This design comes from an exercise in tuning for small area and a short achievable clock period on the open sky130 flow, not from production work. RTL that was checked went through simulation tests only; none was proved equivalent to the original. Not every run is shown, and edits may drop behaviour that the tests do not exercise. For runs 1 to 8 and 10 to 13, only the layout was checked, not whether the RTL still works.

run_1/gate_families.png
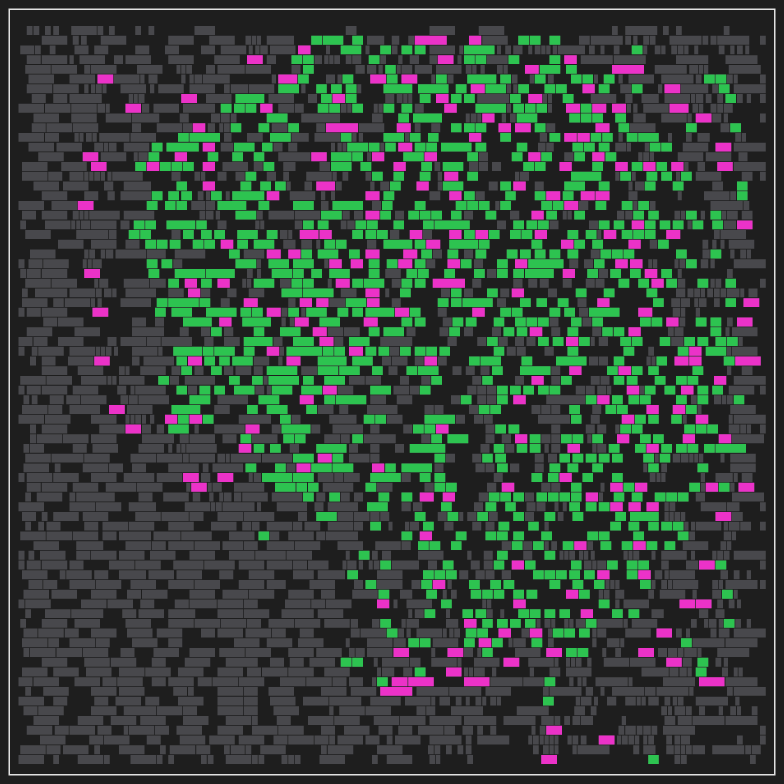
run_1/met1.png
Bar = 50 um. Supply wires on this layer in grey.
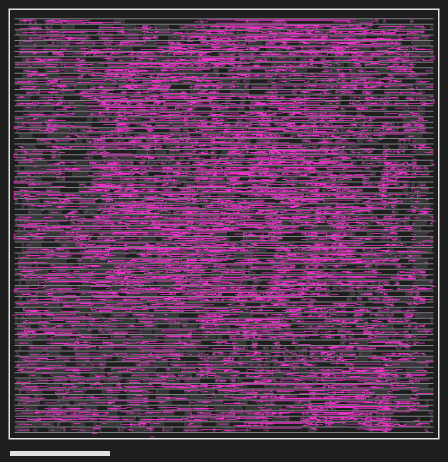
run_1/final_routing.png
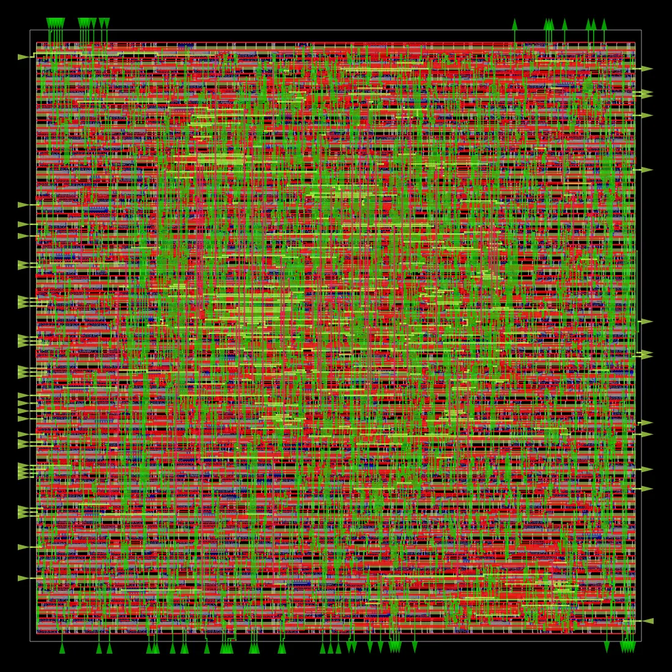
run_1/met3.png
Bar = 50 um.
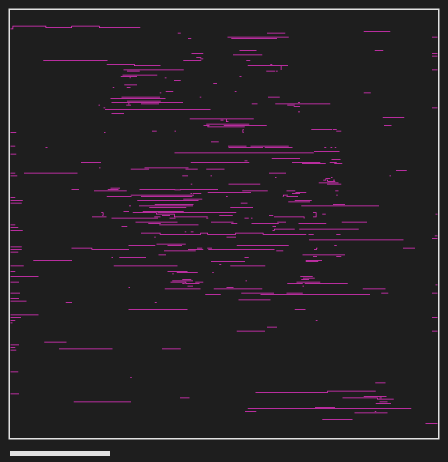
## flow/design.v in outline (module list and top-level ports)
// module PE: 1378 lines
module PE#(
    parameter d_width = 32,
    parameter a_width = 8,
    parameter iact_size =  5,
    parameter kernel_size = 3
)
(
    input start,
    input clk, rst_n,
    input [d_width -1 : 0] weight,
    input [d_width -1 : 0] iact,
    output reg load_weight,
    output reg load_iact,
    output reg done,
    output reg [d_width -1 : 0] pe_out
);
  // ...
==> flow/flow/run.sh <==
#!/bin/bash
# Layout flow: the standard layout (standard.sh) with these changes:
#  - the port buffers are buf_2 cells instead of the cell buffer_ports picks;
#  - timing repair aims at 6.8 ns of setup slack at the 10 ns clock, and
#    may only resize cells and swap pins (no buffers, no cloning).
set -euo pipefail
cat >> config.mk <<'EOC'
export BUFFER_PORTS_ARGS = -buffer_cell sky130_fd_sc_hd__buf_2
export SETUP_SLACK_MARGIN = 6.8
export SETUP_MOVE_SEQUENCE = sizeup,swap
EOC
bash standard.sh > standard.log 2>&1
==> flow/standard.sh <==
#!/bin/bash
# synth_recipe.tcl (not shown) runs the flow's synth.tcl, then flattens the netlist and writes it again
# the make line also repeats each setting of config.mk as NAME=value (left out here)
make -C /OpenROAD-flow-scripts/flow DESIGN_CONFIG=/design/flow/config.mk WORK_HOME=/design/flow/orfs CLKGATE_MAP_FILE= SYNTH_SCRIPT=/design/flow/synth_recipe.tcl "${@:-finish}"
==> flow/config.mk <==
export PLATFORM = sky130hd
export DESIGN_NAME = PE
export DESIGN_NICKNAME = PE
export VERILOG_FILES = /design/flow/design.v
export SDC_FILE = /design/flow/constraint.sdc
export NUM_CORES = 4
export LEC_CHECK = 0
export CAP_MARGIN = 20
export CORE_MARGIN = 2
export CORE_UTILIZATION = 60
export CTS_BUF_LIST = sky130_fd_sc_hd__clkbuf_16
export CTS_CLUSTER_DIAMETER = 60
export CTS_CLUSTER_SIZE = 30
export SLEW_MARGIN = 20
export BUFFER_PORTS_ARGS = -buffer_cell sky130_fd_sc_hd__buf_2
export SETUP_SLACK_MARGIN = 6.8
export SETUP_MOVE_SEQUENCE = sizeup,swap
==> flow/constraint.sdc <==
create_clock -name core_clock -period 10.0 [get_ports {clk}]
set_input_delay 2.0000 -clock core_clock [delete_from_list [all_inputs] [get_ports {clk}]]
set_output_delay 2.0000 -clock core_clock [all_outputs]
set_load 0.01 [all_outputs]
==> results by group, run 1 <==
Synth
  • Avg Cell Area, Syn: 10.0 um^2
  • Post-synthesis sequential area ratio: 0.346
  • Post-synthesis mux area share: 0.0497
  • Share of the synthesized area in the top cell type: 0.306
  • Count leader, synth: xnor2_1
  • Area leader, netlist: dfxtp_1
  • Synth Area in Compound Gates: 0.126
  • Synth cell types: 68
  • Main combinational cell family by area after synthesis: XOR/XNOR gates
  • Synth Area in Adders: 0.0906
  • XOR/XNOR share of the synthesized area: 0.274
  • Post-synthesis cell count: 2639
  • Main synth FF type: dfxtp_1
  • Simple-gate area share of the yosys netlist: 0.0673
  • Ys async rst share: 0.0942
  • Count of warnings emitted by yosys: 1
  • Ranking of synthesized cells by area: dfxtp_1 31%, xnor2_1 17%, a22oi_1 6.7%
  • Post-synth EDFFs: 0
  • Net Count, Synth: 2763
  • Synth Register Bits: between 400 and 500
  • Synthesized cell area: 26400 um^2
  • Synth cell count leaders: 524 x xnor2_1, 404 x dfxtp_1, 237 x a22oi_1

Setup path
  • Largest delay share family, worst path: XOR/XNOR gates
  • R2R setup slack: 6.63 ns
  • Critical path depth: 13
  • Max incr delay on CP: 0.49 ns
  • CP required: ~11 ns
  • Critical path fanouts, max: 28
  • Crit-path most repeated cell: xnor2_2
  • Crit-path cells: buf_12 > a22oi_2 > xnor2_2 > xnor3_2 > xnor3_2 > xor2_2 > xnor2_2 > and2_4 > nor2_2 > xnor2_2 > xor2_1 > ha_2 > nor2b_1
  • Crit-path slowest cell: xnor3_2
  • CP Class: reg2reg
  • CP Launch Type: flip-flop
  • CP arrival: 3.87 ns
  • Buf/Inv on CP: 1
  • CP endpoint kind: flip-flop

Global routing
  • Vias in the first global route: 18200
  • First-pass GRT wire length: 101000 um
  • Largest net degree at the start of global routing: 64
  • Top Usage Layer GRT: met2
  • Met2 Resource Use GR: 0.476
  • GR Overflow Total: 0
  • Initial antenna violation count: 0

Job
  • Max Cap Viol: 0

Layout
  • Clkbuf count: 28
  • Finished Cell Area: around 29000 um^2
  • Register Area: 9300 um^2
  • Layout cells sized above 1: 0.201
  • Clock buf/inv share: 0.0346
  • Fill cells: 3470
  • Post-route core utilization: 0.668
  • N_diodes: 0
  • Non-clk invs: 50
  • Commonest non-fill, non-tap cells in the layout: 483 x xnor2_1, 349 x dfxtp_1, 223 x a22oi_1
  • Nonclk buf count: between 100 and 150
  • Largest class: multi-input combinational cells
  • Sequential cell count: 446
  • #MultiIn Comb: just under 2000
  • P&R area growth vs syn: 9.35%
  • Non-clock buffer share: 0.0311
  • Sequential cell area share: 0.322
  • Nets: 2735

Placed design
  • DP HPWL: 46300 um
  • Area after DPL: 26800 um^2
  • Dpl ws: 5.91 ns
  • Total placed cells including tap cells: 3166
  • PortBufs: 101

Route
  • # DRC: 0
  • WL met1: 28600 um
  • Vias per cell: 5.75
  • Routed wl met2: 30100 um
  • DRT antenna net count: 0
  • Initial DRC count: 1152
  • Avg WL per Cell: 19.9 um
  • DRT Pass-1 Iters: 6

CTS
  • CTS Buf Count: 28
  • Clock Latency Late Sink: 0.64 ns
  • Setup bufs post-CTS: 0
  • CTS tree: yes
  • CTS Sinks: roughly 450
  • Root buffer cell: clkbuf_16
  • Hold Buf Count CTS: 0
  • H-Tree Depth: 1
  • Worst-path clk slew: ~0.10 ns
  • Clock Path Buffers: 3
  • Post-cts repair resize count: 209

Die
  • Core box area: 43300 um^2
  • Tap Cells: 585
  • Die height: 214 um
  • I/O Pins: 102
  • Starting Density: 0.610
  • Die span in x: 214 um
  • Site row count: 76
  • DIE AREA: approximately 46000 um^2

Timing
  • Worst Tran Pin Value: a little over 0.8 ns
  • Final WS setup: about 6.6 ns
  • Setup Skew: 0.0618 ns
  • Fin. max-slew vios: 0
  • Fmax: 0.296 GHz
  • RSZ-0062 raised after global routing: yes
  • Minimum clock period: 3.37 ns
  • Endpoints failing setup: 0
  • Setup TNS: 0 ns
  • Rel. slew slack: 0.445
  • Hold slack: 0.274 ns
  • Final Hold Viols: 0

Status
  • Status: complete, no violations

Hold path
  • Hold Path Stages: 0
## Picture notes: gate_families.png
colour	family	cells
magenta	adder and majority cells	218
green	XOR/XNOR gates	742
fraction of area in multi-input gates: 0.580
Final Instance Count excl. Fillers: 3217
leading cell type in the layout, fill and taps excluded: xnor2_1

## Picture notes: met1.png
longest straight run	74.5 um
wire length on this layer	28.6 mm
nets with wire on the layer	2549
main direction	horizontal
vias: 18500
GRT met1 Usage: 0.377
final wirelength: 64200 um

## Picture notes: final_routing.png
GR Util All Layers: 0.284
met3 WL: 3020 um
Max Used Layer: met4

## Picture notes: met3.png
longest straight run	81.4 um
main direction	horizontal
met3 usage: 0.0335

--- run 2: outline of the changes from run 1 ---
flow/design.v: 1378 -> 1376 lines; modules unchanged: 0
  PE: edited, 1378 -> 1376 lines
==> flow/run.sh (new file) <==
#!/bin/bash
# synth_recipe.tcl (not shown) runs the flow's synth.tcl, then flattens the netlist and writes it again
# the make line also repeats each setting of config.mk as NAME=value (left out here)
make -C /OpenROAD-flow-scripts/flow DESIGN_CONFIG=/design/flow/config.mk WORK_HOME=/design/flow/orfs CLKGATE_MAP_FILE= SYNTH_SCRIPT=/design/flow/synth_recipe.tcl finish
==> flow/config.mk (replaced) <==
export PLATFORM = sky130hd
export DESIGN_NAME = PE
export DESIGN_NICKNAME = PE
export VERILOG_FILES = /design/flow/design.v
export SDC_FILE = /design/flow/constraint.sdc
export NUM_CORES = 4
export LEC_CHECK = 0
export CAP_MARGIN = 20
export CORE_MARGIN = 2
export CORE_UTILIZATION = 80
export CTS_BUF_LIST = sky130_fd_sc_hd__clkbuf_16
export CTS_CLUSTER_DIAMETER = 60
export CTS_CLUSTER_SIZE = 30
export SLEW_MARGIN = 20
removed: flow/flow/run.sh
removed: flow/standard.sh
==> run 2 against run 1 <==
  * Still clean
  * Cell area shrank 0.43%
  * First-iteration DRC count is 140% higher
  * Synthesized cell count rose by 1.9%
==> results by group, run 2 <==
Synth
  • Post-synth EDFFs: 0 (unchanged)
  • Simple-gate area share of the yosys netlist: 0.0650 (-0.00223)
  • Main combinational cell family by area after synthesis: XOR/XNOR gates
  • Synthesized cell area: 26800 um^2 (+1.3%)
  • Net Count, Synth: 2814 (+1.8%)
  • XOR/XNOR share of the synthesized area: 0.269 (-0.00501)
  • Synth cell count leaders: 462 x xnor2_1, 439 x dfxtp_1, 237 x xor2_1
  • Post-synthesis mux area share: 0.0554 (+0.00567)
  • Share of the synthesized area in the top cell type: 0.328 (+0.0222)
  • Area leader, netlist: dfxtp_1
  • Ys async rst share: 0.0948 (+0.000675)
  • Synth Area in Adders: 0.0908 (+0.000225)
  • Count of warnings emitted by yosys: 1 (unchanged)
  • Count leader, synth: xnor2_1

Setup path
  • Critical path depth: 12 (-1)
  • Buf/Inv on CP: 1 (unchanged)
  • CP required: 10.49 ns (about the same)
  • Crit-path cells: ha_1 > a21o_1 > a21oi_1 > o21bai_1 > a21o_1 > a21oi_1 > o21ai_0 > a21oi_1 > inv_1 > fa_1 > xnor2_1 > a211oi_1
  • CP endpoint kind: flip-flop
  • CP Launch Type: flip-flop
  • Largest delay share family, worst path: compound AO/OA/AOI/OAI gates

Layout
  • Non-clk invs: 132 (+160%)
  • Register Area: 9940 um^2 (+6.9%)
  • Leading cell type in the layout, fill and taps excluded: xnor2_1
  • Commonest non-fill, non-tap cells in the layout: 462 x xnor2_1, 439 x dfxtp_1, 237 x xor2_1
  • Fill cells: 1551 (-55%)
  • Fraction of area in multi-input gates: 0.541 (-0.0390)
  • Non-clock buffer share: 0.0377 (+0.00657)
  • Layout cells sized above 1: 0.0725 (-0.128)
  • #MultiIn Comb: 1911 (-2.3%)
  • N_diodes: 0 (unchanged)
  • P&R area growth vs syn: 7.46%
  • Final Instance Count excl. Fillers: 3132 (-2.6%)
  • Clock buf/inv share: 0.0387 (+0.00415)
  • Sequential cell area share: 0.346 (+0.0237)
  • Sequential cell count: 485 (+8.7%)

Timing
  • Hold slack: 0.324 ns (+0.0497 ns)
  • Minimum clock period: 4.10 ns (+0.721 ns)
  • Worst Tran Pin Value: 1.22 ns (+0.391 ns)
  • Rel. slew slack: 0.184 (-0.261)
  • Setup TNS: 0 ns (unchanged)
  • Fin. max-slew vios: 0 (unchanged)
  • RSZ-0062 raised after global routing: no
  • Fmax: 0.244 GHz (-18%)

Route
  • DRT Pass-1 Iters: 7 (+1)
  • # DRC: 0 (unchanged)
  • Vias per cell: 6.63 (+15%)
  • DRT antenna net count: 0 (unchanged)
  • Initial DRC count: 2758 (+140%)

CTS
  • Worst-path clk slew: 0.12 ns (+0.02 ns)
  • H-Tree Depth: 1 (unchanged)
  • Root buffer cell: clkbuf_16
  • CTS Buf Count: 29 (+3.6%)
  • Post-cts repair resize count: 0 (-100%)
  • CTS tree: yes
  • Hold Buf Count CTS: 0 (unchanged)
  • Setup bufs post-CTS: 0 (unchanged)

Global routing
  • First-pass GRT wire length: 120000 um (+18%)
  • Vias in the first global route: 20900 (+15%)
  • Met2 Resource Use GR: 0.721 (+0.244)
  • Initial antenna violation count: 2 (+2)
  • Largest net degree at the start of global routing: 64 (unchanged)
  • Met3 usage: 0.0767 (+0.0432)
  • GR Overflow Total: 0 (unchanged)

Die
  • Core box area: 32700 um^2 (-24%)
  • Starting Density: 0.818 (+0.208)
  • Tap Cells: 442 (-24%)
  • Site row count: 66 (-13%)
  • DIE AREA: 34900 um^2 (-24%)

Job
  • Max Cap Viol: 0 (unchanged)

Status
  • Status: complete, no violations

Placed design
  • DP HPWL: 52800 um (+14%)

Hold path
  • Hold Path Stages: 0 (unchanged)
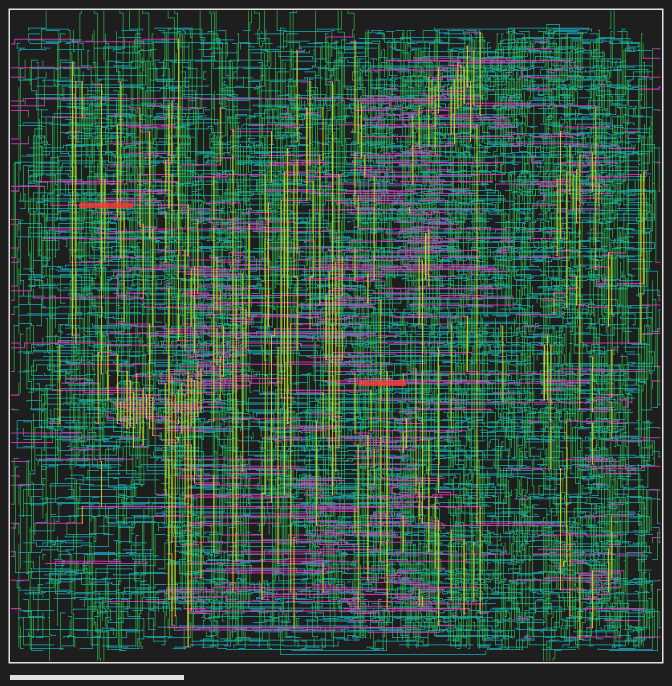
run_2/metal_stack.png
Bar = 50 um.
colour	layer	wire length
magenta	met3	8080 um
red	met5	25.8 um
cyan	met1	28.4 mm
green	met2	36.0 mm
yellow	met4	5200 um
Avg WL per Cell: 24.8 um
final wirelength: 77700 um
GR Util All Layers: 0.434

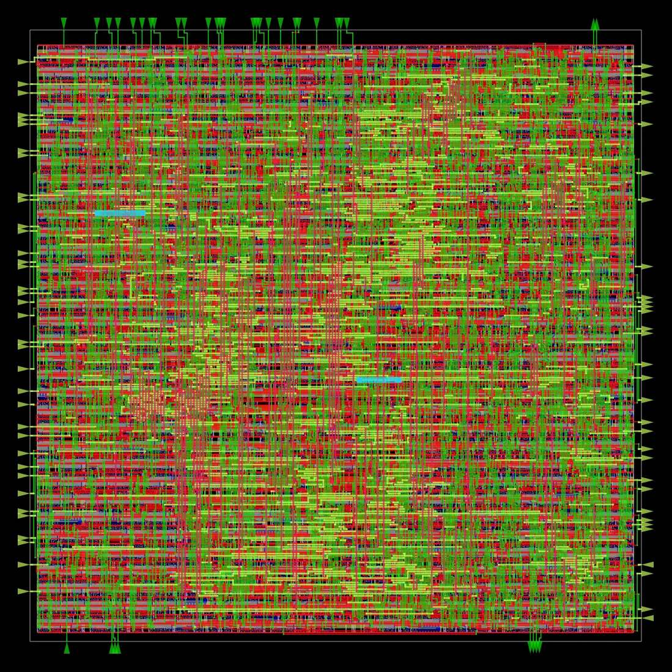
run_2/final_routing.png
WL met1: 28400 um
vias: 20800
Max Used Layer: met5

run_2/met3.png
Bar = 50 um.
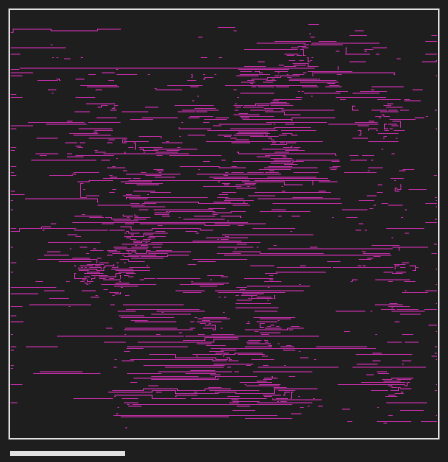

==> run 2 -> run 3 <==
--- a/flow/design.v
+++ b/flow/design.v
@@ -1209,157 +1209,3 @@
     end
-    wire [31:0] sum_p = acc0_s ^ acc0_c;
-    wire [31:0] sum_g = acc0_s & acc0_c;
-    wire G801 = sum_g[1] | (sum_p[1] & sum_g[0]);
-    wire G803 = sum_g[3] | (sum_p[3] & sum_g[2]);
-    wire P804 = sum_p[3] & sum_p[2];
-    wire G805 = sum_g[5] | (sum_p[5] & sum_g[4]);
-    wire P806 = sum_p[5] & sum_p[4];
-    wire G807 = sum_g[7] | (sum_p[7] & sum_g[6]);
-    wire P808 = sum_p[7] & sum_p[6];
-    wire G809 = sum_g[9] | (sum_p[9] & sum_g[8]);
-    wire P810 = sum_p[9] & sum_p[8];
-    wire G811 = sum_g[11] | (sum_p[11] & sum_g[10]);
-    wire P812 = sum_p[11] & sum_p[10];
-    wire G813 = sum_g[13] | (sum_p[13] & sum_g[12]);
-    wire P814 = sum_p[13] & sum_p[12];
-    wire G815 = sum_g[15] | (sum_p[15] & sum_g[14]);
-    wire P816 = sum_p[15] & sum_p[14];
-    wire G817 = sum_g[17] | (sum_p[17] & sum_g[16]);
-    wire P818 = sum_p[17] & sum_p[16];
-    wire G819 = sum_g[19] | (sum_p[19] & sum_g[18]);
-    wire P820 = sum_p[19] & sum_p[18];
-    wire G821 = sum_g[21] | (sum_p[21] & sum_g[20]);
-    wire P822 = sum_p[21] & sum_p[20];
-    wire G823 = sum_g[23] | (sum_p[23] & sum_g[22]);
-    wire P824 = sum_p[23] & sum_p[22];
-    wire G825 = sum_g[25] | (sum_p[25] & sum_g[24]);
-    wire P826 = sum_p[25] & sum_p[24];
-    wire G827 = sum_g[27] | (sum_p[27] & sum_g[26]);
-    wire P828 = sum_p[27] & sum_p[26];
-    wire G829 = sum_g[29] | (sum_p[29] & sum_g[28]);
-    wire P830 = sum_p[29] & sum_p[28];
-    wire G831 = sum_g[2] | (sum_p[2] & G801);
-    wire G833 = G803 | (P804 & G801);
-    wire G835 = sum_g[6] | (sum_p[6] & G805);
-    wire P836 = sum_p[6] & P806;
-    wire G837 = G807 | (P808 & G805);
-    wire P838 = P808 & P806;
-    wire G839 = sum_g[10] | (sum_p[10] & G809);
-    wire P840 = sum_p[10] & P810;
-    wire G841 = G811 | (P812 & G809);
-    wire P842 = P812 & P810;
-    wire G843 = sum_g[14] | (sum_p[14] & G813);
-    wire P844 = sum_p[14] & P814;
-    wire G845 = G815 | (P816 & G813);
-    wire P846 = P816 & P814;
-    wire G847 = sum_g[18] | (sum_p[18] & G817);
-    wire P848 = sum_p[18] & P818;
-    wire G849 = G819 | (P820 & G817);
-    wire P850 = P820 & P818;
-    wire G851 = sum_g[22] | (sum_p[22] & G821);
-    wire P852 = sum_p[22] & P822;
-    wire G853 = G823 | (P824 & G821);
-    wire P854 = P824 & P822;
-    wire G855 = sum_g[26] | (sum_p[26] & G825);
-    wire P856 = sum_p[26] & P826;
-    wire G857 = G827 | (P828 & G825);
-    wire P858 = P828 & P826;
-    wire G859 = sum_g[30] | (sum_p[30] & G829);
-    wire P860 = sum_p[30] & P830;
-    wire G861 = sum_g[4] | (sum_p[4] & G833);
-    wire G863 = G805 | (P806 & G833);
-    wire G865 = G835 | (P836 & G833);
-    wire G867 = G837 | (P838 & G833);
-    wire G869 = sum_g[12] | (sum_p[12] & G841);
-    wire P870 = sum_p[12] & P842;
-    wire G871 = G813 | (P814 & G841);
-    wire P872 = P814 & P842;
-    wire G873 = G843 | (P844 & G841);
-    wire P874 = P844 & P842;
-    wire G875 = G845 | (P846 & G841);
-    wire P876 = P846 & P842;
-    wire G877 = sum_g[20] | (sum_p[20] & G849);
-    wire P878 = sum_p[20] & P850;
-    wire G879 = G821 | (P822 & G849);
-    wire P880 = P822 & P850;
-    wire G881 = G851 | (P852 & G849);
-    wire P882 = P852 & P850;
-    wire G883 = G853 | (P854 & G849);
-    wire P884 = P854 & P850;
-    wire G885 = sum_g[28] | (sum_p[28] & G857);
-    wire P886 = sum_p[28] & P858;
-    wire G887 = G829 | (P830 & G857);
-    wire P888 = P830 & P858;
-    wire G889 = G859 | (P860 & G857);
-    wire P890 = P860 & P858;
-    wire G891 = sum_g[8] | (sum_p[8] & G867);
-    wire G893 = G809 | (P810 & G867);
-    wire G895 = G839 | (P840 & G867);
-    wire G897 = G841 | (P842 & G867);
-    wire G899 = G869 | (P870 & G867);
-    wire G901 = G871 | (P872 & G867);
-    wire G903 = G873 | (P874 & G867);
-    wire G905 = G875 | (P876 & G867);
-    wire G907 = sum_g[24] | (sum_p[24] & G883);
-    wire P908 = sum_p[24] & P884;
-    wire G909 = G825 | (P826 & G883);
-    wire P910 = P826 & P884;
-    wire G911 = G855 | (P856 & G883);
-    wire P912 = P856 & P884;
-    wire G913 = G857 | (P858 & G883);
-    wire P914 = P858 & P884;
-    wire G915 = G885 | (P886 & G883);
-    wire P916 = P886 & P884;
-    wire G917 = G887 | (P888 & G883);
-    wire P918 = P888 & P884;
-    wire G919 = G889 | (P890 & G883);
-    wire P920 = P890 & P884;
-    wire G921 = sum_g[16] | (sum_p[16] & G905);
-    wire G923 = G817 | (P818 & G905);
-    wire G925 = G847 | (P848 & G905);
-    wire G927 = G849 | (P850 & G905);
-    wire G929 = G877 | (P878 & G905);
-    wire G931 = G879 | (P880 & G905);
-    wire G933 = G881 | (P882 & G905);
-    wire G935 = G883 | (P884 & G905);
-    wire G937 = G907 | (P908 & G905);
-    wire G939 = G909 | (P910 & G905);
-    wire G941 = G911 | (P912 & G905);
-    wire G943 = G913 | (P914 & G905);
-    wire G945 = G915 | (P916 & G905);
-    wire G947 = G917 | (P918 & G905);
-    wire G949 = G919 | (P920 & G905);
-    wire [31:0] sum;
-    assign sum[0] = sum_p[0];
-    assign sum[1] = sum_p[1] ^ sum_g[0];
-    assign sum[2] = sum_p[2] ^ G801;
-    assign sum[3] = sum_p[3] ^ G831;
-    assign sum[4] = sum_p[4] ^ G833;
-    assign sum[5] = sum_p[5] ^ G861;
-    assign sum[6] = sum_p[6] ^ G863;
-    assign sum[7] = sum_p[7] ^ G865;
-    assign sum[8] = sum_p[8] ^ G867;
-    assign sum[9] = sum_p[9] ^ G891;
-    assign sum[10] = sum_p[10] ^ G893;
-    assign sum[11] = sum_p[11] ^ G895;
-    assign sum[12] = sum_p[12] ^ G897;
-    assign sum[13] = sum_p[13] ^ G899;
-    assign sum[14] = sum_p[14] ^ G901;
-    assign sum[15] = sum_p[15] ^ G903;
-    assign sum[16] = sum_p[16] ^ G905;
-    assign sum[17] = sum_p[17] ^ G921;
-    assign sum[18] = sum_p[18] ^ G923;
-    assign sum[19] = sum_p[19] ^ G925;
-    assign sum[20] = sum_p[20] ^ G927;
-    assign sum[21] = sum_p[21] ^ G929;
-    assign sum[22] = sum_p[22] ^ G931;
-    assign sum[23] = sum_p[23] ^ G933;
-    assign sum[24] = sum_p[24] ^ G935;
-    assign sum[25] = sum_p[25] ^ G937;
-    assign sum[26] = sum_p[26] ^ G939;
-    assign sum[27] = sum_p[27] ^ G941;
-    assign sum[28] = sum_p[28] ^ G943;
-    assign sum[29] = sum_p[29] ^ G945;
-    assign sum[30] = sum_p[30] ^ G947;
-    assign sum[31] = sum_p[31] ^ G949;
+    wire [31:0] sum = acc0_s + acc0_c;
     always @(posedge clk or negedge rst_n)
--- a/flow/config.mk
+++ b/flow/config.mk
@@ -9,3 +9,3 @@
 export CORE_MARGIN = 2
-export CORE_UTILIZATION = 80
+export CORE_UTILIZATION = 60
 export CTS_BUF_LIST = sky130_fd_sc_hd__clkbuf_16
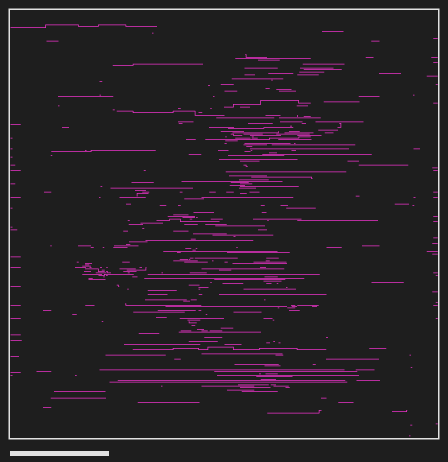
run_3/met3.png
Bar = 50 um.
longest straight run	123 um
wire length on this layer	4440 um
main direction	horizontal
nets with wire on the layer	237
share of all routed wire	6.6%
met3 usage: 0.0588
final wirelength: 67200 um
vias: 19100

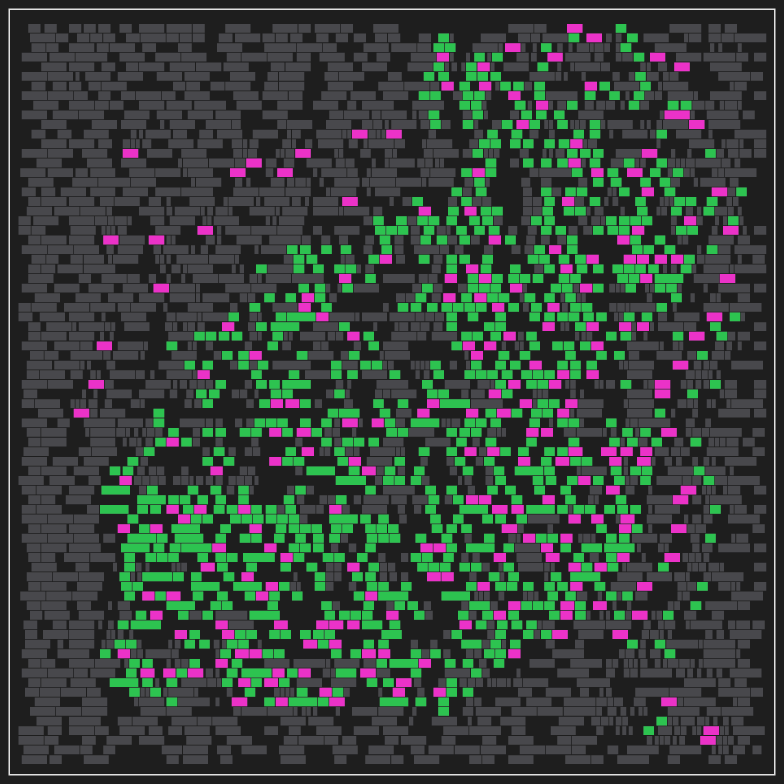
run_3/gate_families.png
colour	family	cells
green	XOR/XNOR gates	753
magenta	adder and majority cells	223
Final Instance Count excl. Fillers: 3336
fraction of area in multi-input gates: 0.539

==> run 3 against run 2 <==
  * Fmax increased by 8.1%
  * Largest cell class unchanged
  * Sequential share of layout area decreased by 0.56 points
  * Highest routed layer is now met4
  * Wire length decreased by 14%
  * Critical path depth increased by 1
  * Sequential cell count unchanged
  * First-iteration DRC count decreased by 45%
  * Cell area increased by 1.7%
==> results by group, run 3 <==
Route
  • Initial DRC count: 1523 (-45%)
  • Max Used Layer: met4
  • Met3 WL: 4440 um
  • DRT Pass-1 Iters: 5 (-2)
  • # DRC: 0 (unchanged)
  • DRT antenna net count: 0 (unchanged)
  • Routed wl met2: 30100 um
  • Vias per cell: 5.72 (-14%)
  • Avg WL per Cell: 20.1 um (-19%)
  • WL met1: 30100 um (+5.8%)

Setup path
  • Crit-path cells: ha_1 > a21o_1 > a21oi_1 > o21ai_1 > a31o_2 > a31oi_1 > o21ai_1 > a221o_1 > a21oi_1 > o31a_1 > o21ai_0 > xnor2_1 > a21oi_1
  • CP Launch Type: flip-flop
  • Reg2Reg Depth: 13
  • Crit-path slowest cell: a221o_1
  • Max incr delay on CP: 0.44 ns
  • CP Class: reg2reg
  • Largest delay share family, worst path: compound AO/OA/AOI/OAI gates
  • Critical path depth: 13 (+1)
  • CP endpoint kind: flip-flop
  • CP required: 10.42 ns (-0.07 ns)
  • R2R setup slack: roughly 6.2 ns
  • Buf/Inv on CP: 0 (-1)

Timing
  • Fmax: 0.264 GHz (+8.1%)
  • RSZ-0062 raised after global routing: no
  • Final Hold Viols: 0
  • Setup TNS: 0 ns (unchanged)
  • Final WS setup: 6.21 ns
  • Hold slack: 0.319 ns (-0.00467 ns)
  • Fin. max-slew vios: 0 (unchanged)
  • Worst Tran Pin Value: 1.09 ns (-0.129 ns)
  • Minimum clock period: 3.79 ns (-0.305 ns)
  • Rel. slew slack: 0.270 (+0.0863)

Hold path
  • Worst min path class: reg2reg
  • Hold Path Stages: 0 (unchanged)

Synth
  • Synth cell types: 64
  • Simple-gate area share of the yosys netlist: 0.0667 (+0.00165)
  • Post-synthesis cell count: 2739
  • Area leader, netlist: dfxtp_1
  • Synth Area in Compound Gates: 0.106
  • Count leader, synth: xnor2_1
  • Count of warnings emitted by yosys: 1 (unchanged)
  • Synthesized cell area: 27000 um^2 (+0.74%)
  • Post-synthesis mux area share: 0.0566 (+0.00117)
  • Ys async rst share: 0.0948 (unchanged)
  • Post-synthesis sequential area ratio: 0.369
  • Main combinational cell family by area after synthesis: XOR/XNOR gates
  • Net Count, Synth: 2860 (+1.6%)
  • Share of the synthesized area in the top cell type: 0.326 (-0.00242)
  • Main synth FF type: dfxtp_1
  • Synth Area in Adders: 0.0892 (-0.00169)
  • Avg Cell Area, Syn: roughly 9.8 um^2
  • XOR/XNOR share of the synthesized area: 0.266 (-0.00324)
  • Ranking of synthesized cells by area: dfxtp_1 33%, xnor2_1 16%, xor2_1 7.4%
  • Synth Register Bits: 485
  • Post-synth EDFFs: 0 (unchanged)
  • Synth cell count leaders: 481 x xnor2_1, 439 x dfxtp_1, 228 x xor2_1

Layout
  • Nonclk buf count: 110
  • Non-clock buffer share: 0.0368 (-0.000879)
  • Sequential cell area share: 0.340 (-0.00562)
  • Sequential cell count: 485 (unchanged)
  • Leading cell type in the layout, fill and taps excluded: xnor2_1
  • Post-route core utilization: 0.660
  • Layout cells sized above 1: 0.0875 (+0.0150)
  • N_diodes: 0 (unchanged)
  • Clock buf/inv share: 0.0432 (+0.00445)
  • Finished Cell Area: approximately 29000 um^2
  • Fill cells: 3655 (+140%)
  • #MultiIn Comb: 1961 (+2.6%)
  • P&R area growth vs syn: 8.46%
  • Commonest non-fill, non-tap cells in the layout: 481 x xnor2_1, 438 x dfxtp_1, 228 x xor2_1
  • Register Area: 9940 um^2 (about the same)
  • Nets: 2836
  • Non-clk invs: 120 (-9.1%)
  • Clkbuf count: 37
  • Largest class: multi-input combinational cells

Global routing
  • GR Overflow Total: 0 (unchanged)
  • Vias in the first global route: 18500 (-11%)
  • Largest net degree at the start of global routing: 64 (unchanged)
  • Initial antenna violation count: 0 (-2)
  • First-pass GRT wire length: 105000 um (-12%)
  • Met2 Resource Use GR: 0.454 (-0.267)
  • Top Usage Layer GRT: met2
  • GR Util All Layers: 0.287 (-0.147)

Die
  • Tap Cells: 592 (+34%)
  • Site row count: 77 (+17%)
  • Core box area: 44300 um^2 (+36%)
  • Starting Density: 0.608 (-0.210)
  • Die height: 216 um
  • I/O Pins: roughly 100
  • DIE AREA: 46600 um^2 (+34%)
  • Die span in x: around 220 um

Placed design
  • PortBufs: between 100 and 150
  • Dpl ws: 6.16 ns
  • GPL Wtd Cong: about 0.98
  • DP HPWL: 51800 um (-1.9%)
  • Area after DPL: 28000 um^2

Job
  • Max Cap Viol: 0 (unchanged)

Status
  • Status: complete, no violations

CTS
  • Root buffer cell: clkbuf_16
  • Clock Path Buffers: 3
  • Setup bufs post-CTS: 0 (unchanged)
  • Worst-path clk slew: 0.10 ns (-0.02 ns)
  • Post-cts repair resize count: 0 (unchanged)
  • CTS Buf Count: 37 (+28%)
  • Hold Buf Count CTS: 0 (unchanged)
  • CTS tree: yes
  • H-Tree Depth: 2 (+1)
--- run 4: outline of the changes from run 3 ---
flow/design.v: 1222 -> 1574 lines; modules unchanged: 0
  PE: edited, 1222 -> 1574 lines
==> flow/flow/run.sh (new file) <==
#!/bin/bash
# Layout flow: the standard layout (standard.sh) with these changes:
#  - the port buffers are buf_2 cells instead of the cell buffer_ports picks;
#  - timing repair aims at 6.9 ns of setup slack at the 10 ns clock, and
#    may only resize cells and swap pins (no buffers, no cloning).
set -euo pipefail
cat >> config.mk <<'EOC'
export BUFFER_PORTS_ARGS = -buffer_cell sky130_fd_sc_hd__buf_2
export SETUP_SLACK_MARGIN = 6.9
export SETUP_MOVE_SEQUENCE = sizeup,swap
EOC
bash standard.sh > standard.log 2>&1
==> flow/standard.sh (new file) <==
#!/bin/bash
# synth_recipe.tcl (not shown) runs the flow's synth.tcl, then flattens the netlist and writes it again
# the make line also repeats each setting of config.mk as NAME=value (left out here)
make -C /OpenROAD-flow-scripts/flow DESIGN_CONFIG=/design/flow/config.mk WORK_HOME=/design/flow/orfs CLKGATE_MAP_FILE= SYNTH_SCRIPT=/design/flow/synth_recipe.tcl "${@:-finish}"
--- a/flow/config.mk
+++ b/flow/config.mk
@@ -10,5 +10,8 @@
 export CORE_UTILIZATION = 60
 export CTS_BUF_LIST = sky130_fd_sc_hd__clkbuf_16
-export CTS_CLUSTER_DIAMETER = 60
-export CTS_CLUSTER_SIZE = 30
+export CTS_CLUSTER_DIAMETER = 100
+export CTS_CLUSTER_SIZE = 32
 export SLEW_MARGIN = 20
+export BUFFER_PORTS_ARGS = -buffer_cell sky130_fd_sc_hd__buf_2
+export SETUP_SLACK_MARGIN = 6.9
+export SETUP_MOVE_SEQUENCE = sizeup,swap
removed: flow/run.sh
==> run 4 against run 3 <==
  * First-iteration DRC count decreased by 9.7%
  * Utilization decreased by 1.9 points
  * Via count up 3.0%
  * Final cell count up 0.93%
  * Area after synthesis rose by 2.8%
  * Sequential cell count shrank 35
  * Fmax rose by 20%
  * Global-route usage shrank 0.87 points
==> results by group, run 4 <==
Timing
  • Setup TNS: 0 ns (unchanged)
  • RSZ-0062 raised after global routing: yes
  • Rel. slew slack: 0.317 (+0.0470)
  • Fmax: 0.318 GHz (+20%)
  • Final Hold Viols: 0 (unchanged)
  • Worst Tran Pin Value: 1.02 ns (-0.0763 ns)
  • Minimum clock period: 3.15 ns (-0.643 ns)

Placed design
  • Dpl ws: 6.49 ns (+0.330 ns)
  • GPL Wtd Cong: 0.846 (-13%)

Layout
  • N_diodes: 0 (unchanged)
  • Finished Cell Area: 29200 um^2 (-0.31%)
  • Clock buf/inv share: 0.0197 (-0.0235)
  • P&R area growth vs syn: 5.17%
  • Layout cells sized above 1: 0.154 (+0.0665)
  • Sequential cell count: 450 (-7.2%)
  • Nets: 2881 (+1.6%)
  • Non-clk invs: 79 (-34%)
  • Fraction of area in multi-input gates: 0.596 (+0.0567)
  • Sequential cell area share: 0.319 (-0.0206)

Status
  • Status: complete, no violations

Global routing
  • Initial antenna violation count: 0 (unchanged)
  • Met2 Resource Use GR: 0.459 (+0.00442)
  • Vias in the first global route: 19700 (+6.2%)

Job
  • Max Cap Viol: 0 (unchanged)

Setup path
  • Max incr delay on CP: 0.42 ns (-0.02 ns)
  • Buf/Inv on CP: 1 (+1)
  • CP required: 8.00 ns (-2.42 ns)
  • Largest delay share family, worst path: flip-flops
  • Crit-path cells: buf_2
  • R2R setup slack: 6.93 ns (+0.72 ns)

Synth
  • Synthesized cell area: 27700 um^2 (+2.8%)
  • Post-synthesis cell count: 2784 (+1.6%)
  • Simple-gate area share of the yosys netlist: 0.0694 (+0.00274)
  • XOR/XNOR share of the synthesized area: 0.280 (+0.0143)
  • Synth Area in Adders: 0.105 (+0.0162)
  • Synth Area in Compound Gates: 0.111 (+0.00509)
  • Net Count, Synth: 2904 (+1.5%)
  • Ys async rst share: 0.102 (+0.00738)
  • Main combinational cell family by area after synthesis: XOR/XNOR gates
  • Area leader, netlist: dfxtp_1
  • Post-synthesis mux area share: 0.0506 (-0.00601)
  • Synth cell count leaders: 580 x xnor2_1, 404 x dfxtp_1, 242 x a22oi_1
  • Synth Register Bits: 450 (-7.2%)

Die
  • Die span in x: 219 um (+1.4%)
  • I/O Pins: 102 (unchanged)
  • Core box area: 45500 um^2 (+2.6%)
  • DIE AREA: 47900 um^2 (+2.8%)
  • Tap Cells: 600 (+1.4%)

Hold path
  • Worst min path class: reg2reg
  • Hold Path Stages: 0 (unchanged)

CTS
  • H-Tree Depth: 1 (-1)
  • Worst-path clk slew: 0.12 ns (+0.02 ns)
  • Hold Buf Count CTS: 0 (unchanged)

Route
  • Max Used Layer: met4
  • DRT antenna net count: 0 (unchanged)
  • Initial DRC count: 1375 (-9.7%)
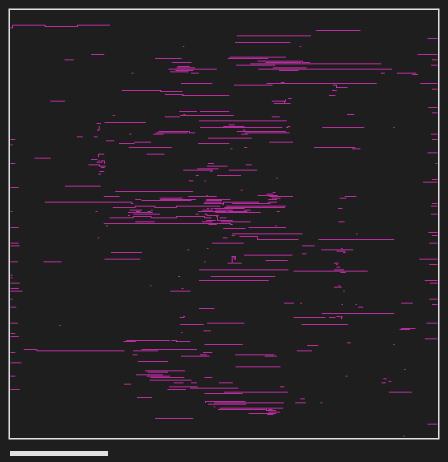
run_4/met3.png
Bar = 50 um.
share of all routed wire	5.3%
longest straight run	68.1 um
main direction	horizontal
vias: 19700
final wirelength: 66500 um
met3 usage: 0.0304

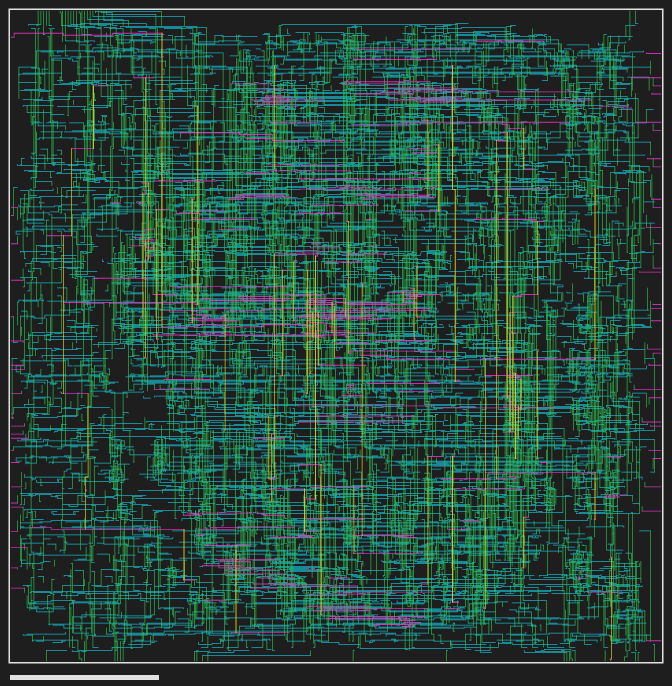
run_4/metal_stack.png
Bar = 50 um.
colour	layer	wire length
magenta	met3	3490 um
cyan	met1	30.4 mm
green	met2	30.5 mm
yellow	met4	2170 um
Avg WL per Cell: 19.7 um
GR Util All Layers: 0.278

==> run 4 -> run 5 <==
--- a/flow/config.mk
+++ b/flow/config.mk
@@ -14,2 +14,3 @@
 export SLEW_MARGIN = 20
+export TNS_END_PERCENT = 30
 export BUFFER_PORTS_ARGS = -buffer_cell sky130_fd_sc_hd__buf_2
==> run 5 against run 4 <==
  * First-iteration DRC count increased by 1.5%
  * Sequential cell count did not move
  * Critical endpoint unchanged
  * Utilization fell by 0.063 points
  * Fmax is 0.21% lower
==> results by group, run 5 <==
Global routing
  • First-pass GRT wire length: 106000 um
  • GR Util All Layers: 0.278 (about the same)
  • Vias in the first global route: 19600 (-0.031%)
  • Initial antenna violation count: 0 (unchanged)
  • GRT met1 Usage: 0.380
  • Top Usage Layer GRT: met2
  • Met3 usage: 0.0304 (unchanged)
  • GR Overflow Total: 0
  • Largest net degree at the start of global routing: between 70 and 80
  • Met2 Resource Use GR: 0.458 (about the same)

Synth
  • Synth Register Bits: 450 (unchanged)
  • Net Count, Synth: 2904 (unchanged)
  • Ranking of synthesized cells by area: dfxtp_1 29%, xnor2_1 18%, a22oi_1 6.6%
  • Synth cell types: 61
  • Post-synthesis cell count: 2784 (unchanged)
  • Simple-gate area share of the yosys netlist: 0.0694 (unchanged)
  • Ys async rst share: 0.102 (unchanged)
  • Synthesized cell area: 27700 um^2 (unchanged)
  • Share of the synthesized area in the top cell type: 0.292
  • Post-synthesis sequential area ratio: 0.333
  • Main synth FF type: dfxtp_1
  • Area leader, netlist: dfxtp_1
  • Avg Cell Area, Syn: 9.96 um^2
  • Post-synth EDFFs: 0
  • Count leader, synth: xnor2_1
  • XOR/XNOR share of the synthesized area: 0.280 (unchanged)
  • Synth Area in Adders: 0.105 (unchanged)
  • Synth Area in Compound Gates: 0.111 (unchanged)
  • Main combinational cell family by area after synthesis: XOR/XNOR gates
  • Post-synthesis mux area share: 0.0506 (unchanged)
  • Count of warnings emitted by yosys: 1
  • Synth cell count leaders: 580 x xnor2_1, 404 x dfxtp_1, 242 x a22oi_1

CTS
  • CTS tree: yes
  • CTS Buf Count: 19
  • Setup bufs post-CTS: 0
  • Root buffer cell: clkbuf_16
  • Hold Buf Count CTS: 0 (unchanged)
  • Clock Path Buffers: 3
  • CTS Sinks: 450
  • Clock Latency Late Sink: 0.59 ns
  • H-Tree Depth: 1 (unchanged)
  • Post-cts repair resize count: 44
  • Worst-path clk slew: 0.12 ns (about the same)

Setup path
  • Critical path fanouts, max: 3
  • CP endpoint kind: output pin
  • Reg2Reg Depth: 11
  • Crit-path cells: buf_2
  • Max incr delay on CP: 0.42 ns (about the same)
  • CP Class: reg2out
  • CP Launch Type: flip-flop
  • Buf/Inv on CP: 1 (unchanged)
  • CP required: 8.00 ns (about the same)
  • Crit-path slowest cell: dfrtp_1
  • R2R setup slack: 6.94 ns (about the same)
  • Critical path depth: 1
  • CP arrival: 1.15 ns
  • Largest delay share family, worst path: flip-flops

Layout
  • N_diodes: 0 (unchanged)
  • Nets: 2881 (unchanged)
  • #MultiIn Comb: 2071
  • Clkbuf count: 19
  • Fill cells: 3839
  • Layout cells sized above 1: 0.153 (-0.00108)
  • P&R area growth vs syn: 5.07% (about the same)
  • Finished Cell Area: 29100 um^2 (about the same)
  • Post-route core utilization: 0.640
  • Multi-input gate area: 17400 um^2
  • Nonclk buf count: 140
  • Non-clock buffer share: 0.0283
  • Sequential cell area share: 0.320 (about the same)
  • Sequential cell count: 450 (unchanged)
  • Commonest non-fill, non-tap cells in the layout: 570 x xnor2_1, 362 x dfxtp_1, 242 x a22oi_1
  • Clock buf/inv share: 0.0197 (about the same)
  • Non-clk invs: 79 (unchanged)
  • Leading cell type in the layout, fill and taps excluded: xnor2_1
  • Largest class: multi-input combinational cells
  • Register Area: 9310 um^2

Placed design
  • PortBufs: 101
  • Dpl ws: 6.49 ns (unchanged)
  • GPL Wtd Cong: 0.846 (unchanged)
  • DP HPWL: 47500 um
  • Total placed cells including tap cells: around 3300
  • Area after DPL: about 28000 um^2

Route
  • DRT Pass-1 Iters: 6
  • Routed wl met2: just over 30000 um
  • # DRC: 0
  • DRT antenna net count: 0 (unchanged)
  • WL met1: a little over 30000 um
  • Vias per cell: between 5 and 6
  • Initial DRC count: 1395 (+1.5%)
  • Max Used Layer: met4
  • Avg WL per Cell: 19.7 um (about the same)
  • Met3 WL: 3280 um

Timing
  • Endpoints failing setup: 0
  • Setup TNS: 0 ns (unchanged)
  • Minimum clock period: 3.15 ns (+0.00647 ns)
  • Setup Skew: 0.0444 ns
  • Fin. max-slew vios: 0
  • Final WS setup: 6.85 ns
  • Final Hold Viols: 0 (unchanged)
  • Worst Tran Pin Value: 1.01 ns (-0.00617 ns)
  • RSZ-0062 raised after global routing: yes
  • Fin crit share: 0.315
  • Rel. slew slack: 0.321 (+0.00415)
  • Fmax: 0.317 GHz (-0.21%)
  • Hold slack: 0.296 ns

Die
  • Tap Cells: 600 (unchanged)
  • Core box area: 45500 um^2 (unchanged)
  • DIE AREA: 47900 um^2 (unchanged)
  • Starting Density: 0.609
  • Die span in x: 219 um (unchanged)
  • Site row count: 78
  • Die height: 219 um
  • I/O Pins: 102 (unchanged)

Hold path
  • Worst min path class: reg2reg
  • Hold Path Stages: 0 (unchanged)

Job
  • Max Cap Viol: 0 (unchanged)

Status
  • Status: complete, no violations
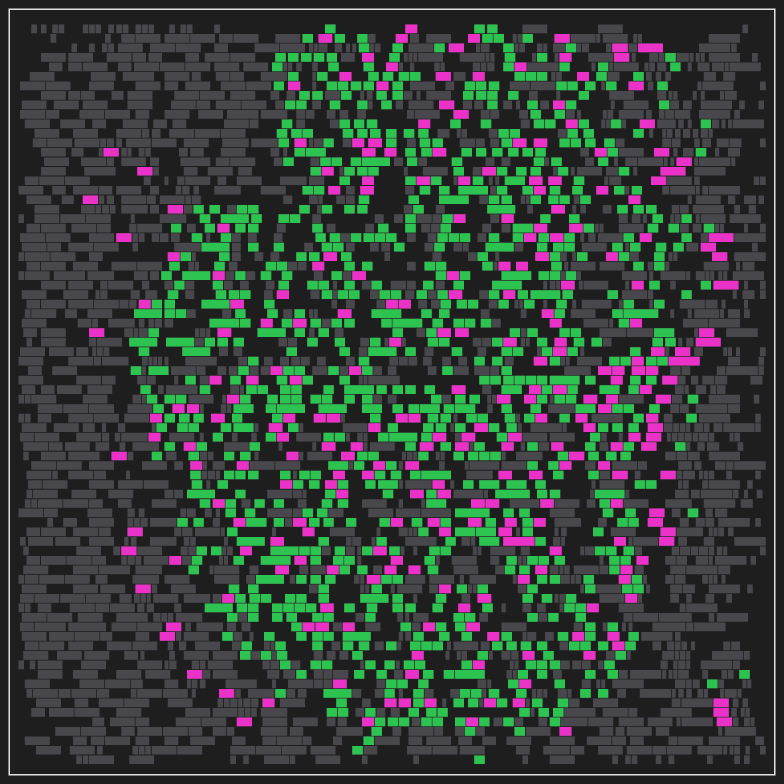
run_5/gate_families.png
colour	family	cells
green	XOR/XNOR gates	815
magenta	adder and majority cells	267
fraction of area in multi-input gates: 0.596
Final Instance Count excl. Fillers: 3367

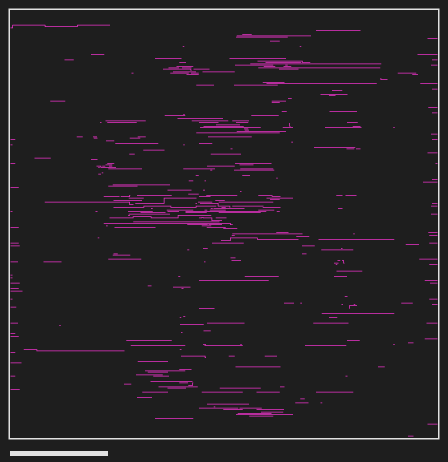
run_5/met3.png
Bar = 50 um.
nets with wire on the layer	173
wire length on this layer	3280 um
final wirelength: 66400 um
vias: 19600

--- run 6: outline of the changes from run 5 ---
flow/design.v: 1574 -> 997 lines; modules unchanged: 0
  PE: edited, 1574 -> 997 lines
==> flow/run.sh (new file) <==
#!/bin/bash
# synth_recipe.tcl (not shown) runs the flow's synth.tcl, then flattens the netlist and writes it again
# the make line also repeats each setting of config.mk as NAME=value (left out here)
make -C /OpenROAD-flow-scripts/flow DESIGN_CONFIG=/design/flow/config.mk WORK_HOME=/design/flow/orfs CLKGATE_MAP_FILE= SYNTH_SCRIPT=/design/flow/synth_recipe.tcl finish
==> flow/config.mk (replaced) <==
export PLATFORM = sky130hd
export DESIGN_NAME = PE
export DESIGN_NICKNAME = PE
export VERILOG_FILES = /design/flow/design.v
export SDC_FILE = /design/flow/constraint.sdc
export NUM_CORES = 4
export LEC_CHECK = 0
export CAP_MARGIN = 20
export CORE_MARGIN = 2
export CORE_UTILIZATION = 40
export SLEW_MARGIN = 20
removed: flow/flow/run.sh
removed: flow/standard.sh
==> run 6 against run 5 <==
  * Non-clock buffer count fell by 1
  * Worst hold slack improved by 0.022 ns
  * Global-route usage fell by 8.6 points
  * Wire length fell by 2.5%
  * Synthesized cell count fell by 12%
  * Critical path depth rose by 10
==> results by group, run 6 <==
Placed design
  • Area after DPL: 28500 um^2 (+1.0%)
  • GPL Wtd Cong: 0.846 (about the same)
  • Total placed cells including tap cells: 3278 (-1.9%)
  • PortBufs: 101 (unchanged)
  • DP HPWL: 45400 um (-4.3%)
  • Dpl ws: 5.78 ns (-0.711 ns)

Die
  • Core box area: 66000 um^2 (+45%)
  • I/O Pins: 102 (unchanged)
  • DIE AREA: 69000 um^2 (+44%)
  • Starting Density: 0.406 (-0.204)
  • Site row count: 94 (+21%)
  • Die height: 263 um (+20%)
  • Tap Cells: 864 (+44%)
  • Die span in x: 263 um (+20%)

Synth
  • Post-synthesis cell count: 2446 (-12%)
  • Synth Area in Adders: 0.248 (+0.143)
  • Count of warnings emitted by yosys: 1 (unchanged)
  • Avg Cell Area, Syn: 10.9 um^2 (+9.9%)
  • Ys async rst share: 0.0966 (-0.00558)
  • Post-synthesis mux area share: 0.0479 (-0.00264)
  • Ranking of synthesized cells by area: dfxtp_1 32%, fa_1 21%, a22oi_1 7.2%
  • Synth Area in Compound Gates: 0.102 (-0.00899)
  • Main synth FF type: dfxtp_1
  • Net Count, Synth: 2873 (-1.1%)
  • Area leader, netlist: dfxtp_1
  • Synth cell types: 60 (-1.6%)
  • Post-synthesis sequential area ratio: 0.365 (+0.0313)
  • Share of the synthesized area in the top cell type: 0.322 (+0.0298)
  • Count leader, synth: dfxtp_1
  • Main combinational cell family by area after synthesis: adder cells
  • Synth Register Bits: 476 (+5.8%)
  • Synth cell count leaders: 430 x dfxtp_1, 317 x inv_1, 284 x fa_1
  • Simple-gate area share of the yosys netlist: 0.0614 (-0.00805)
  • Synthesized cell area: 26800 um^2 (-3.4%)
  • Post-synth EDFFs: 0 (unchanged)
  • XOR/XNOR share of the synthesized area: 0.107 (-0.173)

CTS
  • Clock Latency Late Sink: 0.62 ns (+0.03 ns)
  • Hold Buf Count CTS: 0 (unchanged)
  • Clock Path Buffers: 3 (unchanged)
  • Post-cts repair resize count: 0 (-100%)
  • CTS Buf Count: 50 (+31)
  • H-Tree Depth: 2 (+1)
  • CTS Sinks: 476 (+5.8%)
  • Setup bufs post-CTS: 0 (unchanged)
  • Root buffer cell: clkbuf_16
  • CTS tree: yes
  • Worst-path clk slew: 0.07 ns (-0.05 ns)

Layout
  • N_diodes: 0 (unchanged)
  • Final Instance Count excl. Fillers: 3368 (+0.030%)
  • Finished Cell Area: 30200 um^2 (+3.8%)
  • Sequential cell area share: 0.323 (+0.00363)
  • Multi-input gate area: 15200 um^2 (-13%)
  • Fraction of area in multi-input gates: 0.502 (-0.0947)
  • Largest class: multi-input combinational cells
  • Non-clk invs: 319 (+300%)
  • Leading cell type in the layout, fill and taps excluded: dfxtp_1
  • Nets: 2893 (+0.42%)
  • Clkbuf count: 64 (+45)
  • Fill cells: 6036 (+57%)
  • Clock buf/inv share: 0.0568 (+0.0371)
  • Post-route core utilization: 0.458 (-0.182)
  • Sequential cell count: 476 (+5.8%)
  • Non-clock buffer share: 0.0428 (+0.0145)
  • Nonclk buf count: 139 (-0.71%)
  • Register Area: 9770 um^2 (+4.9%)
  • P&R area growth vs syn: 12.9%
  • Commonest non-fill, non-tap cells in the layout: 425 x dfxtp_1, 317 x inv_1, 284 x fa_1
  • Layout cells sized above 1: 0.101 (-0.0518)
  • #MultiIn Comb: 1480 (-29%)

Setup path
  • Crit-path most repeated cell: fa_1
  • CP arrival: 4.52 ns (+3.37 ns)
  • Reg2Reg Depth: 11 (unchanged)
  • Buf/Inv on CP: 3 (+2)
  • Critical path fanouts, max: 17 (+14)
  • R2R setup slack: 5.89 ns (-1.05 ns)
  • Largest delay share family, worst path: adder cells
  • CP Launch Type: flip-flop
  • CP required: 10.40 ns (+2.40 ns)
  • CP endpoint kind: flip-flop
  • Crit-path slowest cell: dfxtp_1
  • Crit-path cells: a22oi_1 > xor2_1 > fa_1 > fa_1 > inv_1 > fa_1 > inv_1 > fa_1 > inv_1 > fa_1 > nor2b_1
  • CP Class: reg2reg
  • Critical path depth: 11 (+10)
  • Max incr delay on CP: 0.90 ns (+0.48 ns)

Global routing
  • Initial antenna violation count: 0 (unchanged)
  • GRT met1 Usage: 0.259 (-0.121)
  • First-pass GRT wire length: 106000 um (-0.13%)
  • Largest net degree at the start of global routing: 83 (+6.4%)
  • Vias in the first global route: 18900 (-3.6%)
  • Top Usage Layer GRT: met2
  • Met2 Resource Use GR: 0.312 (-0.147)
  • GR Util All Layers: 0.192 (-0.0862)
  • GR Overflow Total: 0 (unchanged)

Status
  • Status: complete, no violations

Hold path
  • Worst min path class: reg2reg
  • Hold Path Stages: 0 (unchanged)

Timing
  • Fin. max-slew vios: 0 (unchanged)
  • Final Hold Viols: 0 (unchanged)
  • Minimum clock period: 4.11 ns (+0.961 ns)
  • Setup TNS: 0 ns (unchanged)
  • Fin crit share: 0.411 (+0.0961)
  • Final WS setup: 5.89 ns (-0.961 ns)
  • RSZ-0062 raised after global routing: no
  • Hold slack: 0.318 ns (+0.0217 ns)
  • Fmax: 0.243 GHz (-23%)
  • Worst Tran Pin Value: 1.05 ns (+0.0361 ns)
  • Rel. slew slack: 0.301 (-0.0202)
  • Endpoints failing setup: 0 (unchanged)
  • Setup Skew: 0.0753 ns (+0.0308 ns)

Route
  • DRT antenna net count: 0 (unchanged)
  • Vias per cell: 5.10 (-12%)
  • Initial DRC count: 1366 (-2.1%)
  • DRT Pass-1 Iters: 7 (+1)
  • WL met1: 29000 um (-4.9%)
  • # DRC: 0 (unchanged)

Job
  • Max Cap Viol: 0 (unchanged)
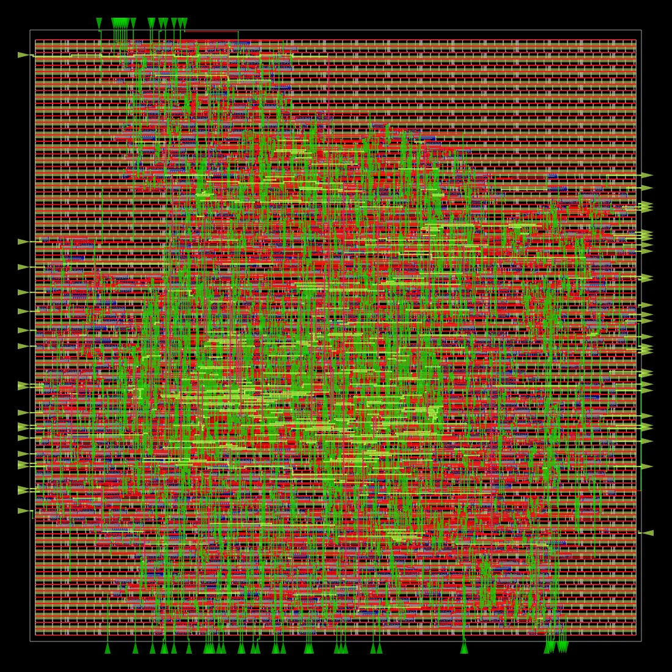
run_6/final_routing.png
vias: 17200
Max Used Layer: met4
met3 WL: 4110 um
routed wl met2: 30000 um
Avg WL per Cell: 19.2 um

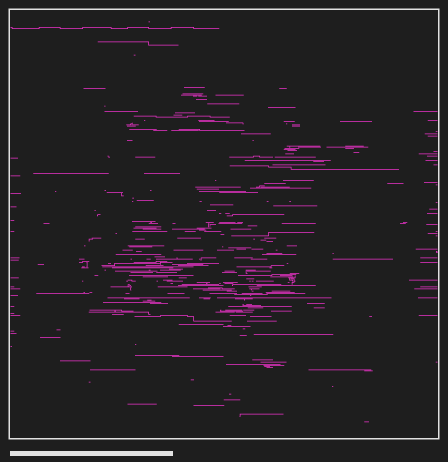
run_6/met3.png
Bar = 100 um.
main direction	horizontal
nets with wire on the layer	160
longest straight run	69.9 um
wire length on this layer	4110 um
share of all routed wire	6.4%
final wirelength: 64800 um
met3 usage: 0.0363

run_6/met1.png
Bar = 100 um. Supply wires on this layer in grey.
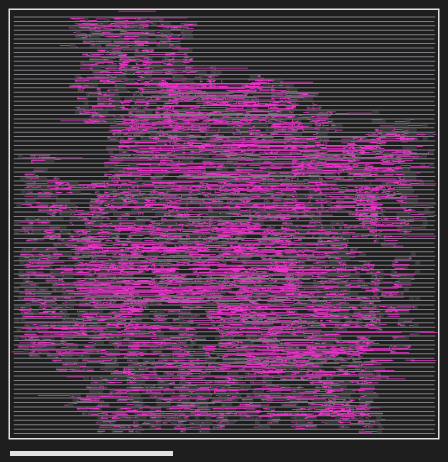

==> run 6 -> run 7 <==
--- a/flow/config.mk
+++ b/flow/config.mk
@@ -10,2 +10,3 @@
 export CORE_UTILIZATION = 40
+export CTS_BUF_LIST = sky130_fd_sc_hd__clkbuf_8
 export SLEW_MARGIN = 20
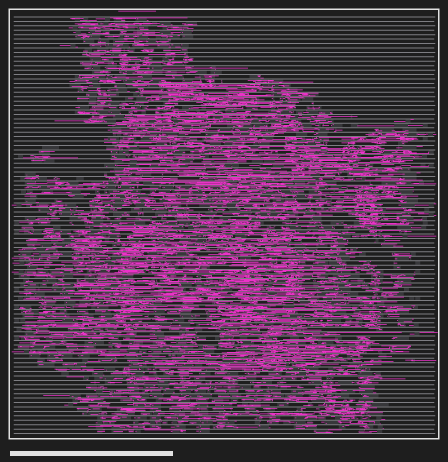
run_7/met1.png
Bar = 100 um. Supply wires on this layer in grey.
nets with wire on the layer	2721
longest straight run	64.4 um
wire length on this layer	28.7 mm
final wirelength: 65100 um
vias: 17500
GRT met1 Usage: 0.259

==> run 7 against run 6 <==
  * Global-route usage increased by 0.31 points
  * Largest cell class unchanged
  * Die area stayed put
  * Sequential share of layout area is 0.071 points lower
  * Count of clock-buffer cells in the layout is 40 higher
  * Area after synthesis stayed put
==> results by group, run 7 <==
Synth
  • Simple-gate area share of the yosys netlist: 0.0614 (unchanged)
  • Post-synthesis cell count: 2446 (unchanged)
  • Synth Area in Compound Gates: 0.102 (unchanged)
  • Net Count, Synth: 2873 (unchanged)
  • Count of warnings emitted by yosys: 1 (unchanged)
  • XOR/XNOR share of the synthesized area: 0.107 (unchanged)
  • Synth Area in Adders: 0.248 (unchanged)
  • Area leader, netlist: dfxtp_1
  • Share of the synthesized area in the top cell type: 0.322 (unchanged)
  • Main combinational cell family by area after synthesis: adder cells
  • Ranking of synthesized cells by area: dfxtp_1 32%, fa_1 21%, a22oi_1 7.2%
  • Post-synthesis mux area share: 0.0479 (unchanged)
  • Main synth FF type: dfxtp_1
  • Post-synth EDFFs: 0 (unchanged)
  • Post-synthesis sequential area ratio: 0.365 (unchanged)
  • Ys async rst share: 0.0966 (unchanged)
  • Synth cell types: 60 (unchanged)
  • Synth Register Bits: 476 (unchanged)
  • Synthesized cell area: 26800 um^2 (unchanged)
  • Synth cell count leaders: 430 x dfxtp_1, 317 x inv_1, 284 x fa_1
  • Avg Cell Area, Syn: 10.9 um^2 (unchanged)

Layout
  • Non-clock buffer share: 0.0427 (-0.0000937)
  • Fill cells: 6053 (+0.28%)
  • Clock buf/inv share: 0.0587 (+0.00190)
  • Nonclk buf count: 139 (unchanged)
  • Finished Cell Area: 30300 um^2 (+0.22%)
  • Register Area: 9770 um^2 (unchanged)
  • Post-route core utilization: 0.459 (+0.00100)
  • Clkbuf count: 104 (+63%)
  • P&R area growth vs syn: 13.1%
  • Leading cell type in the layout, fill and taps excluded: dfxtp_1
  • Layout cells sized above 1: 0.113 (+0.0119)
  • N_diodes: 2 (+2)
  • Largest class: multi-input combinational cells
  • Final Instance Count excl. Fillers: 3426 (+1.7%)
  • Multi-input gate area: 15200 um^2 (unchanged)
  • Sequential cell count: 476 (unchanged)
  • Nets: 2925 (+1.1%)
  • Sequential cell area share: 0.323 (-0.000708)
  • Non-clk invs: 319 (unchanged)
  • Commonest non-fill, non-tap cells in the layout: 425 x dfxtp_1, 343 x inv_1, 284 x fa_1
  • #MultiIn Comb: 1480 (unchanged)
  • Fraction of area in multi-input gates: 0.501 (-0.00110)

Timing
  • Endpoints failing setup: 0 (unchanged)
  • Worst Tran Pin Value: 1.03 ns (-0.0182 ns)
  • Minimum clock period: 4.08 ns (-0.0344 ns)
  • Final WS setup: 5.92 ns (+0.0344 ns)
  • Setup Skew: 0.0333 ns (-0.0420 ns)
  • Fmax: 0.245 GHz (+0.84%)
  • Setup TNS: 0 ns (unchanged)
  • Fin crit share: 0.408 (-0.00344)
  • Hold slack: 0.298 ns (-0.0204 ns)
  • RSZ-0062 raised after global routing: no
  • Rel. slew slack: 0.313 (+0.0122)
  • Fin. max-slew vios: 0 (unchanged)
  • Final Hold Viols: 0 (unchanged)

Setup path
  • CP Class: reg2reg
  • Buf/Inv on CP: 3 (unchanged)
  • CP endpoint kind: flip-flop
  • Reg2Reg Depth: 11 (unchanged)
  • Crit-path most repeated cell: fa_1
  • CP required: 10.53 ns (+0.13 ns)
  • Critical path depth: 11 (unchanged)
  • Crit-path cells: a22oi_1 > xor2_1 > fa_1 > fa_1 > inv_1 > fa_1 > inv_1 > fa_1 > inv_1 > fa_1 > nor2b_1
  • Largest delay share family, worst path: adder cells
  • CP Launch Type: flip-flop
  • R2R setup slack: 5.92 ns (+0.03 ns)
  • Crit-path slowest cell: dfxtp_1
  • CP arrival: 4.61 ns (+0.09 ns)
  • Max incr delay on CP: 0.91 ns (about the same)

Global routing
  • GR Overflow Total: 0 (unchanged)
  • Largest net degree at the start of global routing: 83 (unchanged)
  • Top Usage Layer GRT: met2
  • First-pass GRT wire length: 107000 um (+0.97%)
  • Initial antenna violation count: 1 (+1)
  • Vias in the first global route: 19200 (+1.6%)
  • Met3 usage: 0.0404 (+0.00412)
  • Met2 Resource Use GR: 0.314 (+0.00194)

Die
  • Die height: 263 um (unchanged)
  • Tap Cells: 864 (unchanged)
  • Die span in x: 263 um (unchanged)
  • I/O Pins: 102 (unchanged)
  • DIE AREA: 69000 um^2 (unchanged)
  • Starting Density: 0.406 (unchanged)
  • Site row count: 94 (unchanged)

Route
  • WL met1: 28700 um (-1.3%)
  • Met3 WL: 4730 um (+15%)
  • DRT Pass-1 Iters: 6 (-1)
  • Initial DRC count: 1294 (-5.3%)
  • # DRC: 0 (unchanged)
  • Vias per cell: 5.09 (-0.19%)
  • Max Used Layer: met4
  • Routed wl met2: 29800 um (-0.65%)
  • DRT antenna net count: 0 (unchanged)

CTS
  • Setup bufs post-CTS: 0 (unchanged)
  • CTS Sinks: 476 (unchanged)
  • Root buffer cell: clkbuf_8
  • Clock Path Buffers: 3 (unchanged)
  • Hold Buf Count CTS: 0 (unchanged)
  • H-Tree Depth: 3 (+1)
  • Clock Latency Late Sink: 0.71 ns (+0.09 ns)
  • CTS Buf Count: 82 (+64%)
  • Post-cts repair resize count: 0 (unchanged)
  • Worst-path clk slew: 0.06 ns (about the same)
  • CTS tree: yes

Placed design
  • GPL Wtd Cong: 0.846 (unchanged)
  • PortBufs: 101 (unchanged)
  • Dpl ws: 5.78 ns (unchanged)
  • Total placed cells including tap cells: 3278 (unchanged)
  • Area after DPL: 28500 um^2 (unchanged)

Status
  • Status: complete, no violations

Hold path
  • Worst min path class: reg2reg
  • Hold Path Stages: 0 (unchanged)

Job
  • Max Cap Viol: 0 (unchanged)
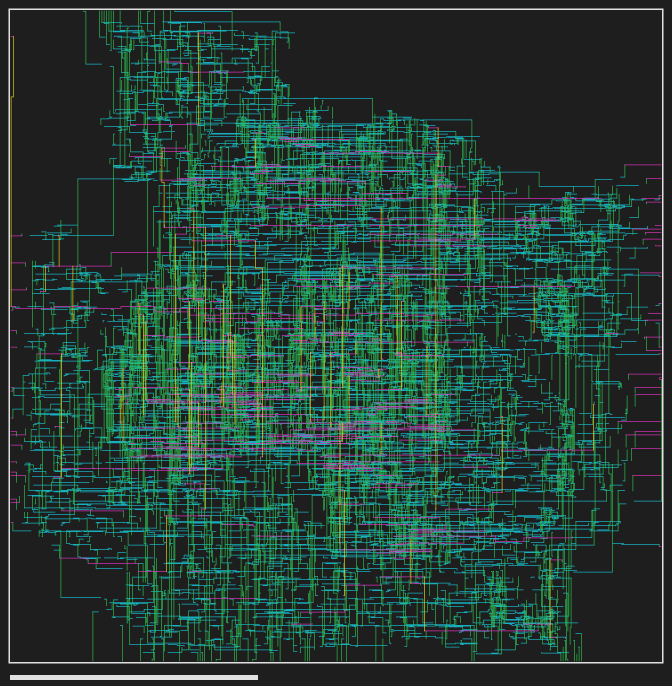
run_7/metal_stack.png
Bar = 100 um.
Avg WL per Cell: 19.0 um
GR Util All Layers: 0.195

==> run 7 -> run 8 <==
--- a/flow/config.mk
+++ b/flow/config.mk
@@ -9,4 +9,4 @@
 export CORE_MARGIN = 2
-export CORE_UTILIZATION = 40
-export CTS_BUF_LIST = sky130_fd_sc_hd__clkbuf_8
+export CORE_UTILIZATION = 60
+export CTS_BUF_LIST = sky130_fd_sc_hd__clkbuf_4
 export SLEW_MARGIN = 20
==> run 8 against run 7 <==
  * Count of clock-buffer cells in the layout is 62 higher
  * Die area is 33% lower
  * Global-route usage is 9.1 points higher
  * Via count is 2.2% higher
  * Worst setup slack better by 0.043 ns
  * Critical path type unchanged
==> results by group, run 8 <==
Status
  • Status: complete, no violations

Die
  • I/O Pins: 102 (unchanged)
  • DIE AREA: 46300 um^2 (-33%)
  • Site row count: 77 (-18%)
  • Starting Density: 0.607 (+0.201)
  • Core box area: ~44000 um^2
  • Tap Cells: 592 (-31%)
  • Die span in x: 215 um (-18%)
  • Die height: 215 um (-18%)

Setup path
  • Crit-path most repeated cell: fa_1
  • Crit-path cells: a22oi_1 > xor2_1 > fa_1 > fa_1 > inv_1 > fa_1 > inv_1 > fa_1 > inv_1 > fa_1 > nor2b_1
  • Reg2Reg Depth: 11 (unchanged)
  • Buf/Inv on CP: 3 (unchanged)
  • Max incr delay on CP: 0.94 ns (+0.03 ns)
  • CP Class: reg2reg
  • CP arrival: 4.77 ns (+0.16 ns)
  • R2R setup slack: 5.96 ns (+0.04 ns)
  • Largest delay share family, worst path: adder cells
  • CP Launch Type: flip-flop
  • CP endpoint kind: flip-flop
  • Critical path depth: 11 (unchanged)
  • CP required: 10.73 ns (+0.20 ns)
  • Crit-path slowest cell: dfxtp_1

Synth
  • Synth cell types: 60 (unchanged)
  • Share of the synthesized area in the top cell type: 0.322 (unchanged)
  • Synth Area in Compound Gates: 0.102 (unchanged)
  • Ranking of synthesized cells by area: dfxtp_1 32%, fa_1 21%, a22oi_1 7.2%
  • Count leader, synth: dfxtp_1
  • Post-synthesis mux area share: 0.0479 (unchanged)
  • Post-synthesis sequential area ratio: 0.365 (unchanged)
  • Ys async rst share: 0.0966 (unchanged)
  • XOR/XNOR share of the synthesized area: 0.107 (unchanged)
  • Net Count, Synth: 2873 (unchanged)
  • Area leader, netlist: dfxtp_1
  • Post-synth EDFFs: 0 (unchanged)
  • Synth cell count leaders: 430 x dfxtp_1, 317 x inv_1, 284 x fa_1
  • Synth Register Bits: 476 (unchanged)
  • Synth Area in Adders: 0.248 (unchanged)
  • Avg Cell Area, Syn: 10.9 um^2 (unchanged)
  • Simple-gate area share of the yosys netlist: 0.0614 (unchanged)
  • Main synth FF type: dfxtp_1
  • Synthesized cell area: 26800 um^2 (unchanged)
  • Count of warnings emitted by yosys: 1 (unchanged)
  • Main combinational cell family by area after synthesis: adder cells
  • Post-synthesis cell count: 2446 (unchanged)

Route
  • # DRC: 0 (unchanged)
  • DRT Pass-1 Iters: 7 (+1)
  • Routed wl met2: 29300 um (-1.6%)
  • Vias per cell: 5.52 (+8.3%)
  • Met3 WL: 5120 um (+8.4%)
  • DRT antenna net count: 0 (unchanged)
  • Initial DRC count: 1207 (-6.7%)
  • Max Used Layer: met4

Layout
  • P&R area growth vs syn: 11.1%
  • Clock buf/inv share: 0.0527 (-0.00599)
  • Finished Cell Area: 29700 um^2 (-1.8%)
  • Nonclk buf count: 139 (unchanged)
  • Multi-input gate area: 15200 um^2 (unchanged)
  • #MultiIn Comb: 1480 (unchanged)
  • Commonest non-fill, non-tap cells in the layout: 427 x dfxtp_1, 317 x inv_1, 284 x fa_1
  • Nets: 2962 (+1.3%)
  • Non-clk invs: 319 (unchanged)
  • Post-route core utilization: 0.674 (+0.215)
  • Non-clock buffer share: 0.0435 (+0.000786)
  • Leading cell type in the layout, fill and taps excluded: dfxtp_1
  • Fill cells: 3560 (-41%)
  • Largest class: multi-input combinational cells
  • Fraction of area in multi-input gates: 0.510 (+0.00920)
  • Sequential cell count: 476 (unchanged)
  • Final Instance Count excl. Fillers: 3233 (-5.6%)
  • Clkbuf count: 166 (+60%)
  • N_diodes: 4 (+2)
  • Layout cells sized above 1: 0.134 (+0.0214)
  • Register Area: 9770 um^2 (about the same)
  • Sequential cell area share: 0.328 (+0.00589)

Placed design
  • Total placed cells including tap cells: 3006 (-8.3%)
  • DP HPWL: approximately 44000 um
  • Dpl ws: 6.03 ns (+0.244 ns)
  • GPL Wtd Cong: 0.900 (+6.4%)
  • PortBufs: 101 (unchanged)
  • Area after DPL: 28200 um^2 (-1.2%)

Timing
  • Final WS setup: 5.96 ns (+0.0430 ns)
  • Fmax: 0.248 GHz (+1.1%)
  • Hold slack: 0.308 ns (+0.0100 ns)
  • Setup TNS: 0 ns (unchanged)
  • Fin. max-slew vios: 0 (unchanged)
  • Rel. slew slack: 0.257 (-0.0560)
  • Setup Skew: 0.0455 ns (+0.0122 ns)
  • Minimum clock period: 4.04 ns (-0.0430 ns)
  • Final Hold Viols: 0 (unchanged)
  • Worst Tran Pin Value: 1.11 ns (+0.0854 ns)
  • Fin crit share: 0.404 (-0.00430)
  • RSZ-0062 raised after global routing: no
  • Endpoints failing setup: 0 (unchanged)

Global routing
  • GRT met1 Usage: 0.380 (+0.120)
  • Largest net degree at the start of global routing: 93 (+12%)
  • Met2 Resource Use GR: 0.445 (+0.132)
  • GR Overflow Total: 0 (unchanged)
  • GR Util All Layers: 0.286 (+0.0909)
  • Initial antenna violation count: 2 (+1)
  • First-pass GRT wire length: 103000 um (-3.4%)
  • Top Usage Layer GRT: met2
  • Vias in the first global route: 19000 (-1.1%)

Hold path
  • Hold Path Stages: 0 (unchanged)
  • Worst min path class: reg2reg

CTS
  • Worst-path clk slew: 0.07 ns (about the same)
  • CTS Sinks: 476 (unchanged)
  • Root buffer cell: clkbuf_4
  • Setup bufs post-CTS: 0 (unchanged)
  • CTS Buf Count: 119 (+45%)
  • Clock Latency Late Sink: 0.89 ns (+0.18 ns)
  • Post-cts repair resize count: 0 (unchanged)
  • Clock Path Buffers: 3 (unchanged)
  • Hold Buf Count CTS: 0 (unchanged)
  • H-Tree Depth: 3 (unchanged)
  • CTS tree: yes

Job
  • Max Cap Viol: 0 (unchanged)
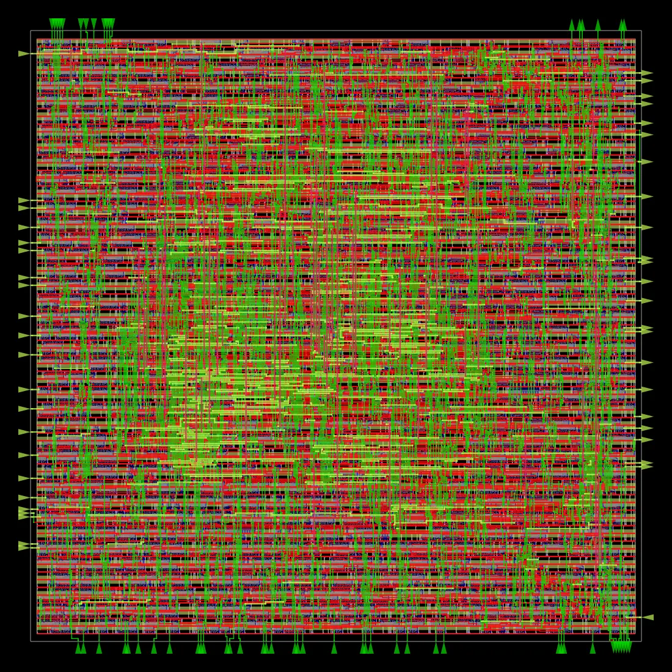
run_8/final_routing.png
Avg WL per Cell: 19.7 um
WL met1: 26900 um

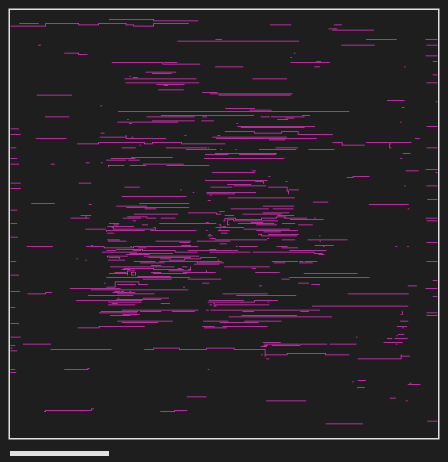
run_8/met3.png
Bar = 50 um.
nets with wire on the layer	198
share of all routed wire	8.1%
main direction	horizontal
longest straight run	116 um
wire length on this layer	5120 um
met3 usage: 0.0739
final wirelength: 63600 um
vias: 17800

==> run 8 -> run 9 <==
--- a/flow/design.v
+++ b/flow/design.v
@@ -34,3 +34,3 @@
             ld_w <= (nc >= 5'd7) && (nc <= 5'd9);
-            clr  <= (nc == 5'd9) || (nc == 5'd14) || (nc == 5'd18);
+            clr  <= (nc == 5'd10) || (nc == 5'd15) || (nc == 5'd19);
             tap4 <= (nc == 5'd14) || (nc == 5'd18) || (nc == 5'd19) || (nc == 5'd20);
@@ -57,4 +57,4 @@
     reg [31:0] acc0_s, acc0_c;
-    wire [31:0] f0_s = acc0_s;
-    wire [31:0] f0_c = acc0_c;
+    wire [31:0] f0_s = clr ? 32'd0 : acc0_s;
+    wire [31:0] f0_c = clr ? 32'd0 : acc0_c;
     wire pp0_0 = ((one[0] & a[0]) | (two[0] & 1'b0)) ^ neg[0];
@@ -724,9 +724,6 @@
     assign n0_c[31] = c384;
-    always @(posedge clk) begin
-        acc0_s <= clr ? 32'd0 : n0_s;
-        acc0_c <= clr ? 32'd0 : n0_c;
-    end
+    always @(posedge clk) begin acc0_s <= n0_s; acc0_c <= n0_c; end
     reg [31:16] acc1_s, acc1_c;
-    wire [31:16] f1_s = acc1_s;
-    wire [31:16] f1_c = acc1_c;
+    wire [31:16] f1_s = clr ? 16'd0 : acc1_s;
+    wire [31:16] f1_c = clr ? 16'd0 : acc1_c;
     wire pp8_16 = ((one[8] & a[0]) | (two[8] & 1'b0)) ^ neg[8];
@@ -980,6 +977,3 @@
     assign n1_c[31] = c528;
-    always @(posedge clk) begin
-        acc1_s <= clr ? 16'd0 : n1_s;
-        acc1_c <= clr ? 16'd0 : n1_c;
-    end
+    always @(posedge clk) begin acc1_s <= n1_s; acc1_c <= n1_c; end
     wire [31:0] sum = acc0_s + acc0_c + {acc1_s, 16'd0} + {acc1_c, 16'd0};
--- a/flow/config.mk
+++ b/flow/config.mk
@@ -9,4 +9,3 @@
 export CORE_MARGIN = 2
-export CORE_UTILIZATION = 60
-export CTS_BUF_LIST = sky130_fd_sc_hd__clkbuf_4
+export CORE_UTILIZATION = 40
 export SLEW_MARGIN = 20
==> run 9 against run 8 <==
  * Still clean
  * Cell area rose by 1.7%
  * First-iteration DRC count fell by 2.5%
  * Worst hold slack improved by 0.013 ns
  * Die area rose by 49%
  * Sequential share of layout area fell by 0.55 points
  * Synthesized cell count rose by 0.12%
  * Utilization fell by 22 points
  * Sequential cell count did not move
  * Count of clock-buffer cells in the layout fell by 102
  * Critical endpoint is now acc0_c[15]$_DFF_P_
==> results by group, run 9 <==
CTS
  • Clock Path Buffers: 3 (unchanged)
  • Setup bufs post-CTS: 0 (unchanged)
  • Post-cts repair resize count: 0 (unchanged)
  • Clock Latency Late Sink: 0.62 ns (-0.27 ns)
  • CTS tree: yes
  • CTS Buf Count: 50 (-58%)
  • H-Tree Depth: 2 (-1)
  • Hold Buf Count CTS: 0 (unchanged)

Hold path
  • Hold Path Stages: 0 (unchanged)

Synth
  • Synth cell count leaders: 430 x dfxtp_1, 296 x inv_1, 284 x fa_1
  • Post-synthesis cell count: 2449 (+0.12%)
  • Count of warnings emitted by yosys: 1 (unchanged)
  • Synth Area in Adders: 0.248 (about the same)
  • XOR/XNOR share of the synthesized area: 0.109 (+0.00230)
  • Main combinational cell family by area after synthesis: adder cells
  • Synth Register Bits: 476 (unchanged)
  • Post-synthesis mux area share: 0.0495 (+0.00159)
  • Main synth FF type: dfxtp_1
  • Simple-gate area share of the yosys netlist: 0.0617 (+0.000283)
  • Area leader, netlist: dfxtp_1
  • Post-synthesis sequential area ratio: 0.365 (about the same)

Die
  • DIE AREA: 69000 um^2 (+49%)
  • Tap Cells: 864 (+46%)
  • Die span in x: 263 um (+22%)
  • Starting Density: 0.406 (-0.201)
  • I/O Pins: 102 (unchanged)

Route
  • # DRC: 0 (unchanged)
  • Vias per cell: 5.11 (-7.4%)
  • DRT antenna net count: 0 (unchanged)
  • DRT Pass-1 Iters: 7 (unchanged)
  • Initial DRC count: 1177 (-2.5%)

Timing
  • Final WS setup: 5.79 ns (-0.175 ns)
  • Minimum clock period: 4.21 ns (+0.175 ns)
  • Final Hold Viols: 0 (unchanged)
  • Rel. slew slack: 0.239 (-0.0183)
  • Endpoints failing setup: 0 (unchanged)
  • Setup TNS: 0 ns (unchanged)
  • RSZ-0062 raised after global routing: no
  • Hold slack: 0.320 ns (+0.0125 ns)
  • Fmax: 0.237 GHz (-4.2%)
  • Worst Tran Pin Value: 1.14 ns (+0.0259 ns)
  • Fin. max-slew vios: 0 (unchanged)

Placed design
  • Area after DPL: 28500 um^2 (+1.1%)
  • GPL Wtd Cong: 0.899 (-0.16%)

Layout
  • Nonclk buf count: 136 (-2.2%)
  • Sequential cell area share: 0.323 (-0.00551)
  • Finished Cell Area: 30200 um^2 (+1.7%)
  • Multi-input gate area: 15200 um^2 (+0.47%)
  • Layout cells sized above 1: 0.0981 (-0.0361)
  • N_diodes: 0 (-4)
  • Clkbuf count: 64 (-61%)
  • Post-route core utilization: 0.458 (-0.216)
  • Sequential cell count: 476 (unchanged)
  • Fill cells: 6039 (+70%)
  • #MultiIn Comb: 1503 (+1.6%)
  • Largest class: multi-input combinational cells
  • Non-clk invs: 298 (-6.6%)
  • Non-clock buffer share: 0.0420 (-0.00147)

Global routing
  • Top Usage Layer GRT: met2
  • Met2 Resource Use GR: 0.308 (-0.137)
  • GR Overflow Total: 0 (unchanged)
  • First-pass GRT wire length: 105000 um (+1.1%)
  • Vias in the first global route: 18500 (-2.8%)
  • Largest net degree at the start of global routing: 55 (-41%)

Setup path
  • CP endpoint kind: flip-flop
  • CP required: 10.48 ns (-0.25 ns)
  • Crit-path most repeated cell: fa_1
  • CP Class: reg2reg
  • Largest delay share family, worst path: adder cells
  • Critical path depth: 9 (-2)
  • R2R setup slack: 5.79 ns (-0.18 ns)
  • Reg2Reg Depth: 9 (-2)

Status
  • Status: complete, no violations

Job
  • Max Cap Viol: 0 (unchanged)
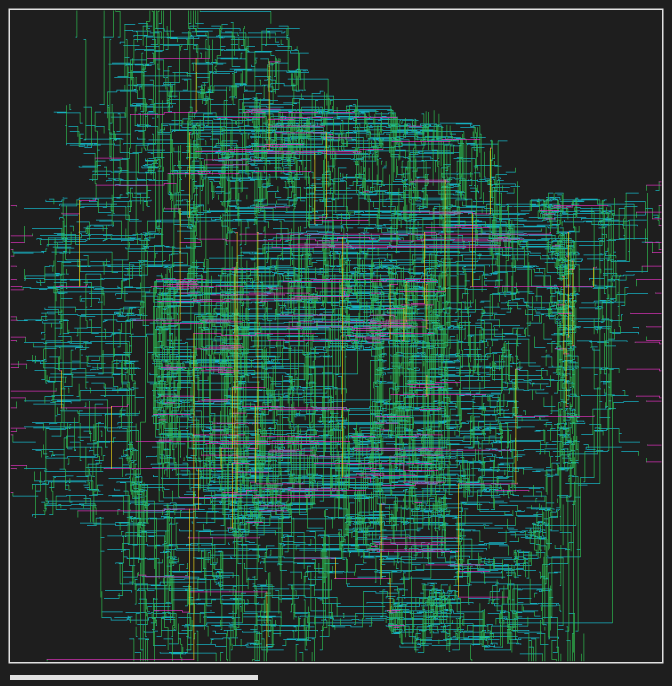
run_9/metal_stack.png
Bar = 100 um.
final wirelength: 65000 um
Avg WL per Cell: 19.3 um

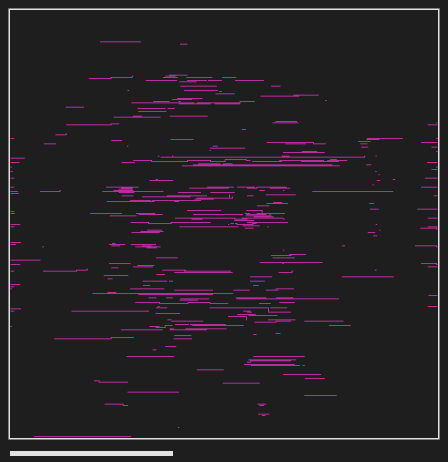
run_9/met3.png
Bar = 100 um.
main direction	horizontal
share of all routed wire	6.5%
met3 usage: 0.0319
vias: 17200

## Run 10: large edit since run 9, in outline
flow/design.v: 991 -> 1006 lines; modules unchanged: 0
  PE: edited, 991 -> 1006 lines
--- a/flow/config.mk
+++ b/flow/config.mk
@@ -8,4 +8,7 @@
 export CAP_MARGIN = 20
 export CORE_MARGIN = 2
-export CORE_UTILIZATION = 40
+export CORE_UTILIZATION = 60
+export CTS_BUF_LIST = sky130_fd_sc_hd__clkbuf_16
+export CTS_CLUSTER_DIAMETER = 60
+export CTS_CLUSTER_SIZE = 30
 export SLEW_MARGIN = 20
==> run 10 against run 9 <==
  * Sequential share of layout area rose by 2.7 points
  * Die area fell by 31%
  * Utilization increased by 21 points
  * Wire length is 5.3% lower
  * Worst hold slack better by 0.00098 ns
  * Still clean
  * Final cell count down 5.8%
  * Critical path depth increased by 2
==> results by group, run 10 <==
Status
  • Status: complete, no violations

Synth
  • Synth Area in Compound Gates: 0.0903
  • XOR/XNOR share of the synthesized area: 0.104 (-0.00509)
  • Synth Register Bits: 516 (+8.4%)
  • Simple-gate area share of the yosys netlist: 0.0607 (-0.000980)
  • Area leader, netlist: dfxtp_1
  • Synth Area in Adders: 0.240 (-0.00795)
  • Post-synthesis cell count: 2554 (+4.3%)
  • Net Count, Synth: 2981
  • Post-synthesis mux area share: 0.0467 (-0.00281)
  • Post-synth EDFFs: 0
  • Main combinational cell family by area after synthesis: adder cells
  • Main synth FF type: dfxtp_1
  • Synth cell count leaders: 470 x dfxtp_1, 390 x inv_1, 284 x fa_1
  • Count of warnings emitted by yosys: 1 (unchanged)
  • Post-synthesis sequential area ratio: 0.382 (+0.0173)

CTS
  • Setup bufs post-CTS: 0 (unchanged)
  • Hold Buf Count CTS: 0 (unchanged)
  • CTS tree: yes
  • Clock Latency Late Sink: 0.60 ns (-0.02 ns)
  • H-Tree Depth: 2 (unchanged)
  • Clock Path Buffers: 3 (unchanged)
  • CTS Buf Count: 37 (-26%)

Timing
  • RSZ-0062 raised after global routing: no
  • Setup TNS: 0 ns (unchanged)
  • Minimum clock period: 3.82 ns (-0.398 ns)
  • Final Hold Viols: 0 (unchanged)
  • Hold slack: 0.321 ns (+0.000984 ns)
  • Endpoints failing setup: 0 (unchanged)
  • Fin. max-slew vios: 0 (unchanged)
  • Rel. slew slack: 0.277 (+0.0375)
  • Final WS setup: 6.18 ns (+0.398 ns)
  • Worst Tran Pin Value: 1.08 ns (-0.0562 ns)
  • Fmax: 0.262 GHz (+10%)

Die
  • I/O Pins: 102 (unchanged)
  • Die span in x: 219 um (-17%)
  • Tap Cells: 600 (-31%)
  • DIE AREA: 47800 um^2 (-31%)
  • Starting Density: 0.608 (+0.202)

Layout
  • Finished Cell Area: 30200 um^2 (-0.14%)
  • Register Area: ~11000 um^2
  • Sequential cell count: 516 (+8.4%)
  • Largest class: multi-input combinational cells
  • Non-clk invs: 397 (+33%)
  • Layout cells sized above 1: 0.0715 (-0.0267)
  • Post-route core utilization: 0.664 (+0.206)
  • Non-clock buffer share: 0.0354 (-0.00665)
  • Sequential cell area share: 0.350 (+0.0269)
  • Final Instance Count excl. Fillers: 3175
  • Nonclk buf count: 109 (-20%)
  • #MultiIn Comb: 1487 (-1.1%)
  • Clkbuf count: 38 (-41%)
  • Fill cells: 3686 (-39%)
  • N_diodes: 0 (unchanged)

Global routing
  • Met2 Resource Use GR: 0.420 (+0.112)
  • Largest net degree at the start of global routing: 67 (+22%)
  • Vias in the first global route: 17800 (-3.9%)
  • GR Overflow Total: 0 (unchanged)
  • Top Usage Layer GRT: met2
  • First-pass GRT wire length: 98400 um (-5.9%)

Setup path
  • R2R setup slack: 6.18 ns (+0.40 ns)
  • CP required: 10.44 ns (-0.04 ns)
  • CP Class: reg2reg
  • Critical path depth: 11 (+2)
  • CP endpoint kind: flip-flop
  • Largest delay share family, worst path: adder cells
  • CP Launch Type: flip-flop
  • Crit-path most repeated cell: fa_1
  • Reg2Reg Depth: 11 (+2)

Route
  • DRT Pass-1 Iters: 6 (-1)
  • DRT antenna net count: 0 (unchanged)
  • # DRC: 0 (unchanged)
  • Vias per cell: 5.46 (+6.9%)
  • Initial DRC count: 1289 (+9.5%)
  • Avg WL per Cell: 19.4 um (+0.50%)

Placed design
  • GPL Wtd Cong: 0.902 (+0.33%)
  • Area after DPL: 28900 um^2 (+1.4%)

Job
  • Max Cap Viol: 0 (unchanged)

Hold path
  • Hold Path Stages: 0 (unchanged)
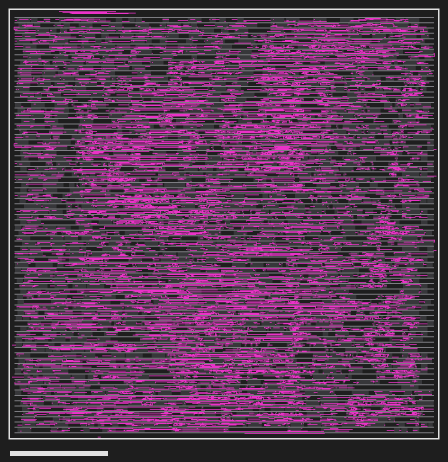
run_10/met1.png
Bar = 50 um. Supply wires on this layer in grey.
share of all routed wire	45%
longest straight run	83.3 um
vias: 17300
GRT met1 Usage: 0.377
final wirelength: 61500 um

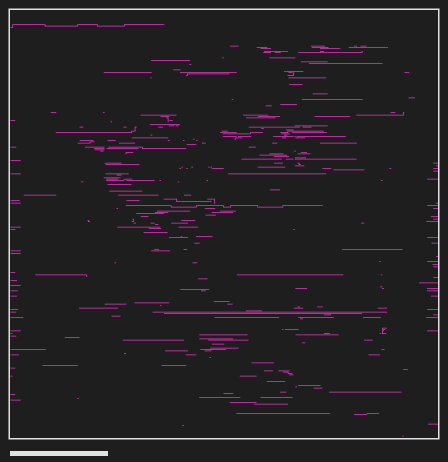
run_10/met3.png
Bar = 50 um.
wire length on this layer	2850 um
longest straight run	120 um
met3 usage: 0.0320

run_10/metal_stack.png
Bar = 50 um.
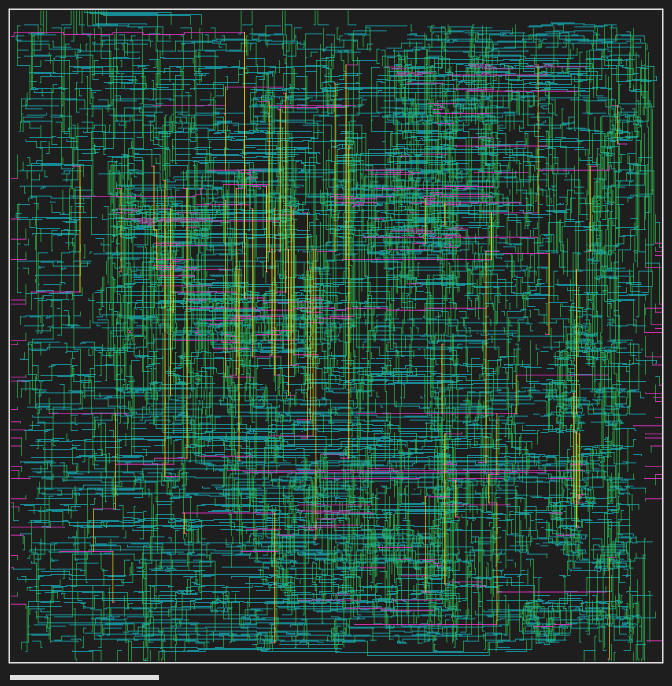

==> run 10 -> run 11 <==
--- a/flow/config.mk
+++ b/flow/config.mk
@@ -10,5 +10,2 @@
 export CORE_UTILIZATION = 60
-export CTS_BUF_LIST = sky130_fd_sc_hd__clkbuf_16
-export CTS_CLUSTER_DIAMETER = 60
-export CTS_CLUSTER_SIZE = 30
 export SLEW_MARGIN = 20
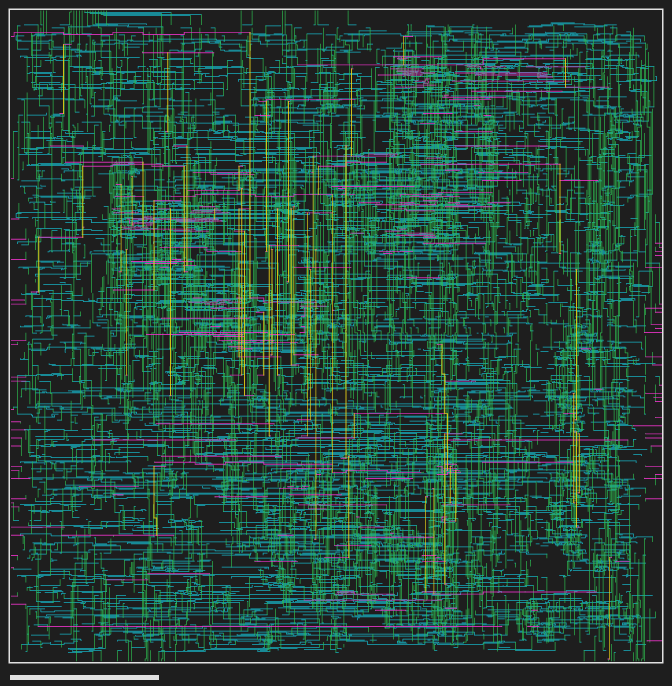
run_11/metal_stack.png
Bar = 50 um.
colour	layer	wire length
cyan	met1	28.2 mm
green	met2	29.4 mm
yellow	met4	2000 um
magenta	met3	3080 um
final wirelength: 62700 um
vias: 17400
GR Util All Layers: 0.271
Avg WL per Cell: 19.6 um

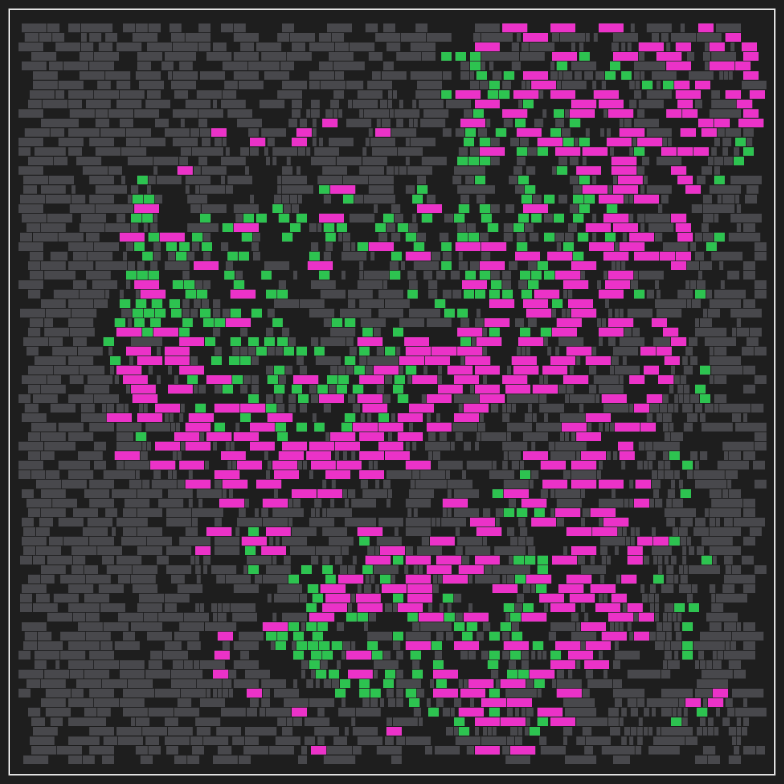
run_11/gate_families.png
colour	family	cells
green	XOR/XNOR gates	329
magenta	adder and majority cells	360
fraction of area in multi-input gates: 0.490
leading cell type in the layout, fill and taps excluded: dfxtp_1
Final Instance Count excl. Fillers: 3200

==> run 11 against run 10 <==
  * Via count up 0.59%
  * Cell area grew 1.3%
  * Largest cell class unchanged
==> results by group, run 11 <==
Status
  • Status: complete, no violations

Placed design
  • Total placed cells including tap cells: 3109
  • DP HPWL: roughly 48000 um
  • PortBufs: 101
  • Area after DPL: 28900 um^2 (unchanged)
  • GPL Wtd Cong: 0.902 (unchanged)
  • Dpl ws: 6.18 ns

CTS
  • Post-cts repair resize count: 0
  • Setup bufs post-CTS: 0 (unchanged)
  • CTS tree: yes
  • Hold Buf Count CTS: 0 (unchanged)
  • CTS Sinks: between 500 and 600
  • Worst-path clk slew: 0.07 ns
  • Clock Latency Late Sink: 0.61 ns (about the same)
  • Root buffer cell: clkbuf_16
  • H-Tree Depth: 2 (unchanged)
  • Clock Path Buffers: 3 (unchanged)
  • CTS Buf Count: 52 (+41%)

Job
  • Max Cap Viol: 0 (unchanged)

Global routing
  • First-pass GRT wire length: 100000 um (+1.6%)
  • Met3 usage: 0.0381 (+0.00612)
  • Largest net degree at the start of global routing: 67 (unchanged)
  • Top Usage Layer GRT: met2
  • Initial antenna violation count: 0
  • GRT met1 Usage: 0.379 (+0.00223)
  • Met2 Resource Use GR: 0.433 (+0.0130)
  • GR Overflow Total: 0 (unchanged)
  • Vias in the first global route: 18100 (+1.7%)

Route
  • Vias per cell: 5.45 (-0.20%)
  • Routed wl met2: slightly below 30000 um
  • DRT antenna net count: 0 (unchanged)
  • # DRC: 0 (unchanged)
  • WL met1: about 28000 um
  • Initial DRC count: 1416 (+9.9%)
  • Max Used Layer: met4
  • DRT Pass-1 Iters: 6 (unchanged)
  • Met3 WL: approximately 3000 um

Layout
  • Largest class: multi-input combinational cells
  • Non-clock buffer share: 0.0349 (-0.000465)
  • Nets: 2990
  • Sequential cell count: 516 (unchanged)
  • Commonest non-fill, non-tap cells in the layout: 470 x dfxtp_1, 390 x inv_1, 284 x fa_1
  • Finished Cell Area: 30600 um^2 (+1.3%)
  • Layout cells sized above 1: 0.0785 (+0.00701)
  • Nonclk buf count: 109 (unchanged)
  • Register Area: 10600 um^2 (unchanged)
  • Sequential cell area share: 0.345 (-0.00459)
  • Post-route core utilization: 0.673 (+0.00883)
  • Clock buf/inv share: 0.0569
  • #MultiIn Comb: 1487 (unchanged)
  • Fill cells: 3626 (-1.6%)
  • Clkbuf count: 65 (+71%)
  • N_diodes: 0 (unchanged)
  • P&R area growth vs syn: 10.7%
  • Multi-input gate area: between 10000 and 15000 um^2
  • Non-clk invs: 397 (unchanged)

Timing
  • Setup Skew: 0.0180 ns
  • Fmax: 0.262 GHz (about the same)
  • Final WS setup: 6.19 ns (+0.000380 ns)
  • Worst Tran Pin Value: 1.08 ns (+0.00136 ns)
  • RSZ-0062 raised after global routing: no
  • Minimum clock period: 3.81 ns (-0.000380 ns)
  • Hold slack: 0.320 ns (-0.000880 ns)
  • Final Hold Viols: 0 (unchanged)
  • Fin. max-slew vios: 0 (unchanged)
  • Setup TNS: 0 ns (unchanged)
  • Endpoints failing setup: 0 (unchanged)
  • Rel. slew slack: 0.276 (-0.000908)
  • Fin crit share: 0.381

Synth
  • Synth Area in Compound Gates: 0.0903 (unchanged)
  • Post-synthesis sequential area ratio: 0.382 (unchanged)
  • Post-synthesis mux area share: 0.0467 (unchanged)
  • Synth Area in Adders: 0.240 (unchanged)
  • Count leader, synth: dfxtp_1
  • Synth Register Bits: 516 (unchanged)
  • Synth cell count leaders: 470 x dfxtp_1, 390 x inv_1, 284 x fa_1
  • Avg Cell Area, Syn: 10.8 um^2
  • XOR/XNOR share of the synthesized area: 0.104 (unchanged)
  • Post-synthesis cell count: 2554 (unchanged)
  • Post-synth EDFFs: 0 (unchanged)
  • Simple-gate area share of the yosys netlist: 0.0607 (unchanged)
  • Ranking of synthesized cells by area: dfxtp_1 34%, fa_1 21%, xnor2_1 5.7%
  • Synth cell types: 64
  • Synthesized cell area: 27600 um^2
  • Count of warnings emitted by yosys: 1 (unchanged)
  • Ys async rst share: 0.0891
  • Net Count, Synth: 2981 (unchanged)
  • Share of the synthesized area in the top cell type: 0.340
  • Main synth FF type: dfxtp_1
  • Main combinational cell family by area after synthesis: adder cells
  • Area leader, netlist: dfxtp_1

Setup path
  • Critical path depth: 10 (-1)
  • Crit-path slowest cell: dfxtp_1
  • CP arrival: 4.28 ns
  • CP Launch Type: flip-flop
  • CP endpoint kind: flip-flop
  • Crit-path cells: xor2_1 > fa_1 > fa_1 > inv_1 > fa_1 > inv_1 > fa_1 > inv_1 > fa_1 > nor2b_1
  • Buf/Inv on CP: 3
  • Largest delay share family, worst path: adder cells
  • Crit-path most repeated cell: fa_1
  • Critical path fanouts, max: 16
  • CP Class: reg2reg
  • R2R setup slack: 6.19 ns (about the same)
  • Reg2Reg Depth: 10 (-1)
  • CP required: 10.47 ns (+0.03 ns)
  • Max incr delay on CP: 1.00 ns

Die
  • I/O Pins: 102 (unchanged)
  • Tap Cells: 600 (unchanged)
  • Die span in x: 219 um (unchanged)
  • DIE AREA: 47800 um^2 (unchanged)
  • Core box area: 45500 um^2
  • Starting Density: 0.608 (unchanged)
  • Site row count: 78
  • Die height: 219 um

Hold path
  • Hold Path Stages: 0 (unchanged)
  • Worst min path class: reg2reg
==> run 12: too many edits to list; what changed since run 11 <==
flow/design.v: 1006 -> 1502 lines; modules unchanged: 0
  PE: edited, 1006 -> 1502 lines
==> flow/flow/run.sh (new file) <==
#!/bin/bash
# Layout flow: the standard layout (standard.sh) with these changes:
#  - the port buffers are buf_2 cells instead of the cell buffer_ports picks;
#  - timing repair aims at 6.8 ns of setup slack at the 10 ns clock, and
#    may only resize cells and swap pins (no buffers, no cloning).
set -euo pipefail
cat >> config.mk <<'EOC'
export BUFFER_PORTS_ARGS = -buffer_cell sky130_fd_sc_hd__buf_2
export SETUP_SLACK_MARGIN = 6.8
export SETUP_MOVE_SEQUENCE = sizeup,swap
EOC
bash standard.sh > standard.log 2>&1
==> flow/standard.sh (new file) <==
#!/bin/bash
# synth_recipe.tcl (not shown) runs the flow's synth.tcl, then flattens the netlist and writes it again
# the make line also repeats each setting of config.mk as NAME=value (left out here)
make -C /OpenROAD-flow-scripts/flow DESIGN_CONFIG=/design/flow/config.mk WORK_HOME=/design/flow/orfs CLKGATE_MAP_FILE= SYNTH_SCRIPT=/design/flow/synth_recipe.tcl "${@:-finish}"
--- a/flow/config.mk
+++ b/flow/config.mk
@@ -9,3 +9,9 @@
 export CORE_MARGIN = 2
 export CORE_UTILIZATION = 60
+export CTS_BUF_LIST = sky130_fd_sc_hd__clkbuf_16
+export CTS_CLUSTER_DIAMETER = 60
+export CTS_CLUSTER_SIZE = 30
 export SLEW_MARGIN = 20
+export BUFFER_PORTS_ARGS = -buffer_cell sky130_fd_sc_hd__buf_2
+export SETUP_SLACK_MARGIN = 6.8
+export SETUP_MOVE_SEQUENCE = sizeup,swap
removed: flow/run.sh
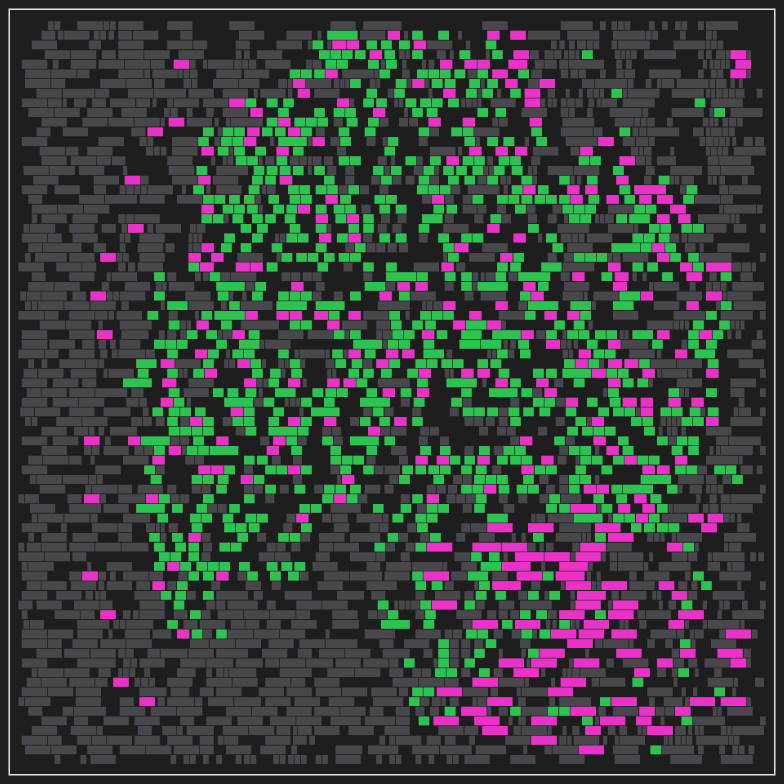
run_12/gate_families.png
colour	family	cells
magenta	adder and majority cells	291
green	XOR/XNOR gates	732
Final Instance Count excl. Fillers: 3273
fraction of area in multi-input gates: 0.566
leading cell type in the layout, fill and taps excluded: xnor2_1

==> run 12 against run 11 <==
  * Wire length grew 0.11%
  * Die area shrank 3.1%
  * Fmax grew 21%
  * Still clean
  * Worst setup slack gained 0.66 ns
  * Largest cell class unchanged
  * Global-route usage grew 0.20 points
  * Register-to-register slack gained 0.66 ns
==> results by group, run 12 <==
Setup path
  • CP Class: reg2reg
  • CP required: 10.43 ns (-0.04 ns)
  • Reg2Reg Depth: 10 (unchanged)
  • CP endpoint kind: flip-flop
  • Crit-path slowest cell: maj3_1
  • R2R setup slack: 6.84 ns (+0.66 ns)
  • CP Launch Type: flip-flop
  • CP arrival: 3.59 ns (-0.69 ns)
  • Largest delay share family, worst path: compound AO/OA/AOI/OAI gates
  • Max incr delay on CP: 0.41 ns (-0.59 ns)
  • Critical path fanouts, max: 6 (-10)
  • Crit-path cells: maj3_1 > maj3_1 > ha_4 > a21o_1 > a21o_1 > a221o_1 > a21o_4 > a21o_1 > a2111oi_4 > nor3_1

Placed design
  • Total placed cells including tap cells: 3210 (+3.2%)
  • PortBufs: 101 (unchanged)
  • DP HPWL: 45300 um (-5.3%)
  • Area after DPL: 27500 um^2 (-4.7%)
  • Dpl ws: 6.29 ns (+0.114 ns)
  • GPL Wtd Cong: 0.857 (-4.9%)

Timing
  • Final WS setup: 6.84 ns (+0.657 ns)
  • Worst Tran Pin Value: 0.962 ns (-0.123 ns)
  • Endpoints failing setup: 0 (unchanged)
  • Rel. slew slack: 0.358 (+0.0823)
  • Fin. max-slew vios: 0 (unchanged)
  • Hold slack: 0.290 ns (-0.0304 ns)
  • Setup TNS: 0 ns (unchanged)
  • RSZ-0062 raised after global routing: yes
  • Fmax: 0.317 GHz (+21%)
  • Fin crit share: 0.316 (-0.0657)
  • Minimum clock period: 3.16 ns (-0.657 ns)

CTS
  • H-Tree Depth: 2 (unchanged)
  • Setup bufs post-CTS: 0 (unchanged)
  • Clock Path Buffers: 3 (unchanged)
  • CTS tree: yes
  • Post-cts repair resize count: 97 (+97)
  • Clock Latency Late Sink: 0.57 ns (-0.04 ns)
  • CTS Buf Count: 35 (-33%)
  • Root buffer cell: clkbuf_16
  • Worst-path clk slew: 0.10 ns (+0.03 ns)
  • CTS Sinks: 446 (-14%)
  • Hold Buf Count CTS: 0 (unchanged)

Route
  • Routed wl met2: 29200 um (-0.72%)
  • Met3 WL: 3730 um (+21%)
  • Vias per cell: 5.72 (+4.9%)
  • DRT Pass-1 Iters: 6 (unchanged)
  • Initial DRC count: 1319 (-6.9%)
  • Avg WL per Cell: 19.2 um (-2.1%)
  • DRT antenna net count: 0 (unchanged)
  • Max Used Layer: met4
  • # DRC: 0 (unchanged)
  • WL met1: 28100 um (-0.46%)

Synth
  • Net Count, Synth: 2831 (-5.0%)
  • Synth Area in Compound Gates: 0.109 (+0.0191)
  • Main combinational cell family by area after synthesis: XOR/XNOR gates
  • Synth Register Bits: 446 (-14%)
  • XOR/XNOR share of the synthesized area: 0.258 (+0.153)
  • Simple-gate area share of the yosys netlist: 0.0621 (+0.00140)
  • Synthesized cell area: 26800 um^2 (-3.2%)
  • Share of the synthesized area in the top cell type: 0.299 (-0.0411)
  • Ranking of synthesized cells by area: dfxtp_1 30%, xnor2_1 18%, a22oi_1 7.0%
  • Synth Area in Adders: 0.137 (-0.103)
  • Count leader, synth: xnor2_1
  • Avg Cell Area, Syn: 10.1 um^2 (-6.9%)
  • Post-synth EDFFs: 0 (unchanged)
  • Synth cell types: 59 (-7.8%)
  • Post-synthesis sequential area ratio: 0.342 (-0.0397)
  • Synth cell count leaders: 544 x xnor2_1, 400 x dfxtp_1, 249 x a22oi_1
  • Post-synthesis mux area share: 0.0453 (-0.00145)
  • Count of warnings emitted by yosys: 1 (unchanged)
  • Post-synthesis cell count: 2656 (+4.0%)

Layout
  • Non-clock buffer share: 0.0371 (+0.00215)
  • Non-clk invs: 118 (-70%)
  • N_diodes: 0 (unchanged)
  • Register Area: 9230 um^2 (-13%)
  • Nonclk buf count: 140 (+28%)
  • Layout cells sized above 1: 0.145 (+0.0670)
  • P&R area growth vs syn: 9.58%
  • Clkbuf count: 35 (-46%)
  • Sequential cell count: 446 (-14%)
  • #MultiIn Comb: 1915 (+29%)
  • Finished Cell Area: 29300 um^2 (-4.2%)
  • Sequential cell area share: 0.315 (-0.0304)
  • Commonest non-fill, non-tap cells in the layout: 533 x xnor2_1, 364 x dfxtp_1, 239 x a22oi_1
  • Post-route core utilization: 0.665 (-0.00814)
  • Nets: 2831 (-5.3%)
  • Multi-input gate area: 16600 um^2 (+11%)
  • Fill cells: 3576 (-1.4%)

Global routing
  • GR Overflow Total: 0 (unchanged)
  • Met2 Resource Use GR: 0.445 (+0.0114)
  • GR Util All Layers: 0.273 (+0.00204)
  • Vias in the first global route: 18600 (+2.6%)
  • Top Usage Layer GRT: met2
  • Largest net degree at the start of global routing: 97 (+45%)
  • Initial antenna violation count: 0 (unchanged)
  • Met3 usage: 0.0381 (-0.0000600)

Hold path
  • Hold Path Stages: 0 (unchanged)
  • Worst min path class: reg2reg

Die
  • Die height: 215 um (-1.6%)
  • Tap Cells: 592 (-1.3%)
  • DIE AREA: 46300 um^2 (-3.1%)
  • I/O Pins: 102 (unchanged)
  • Starting Density: 0.607 (-0.00142)
  • Core box area: 44100 um^2 (-3.0%)
  • Site row count: 77 (-1.3%)

Status
  • Status: complete, no violations

Job
  • Max Cap Viol: 0 (unchanged)
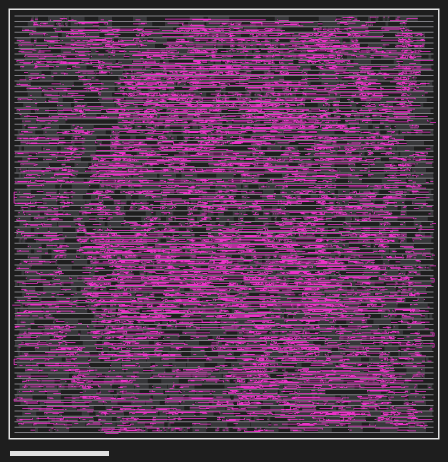
run_12/met1.png
Bar = 50 um. Supply wires on this layer in grey.
share of all routed wire	45%
wire length on this layer	28.1 mm
nets with wire on the layer	2635
longest straight run	70.8 um
main direction	horizontal
final wirelength: 62800 um
GRT met1 Usage: 0.377
vias: 18700

==> run 12 -> run 13 <==
--- a/flow/design.v
+++ b/flow/design.v
@@ -41,2 +41,3 @@
     reg [31:0] w0, w1, w2;
+    reg [31:0] a;           
     always @(posedge clk) begin
@@ -44,5 +45,5 @@
         w0 <= w1; w1 <= w2; w2 <= ld_w ? weight : w0;
+        a <= tap4 ? r0 : r2;
     end
-    wire [31:0] a = w0;
-    wire [32:0] bx = {tap4 ? r0 : r2, 1'b0};
+    wire [32:0] bx = {w1, 1'b0};
     reg [15:0] one, two, neg;
==> run 13 against run 12 <==
  * Still clean on timing, DRC and antenna
  * Global-route usage increased by 0.93 points
  * Sequential cell count increased by 32
  * Sequential share of layout area increased by 0.93 points
  * Worst hold slack improved by 0.017 ns
  * Clock skew increased by 0.010 ns
  * Wire length increased by 7.2%
  * Via count increased by 1.7%
  * Worst setup slack got worse by 0.0094 ns
  * Highest routed layer unchanged
==> results by group, run 13 <==
Synth
  • Post-synthesis cell count: 2713 (+2.1%)
  • Net Count, Synth: 2888 (+2.0%)
  • Synth Area in Adders: 0.132 (-0.00494)
  • Synth Area in Compound Gates: 0.107 (-0.00279)
  • Simple-gate area share of the yosys netlist: 0.0648 (+0.00269)
  • Synth Register Bits: 478 (+7.2%)
  • XOR/XNOR share of the synthesized area: 0.253 (-0.00491)
  • Post-synthesis mux area share: 0.0452 (-0.0000837)
  • Main combinational cell family by area after synthesis: XOR/XNOR gates
  • Post-synthesis sequential area ratio: 0.354 (+0.0116)
  • Count of warnings emitted by yosys: 1 (unchanged)
  • Synth cell count leaders: 527 x xnor2_1, 432 x dfxtp_1, 251 x a22oi_1
  • Ranking of synthesized cells by area: dfxtp_1 31%, xnor2_1 17%, a22oi_1 6.8%
  • Avg Cell Area, Syn: 10.2 um^2 (+1.3%)

Timing
  • Fin. max-slew vios: 0 (unchanged)
  • Fin crit share: 0.317 (+0.000938)
  • Hold slack: 0.306 ns (+0.0167 ns)
  • Worst Tran Pin Value: 0.856 ns (-0.105 ns)
  • Minimum clock period: 3.17 ns (+0.00938 ns)
  • Setup TNS: 0 ns (unchanged)
  • Final WS setup: 6.83 ns (-0.00938 ns)
  • Rel. slew slack: 0.429 (+0.0710)
  • Fmax: 0.316 GHz (-0.30%)

Layout
  • Non-clock buffer share: 0.0348 (-0.00225)
  • Final Instance Count excl. Fillers: 3346 (+2.2%)
  • Commonest non-fill, non-tap cells in the layout: 511 x xnor2_1, 398 x dfxtp_1, 244 x a22oi_1
  • #MultiIn Comb: 1954 (+2.0%)
  • P&R area growth vs syn: 9.98%
  • Layout cells sized above 1: 0.157 (+0.0119)
  • Non-clk invs: 107 (-9.3%)
  • Register Area: 9870 um^2 (+6.9%)
  • Sequential cell count: 478 (+7.2%)
  • Sequential cell area share: 0.324 (+0.00927)
  • N_diodes: 0 (unchanged)
  • Finished Cell Area: 30500 um^2 (+3.9%)

Route
  • DRT antenna net count: 0 (unchanged)
  • # DRC: 0 (unchanged)
  • Vias per cell: 5.69 (-0.47%)
  • DRT Pass-1 Iters: 6 (unchanged)
  • Initial DRC count: 1320 (+0.076%)
  • Max Used Layer: met4

Die
  • Starting Density: 0.609 (+0.00252)
  • I/O Pins: 102 (unchanged)
  • Core box area: 45500 um^2 (+3.1%)
  • Die height: 219 um (+1.7%)
  • DIE AREA: 47900 um^2 (+3.4%)

CTS
  • CTS tree: yes
  • Worst-path clk slew: 0.10 ns (about the same)
  • H-Tree Depth: 2 (unchanged)
  • Clock Latency Late Sink: 0.59 ns (+0.02 ns)
  • CTS Buf Count: 36 (+2.9%)
  • Root buffer cell: clkbuf_16
  • Post-cts repair resize count: 89 (-8.2%)
  • Hold Buf Count CTS: 0 (unchanged)

Setup path
  • CP endpoint kind: flip-flop
  • CP arrival: 3.58 ns (about the same)
  • CP Launch Type: flip-flop
  • Crit-path slowest cell: dfxtp_4
  • R2R setup slack: 6.83 ns (about the same)
  • CP Class: reg2reg
  • CP required: 10.41 ns (-0.02 ns)
  • Largest delay share family, worst path: adder cells

Global routing
  • Vias in the first global route: 18900 (+2.0%)
  • Met2 Resource Use GR: 0.455 (+0.0104)
  • GRT met1 Usage: 0.395 (+0.0185)
  • Met3 usage: 0.0437 (+0.00558)
  • Initial antenna violation count: 0 (unchanged)
  • GR Overflow Total: 0 (unchanged)
  • Largest net degree at the start of global routing: 72 (-26%)

Placed design
  • Total placed cells including tap cells: 3281 (+2.2%)
  • PortBufs: 101 (unchanged)
  • DP HPWL: 47700 um (+5.2%)
  • GPL Wtd Cong: 0.875 (+2.1%)
  • Dpl ws: 6.18 ns (-0.109 ns)

Status
  • Status: complete, no violations

Job
  • Max Cap Viol: 0 (unchanged)
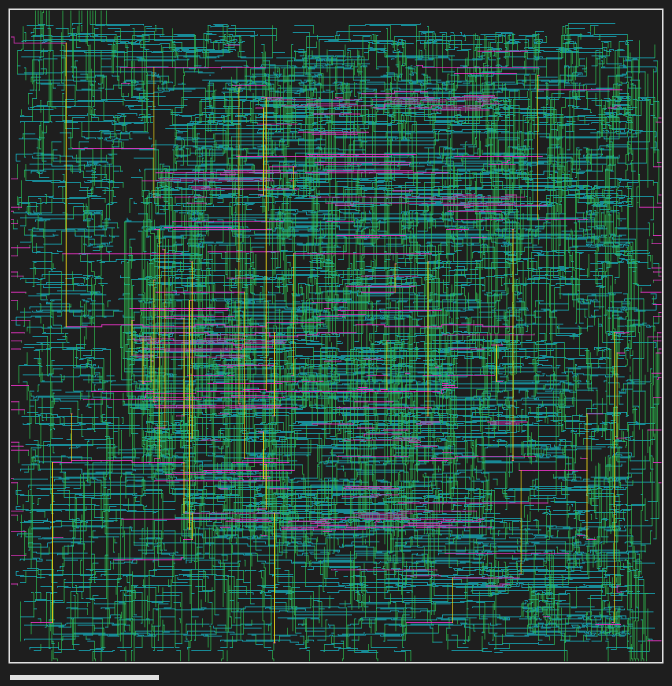
run_13/metal_stack.png
Bar = 50 um.
colour	layer	wire length
magenta	met3	4150 um
cyan	met1	30.8 mm
green	met2	30.8 mm
yellow	met4	1490 um
vias: 19000
final wirelength: 67300 um
GR Util All Layers: 0.282

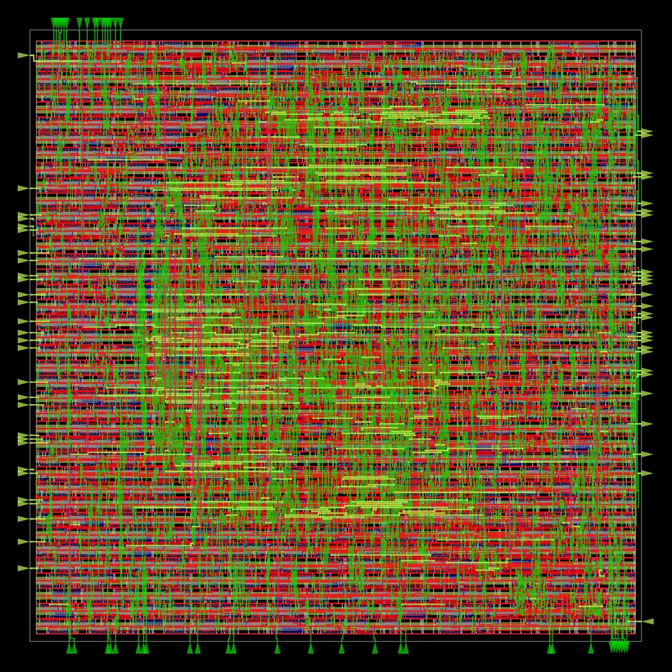
run_13/final_routing.png
WL met1: 30800 um
Avg WL per Cell: 20.1 um
met3 WL: 4150 um
routed wl met2: 30800 um

[re-timing with driven ports]
The flow's constraints put no driver on any port. The routed layouts listed below were extracted and timed again, unchanged, in two steps.
Step 1, drivers: a clkbuf_16 drives clk and a buf_2 each remaining input, both assumed.
Step 2 times the ports against the registers' clock, not the clock port: input delays grow and output delays shrink by t, the midpoint of the rising clock arrivals with the driver on.
a / b / c = ideal ports / drivers / drivers and shift; a / b = the first two.
run | t (ns) | setup WS [ns] | worst setup path after step 2 | worst slew at a driven data input, ns
run 1 | 0.669 | 6.625 / 6.625 / 6.307 | input to register | 0.04
run 2 | 0.680 | 5.904 / 5.904 / 5.904 | register to register | 0.08
run 3 | 0.646 | 6.210 / 6.210 / 6.210 | register to register | 0.06
run 4 | 0.624 | 6.852 / 6.793 / 6.897 | input to register | 0.05
run 5 | 0.627 | 6.846 / 6.786 / 6.886 | input to register | 0.05
run 6 | 0.647 | 5.885 / 5.885 / 5.885 | register to register | 0.04
run 7 | 0.746 | 5.920 / 5.920 / 5.920 | register to register | 0.05
run 8 | 0.926 | 5.963 / 5.963 / 5.963 | register to register | 0.05
run 9 | 0.659 | 5.787 / 5.787 / 5.787 | register to register | 0.04
run 10 | 0.632 | 6.185 / 6.185 / 6.185 | register to register | 0.06
run 11 | 0.656 | 6.185 / 6.185 / 6.185 | register to register | 0.06
run 12 | 0.608 | 6.842 / 6.842 / 6.728 | input to register | 0.04
run 13 | 0.619 | 6.833 / 6.833 / 6.833 | register to register | 0.06
After both steps every run listed still meets setup and hold. For run 1, which loses most, drivers alone change the setup slack by 0.000 ns; drivers and shift together by -0.318 ns.
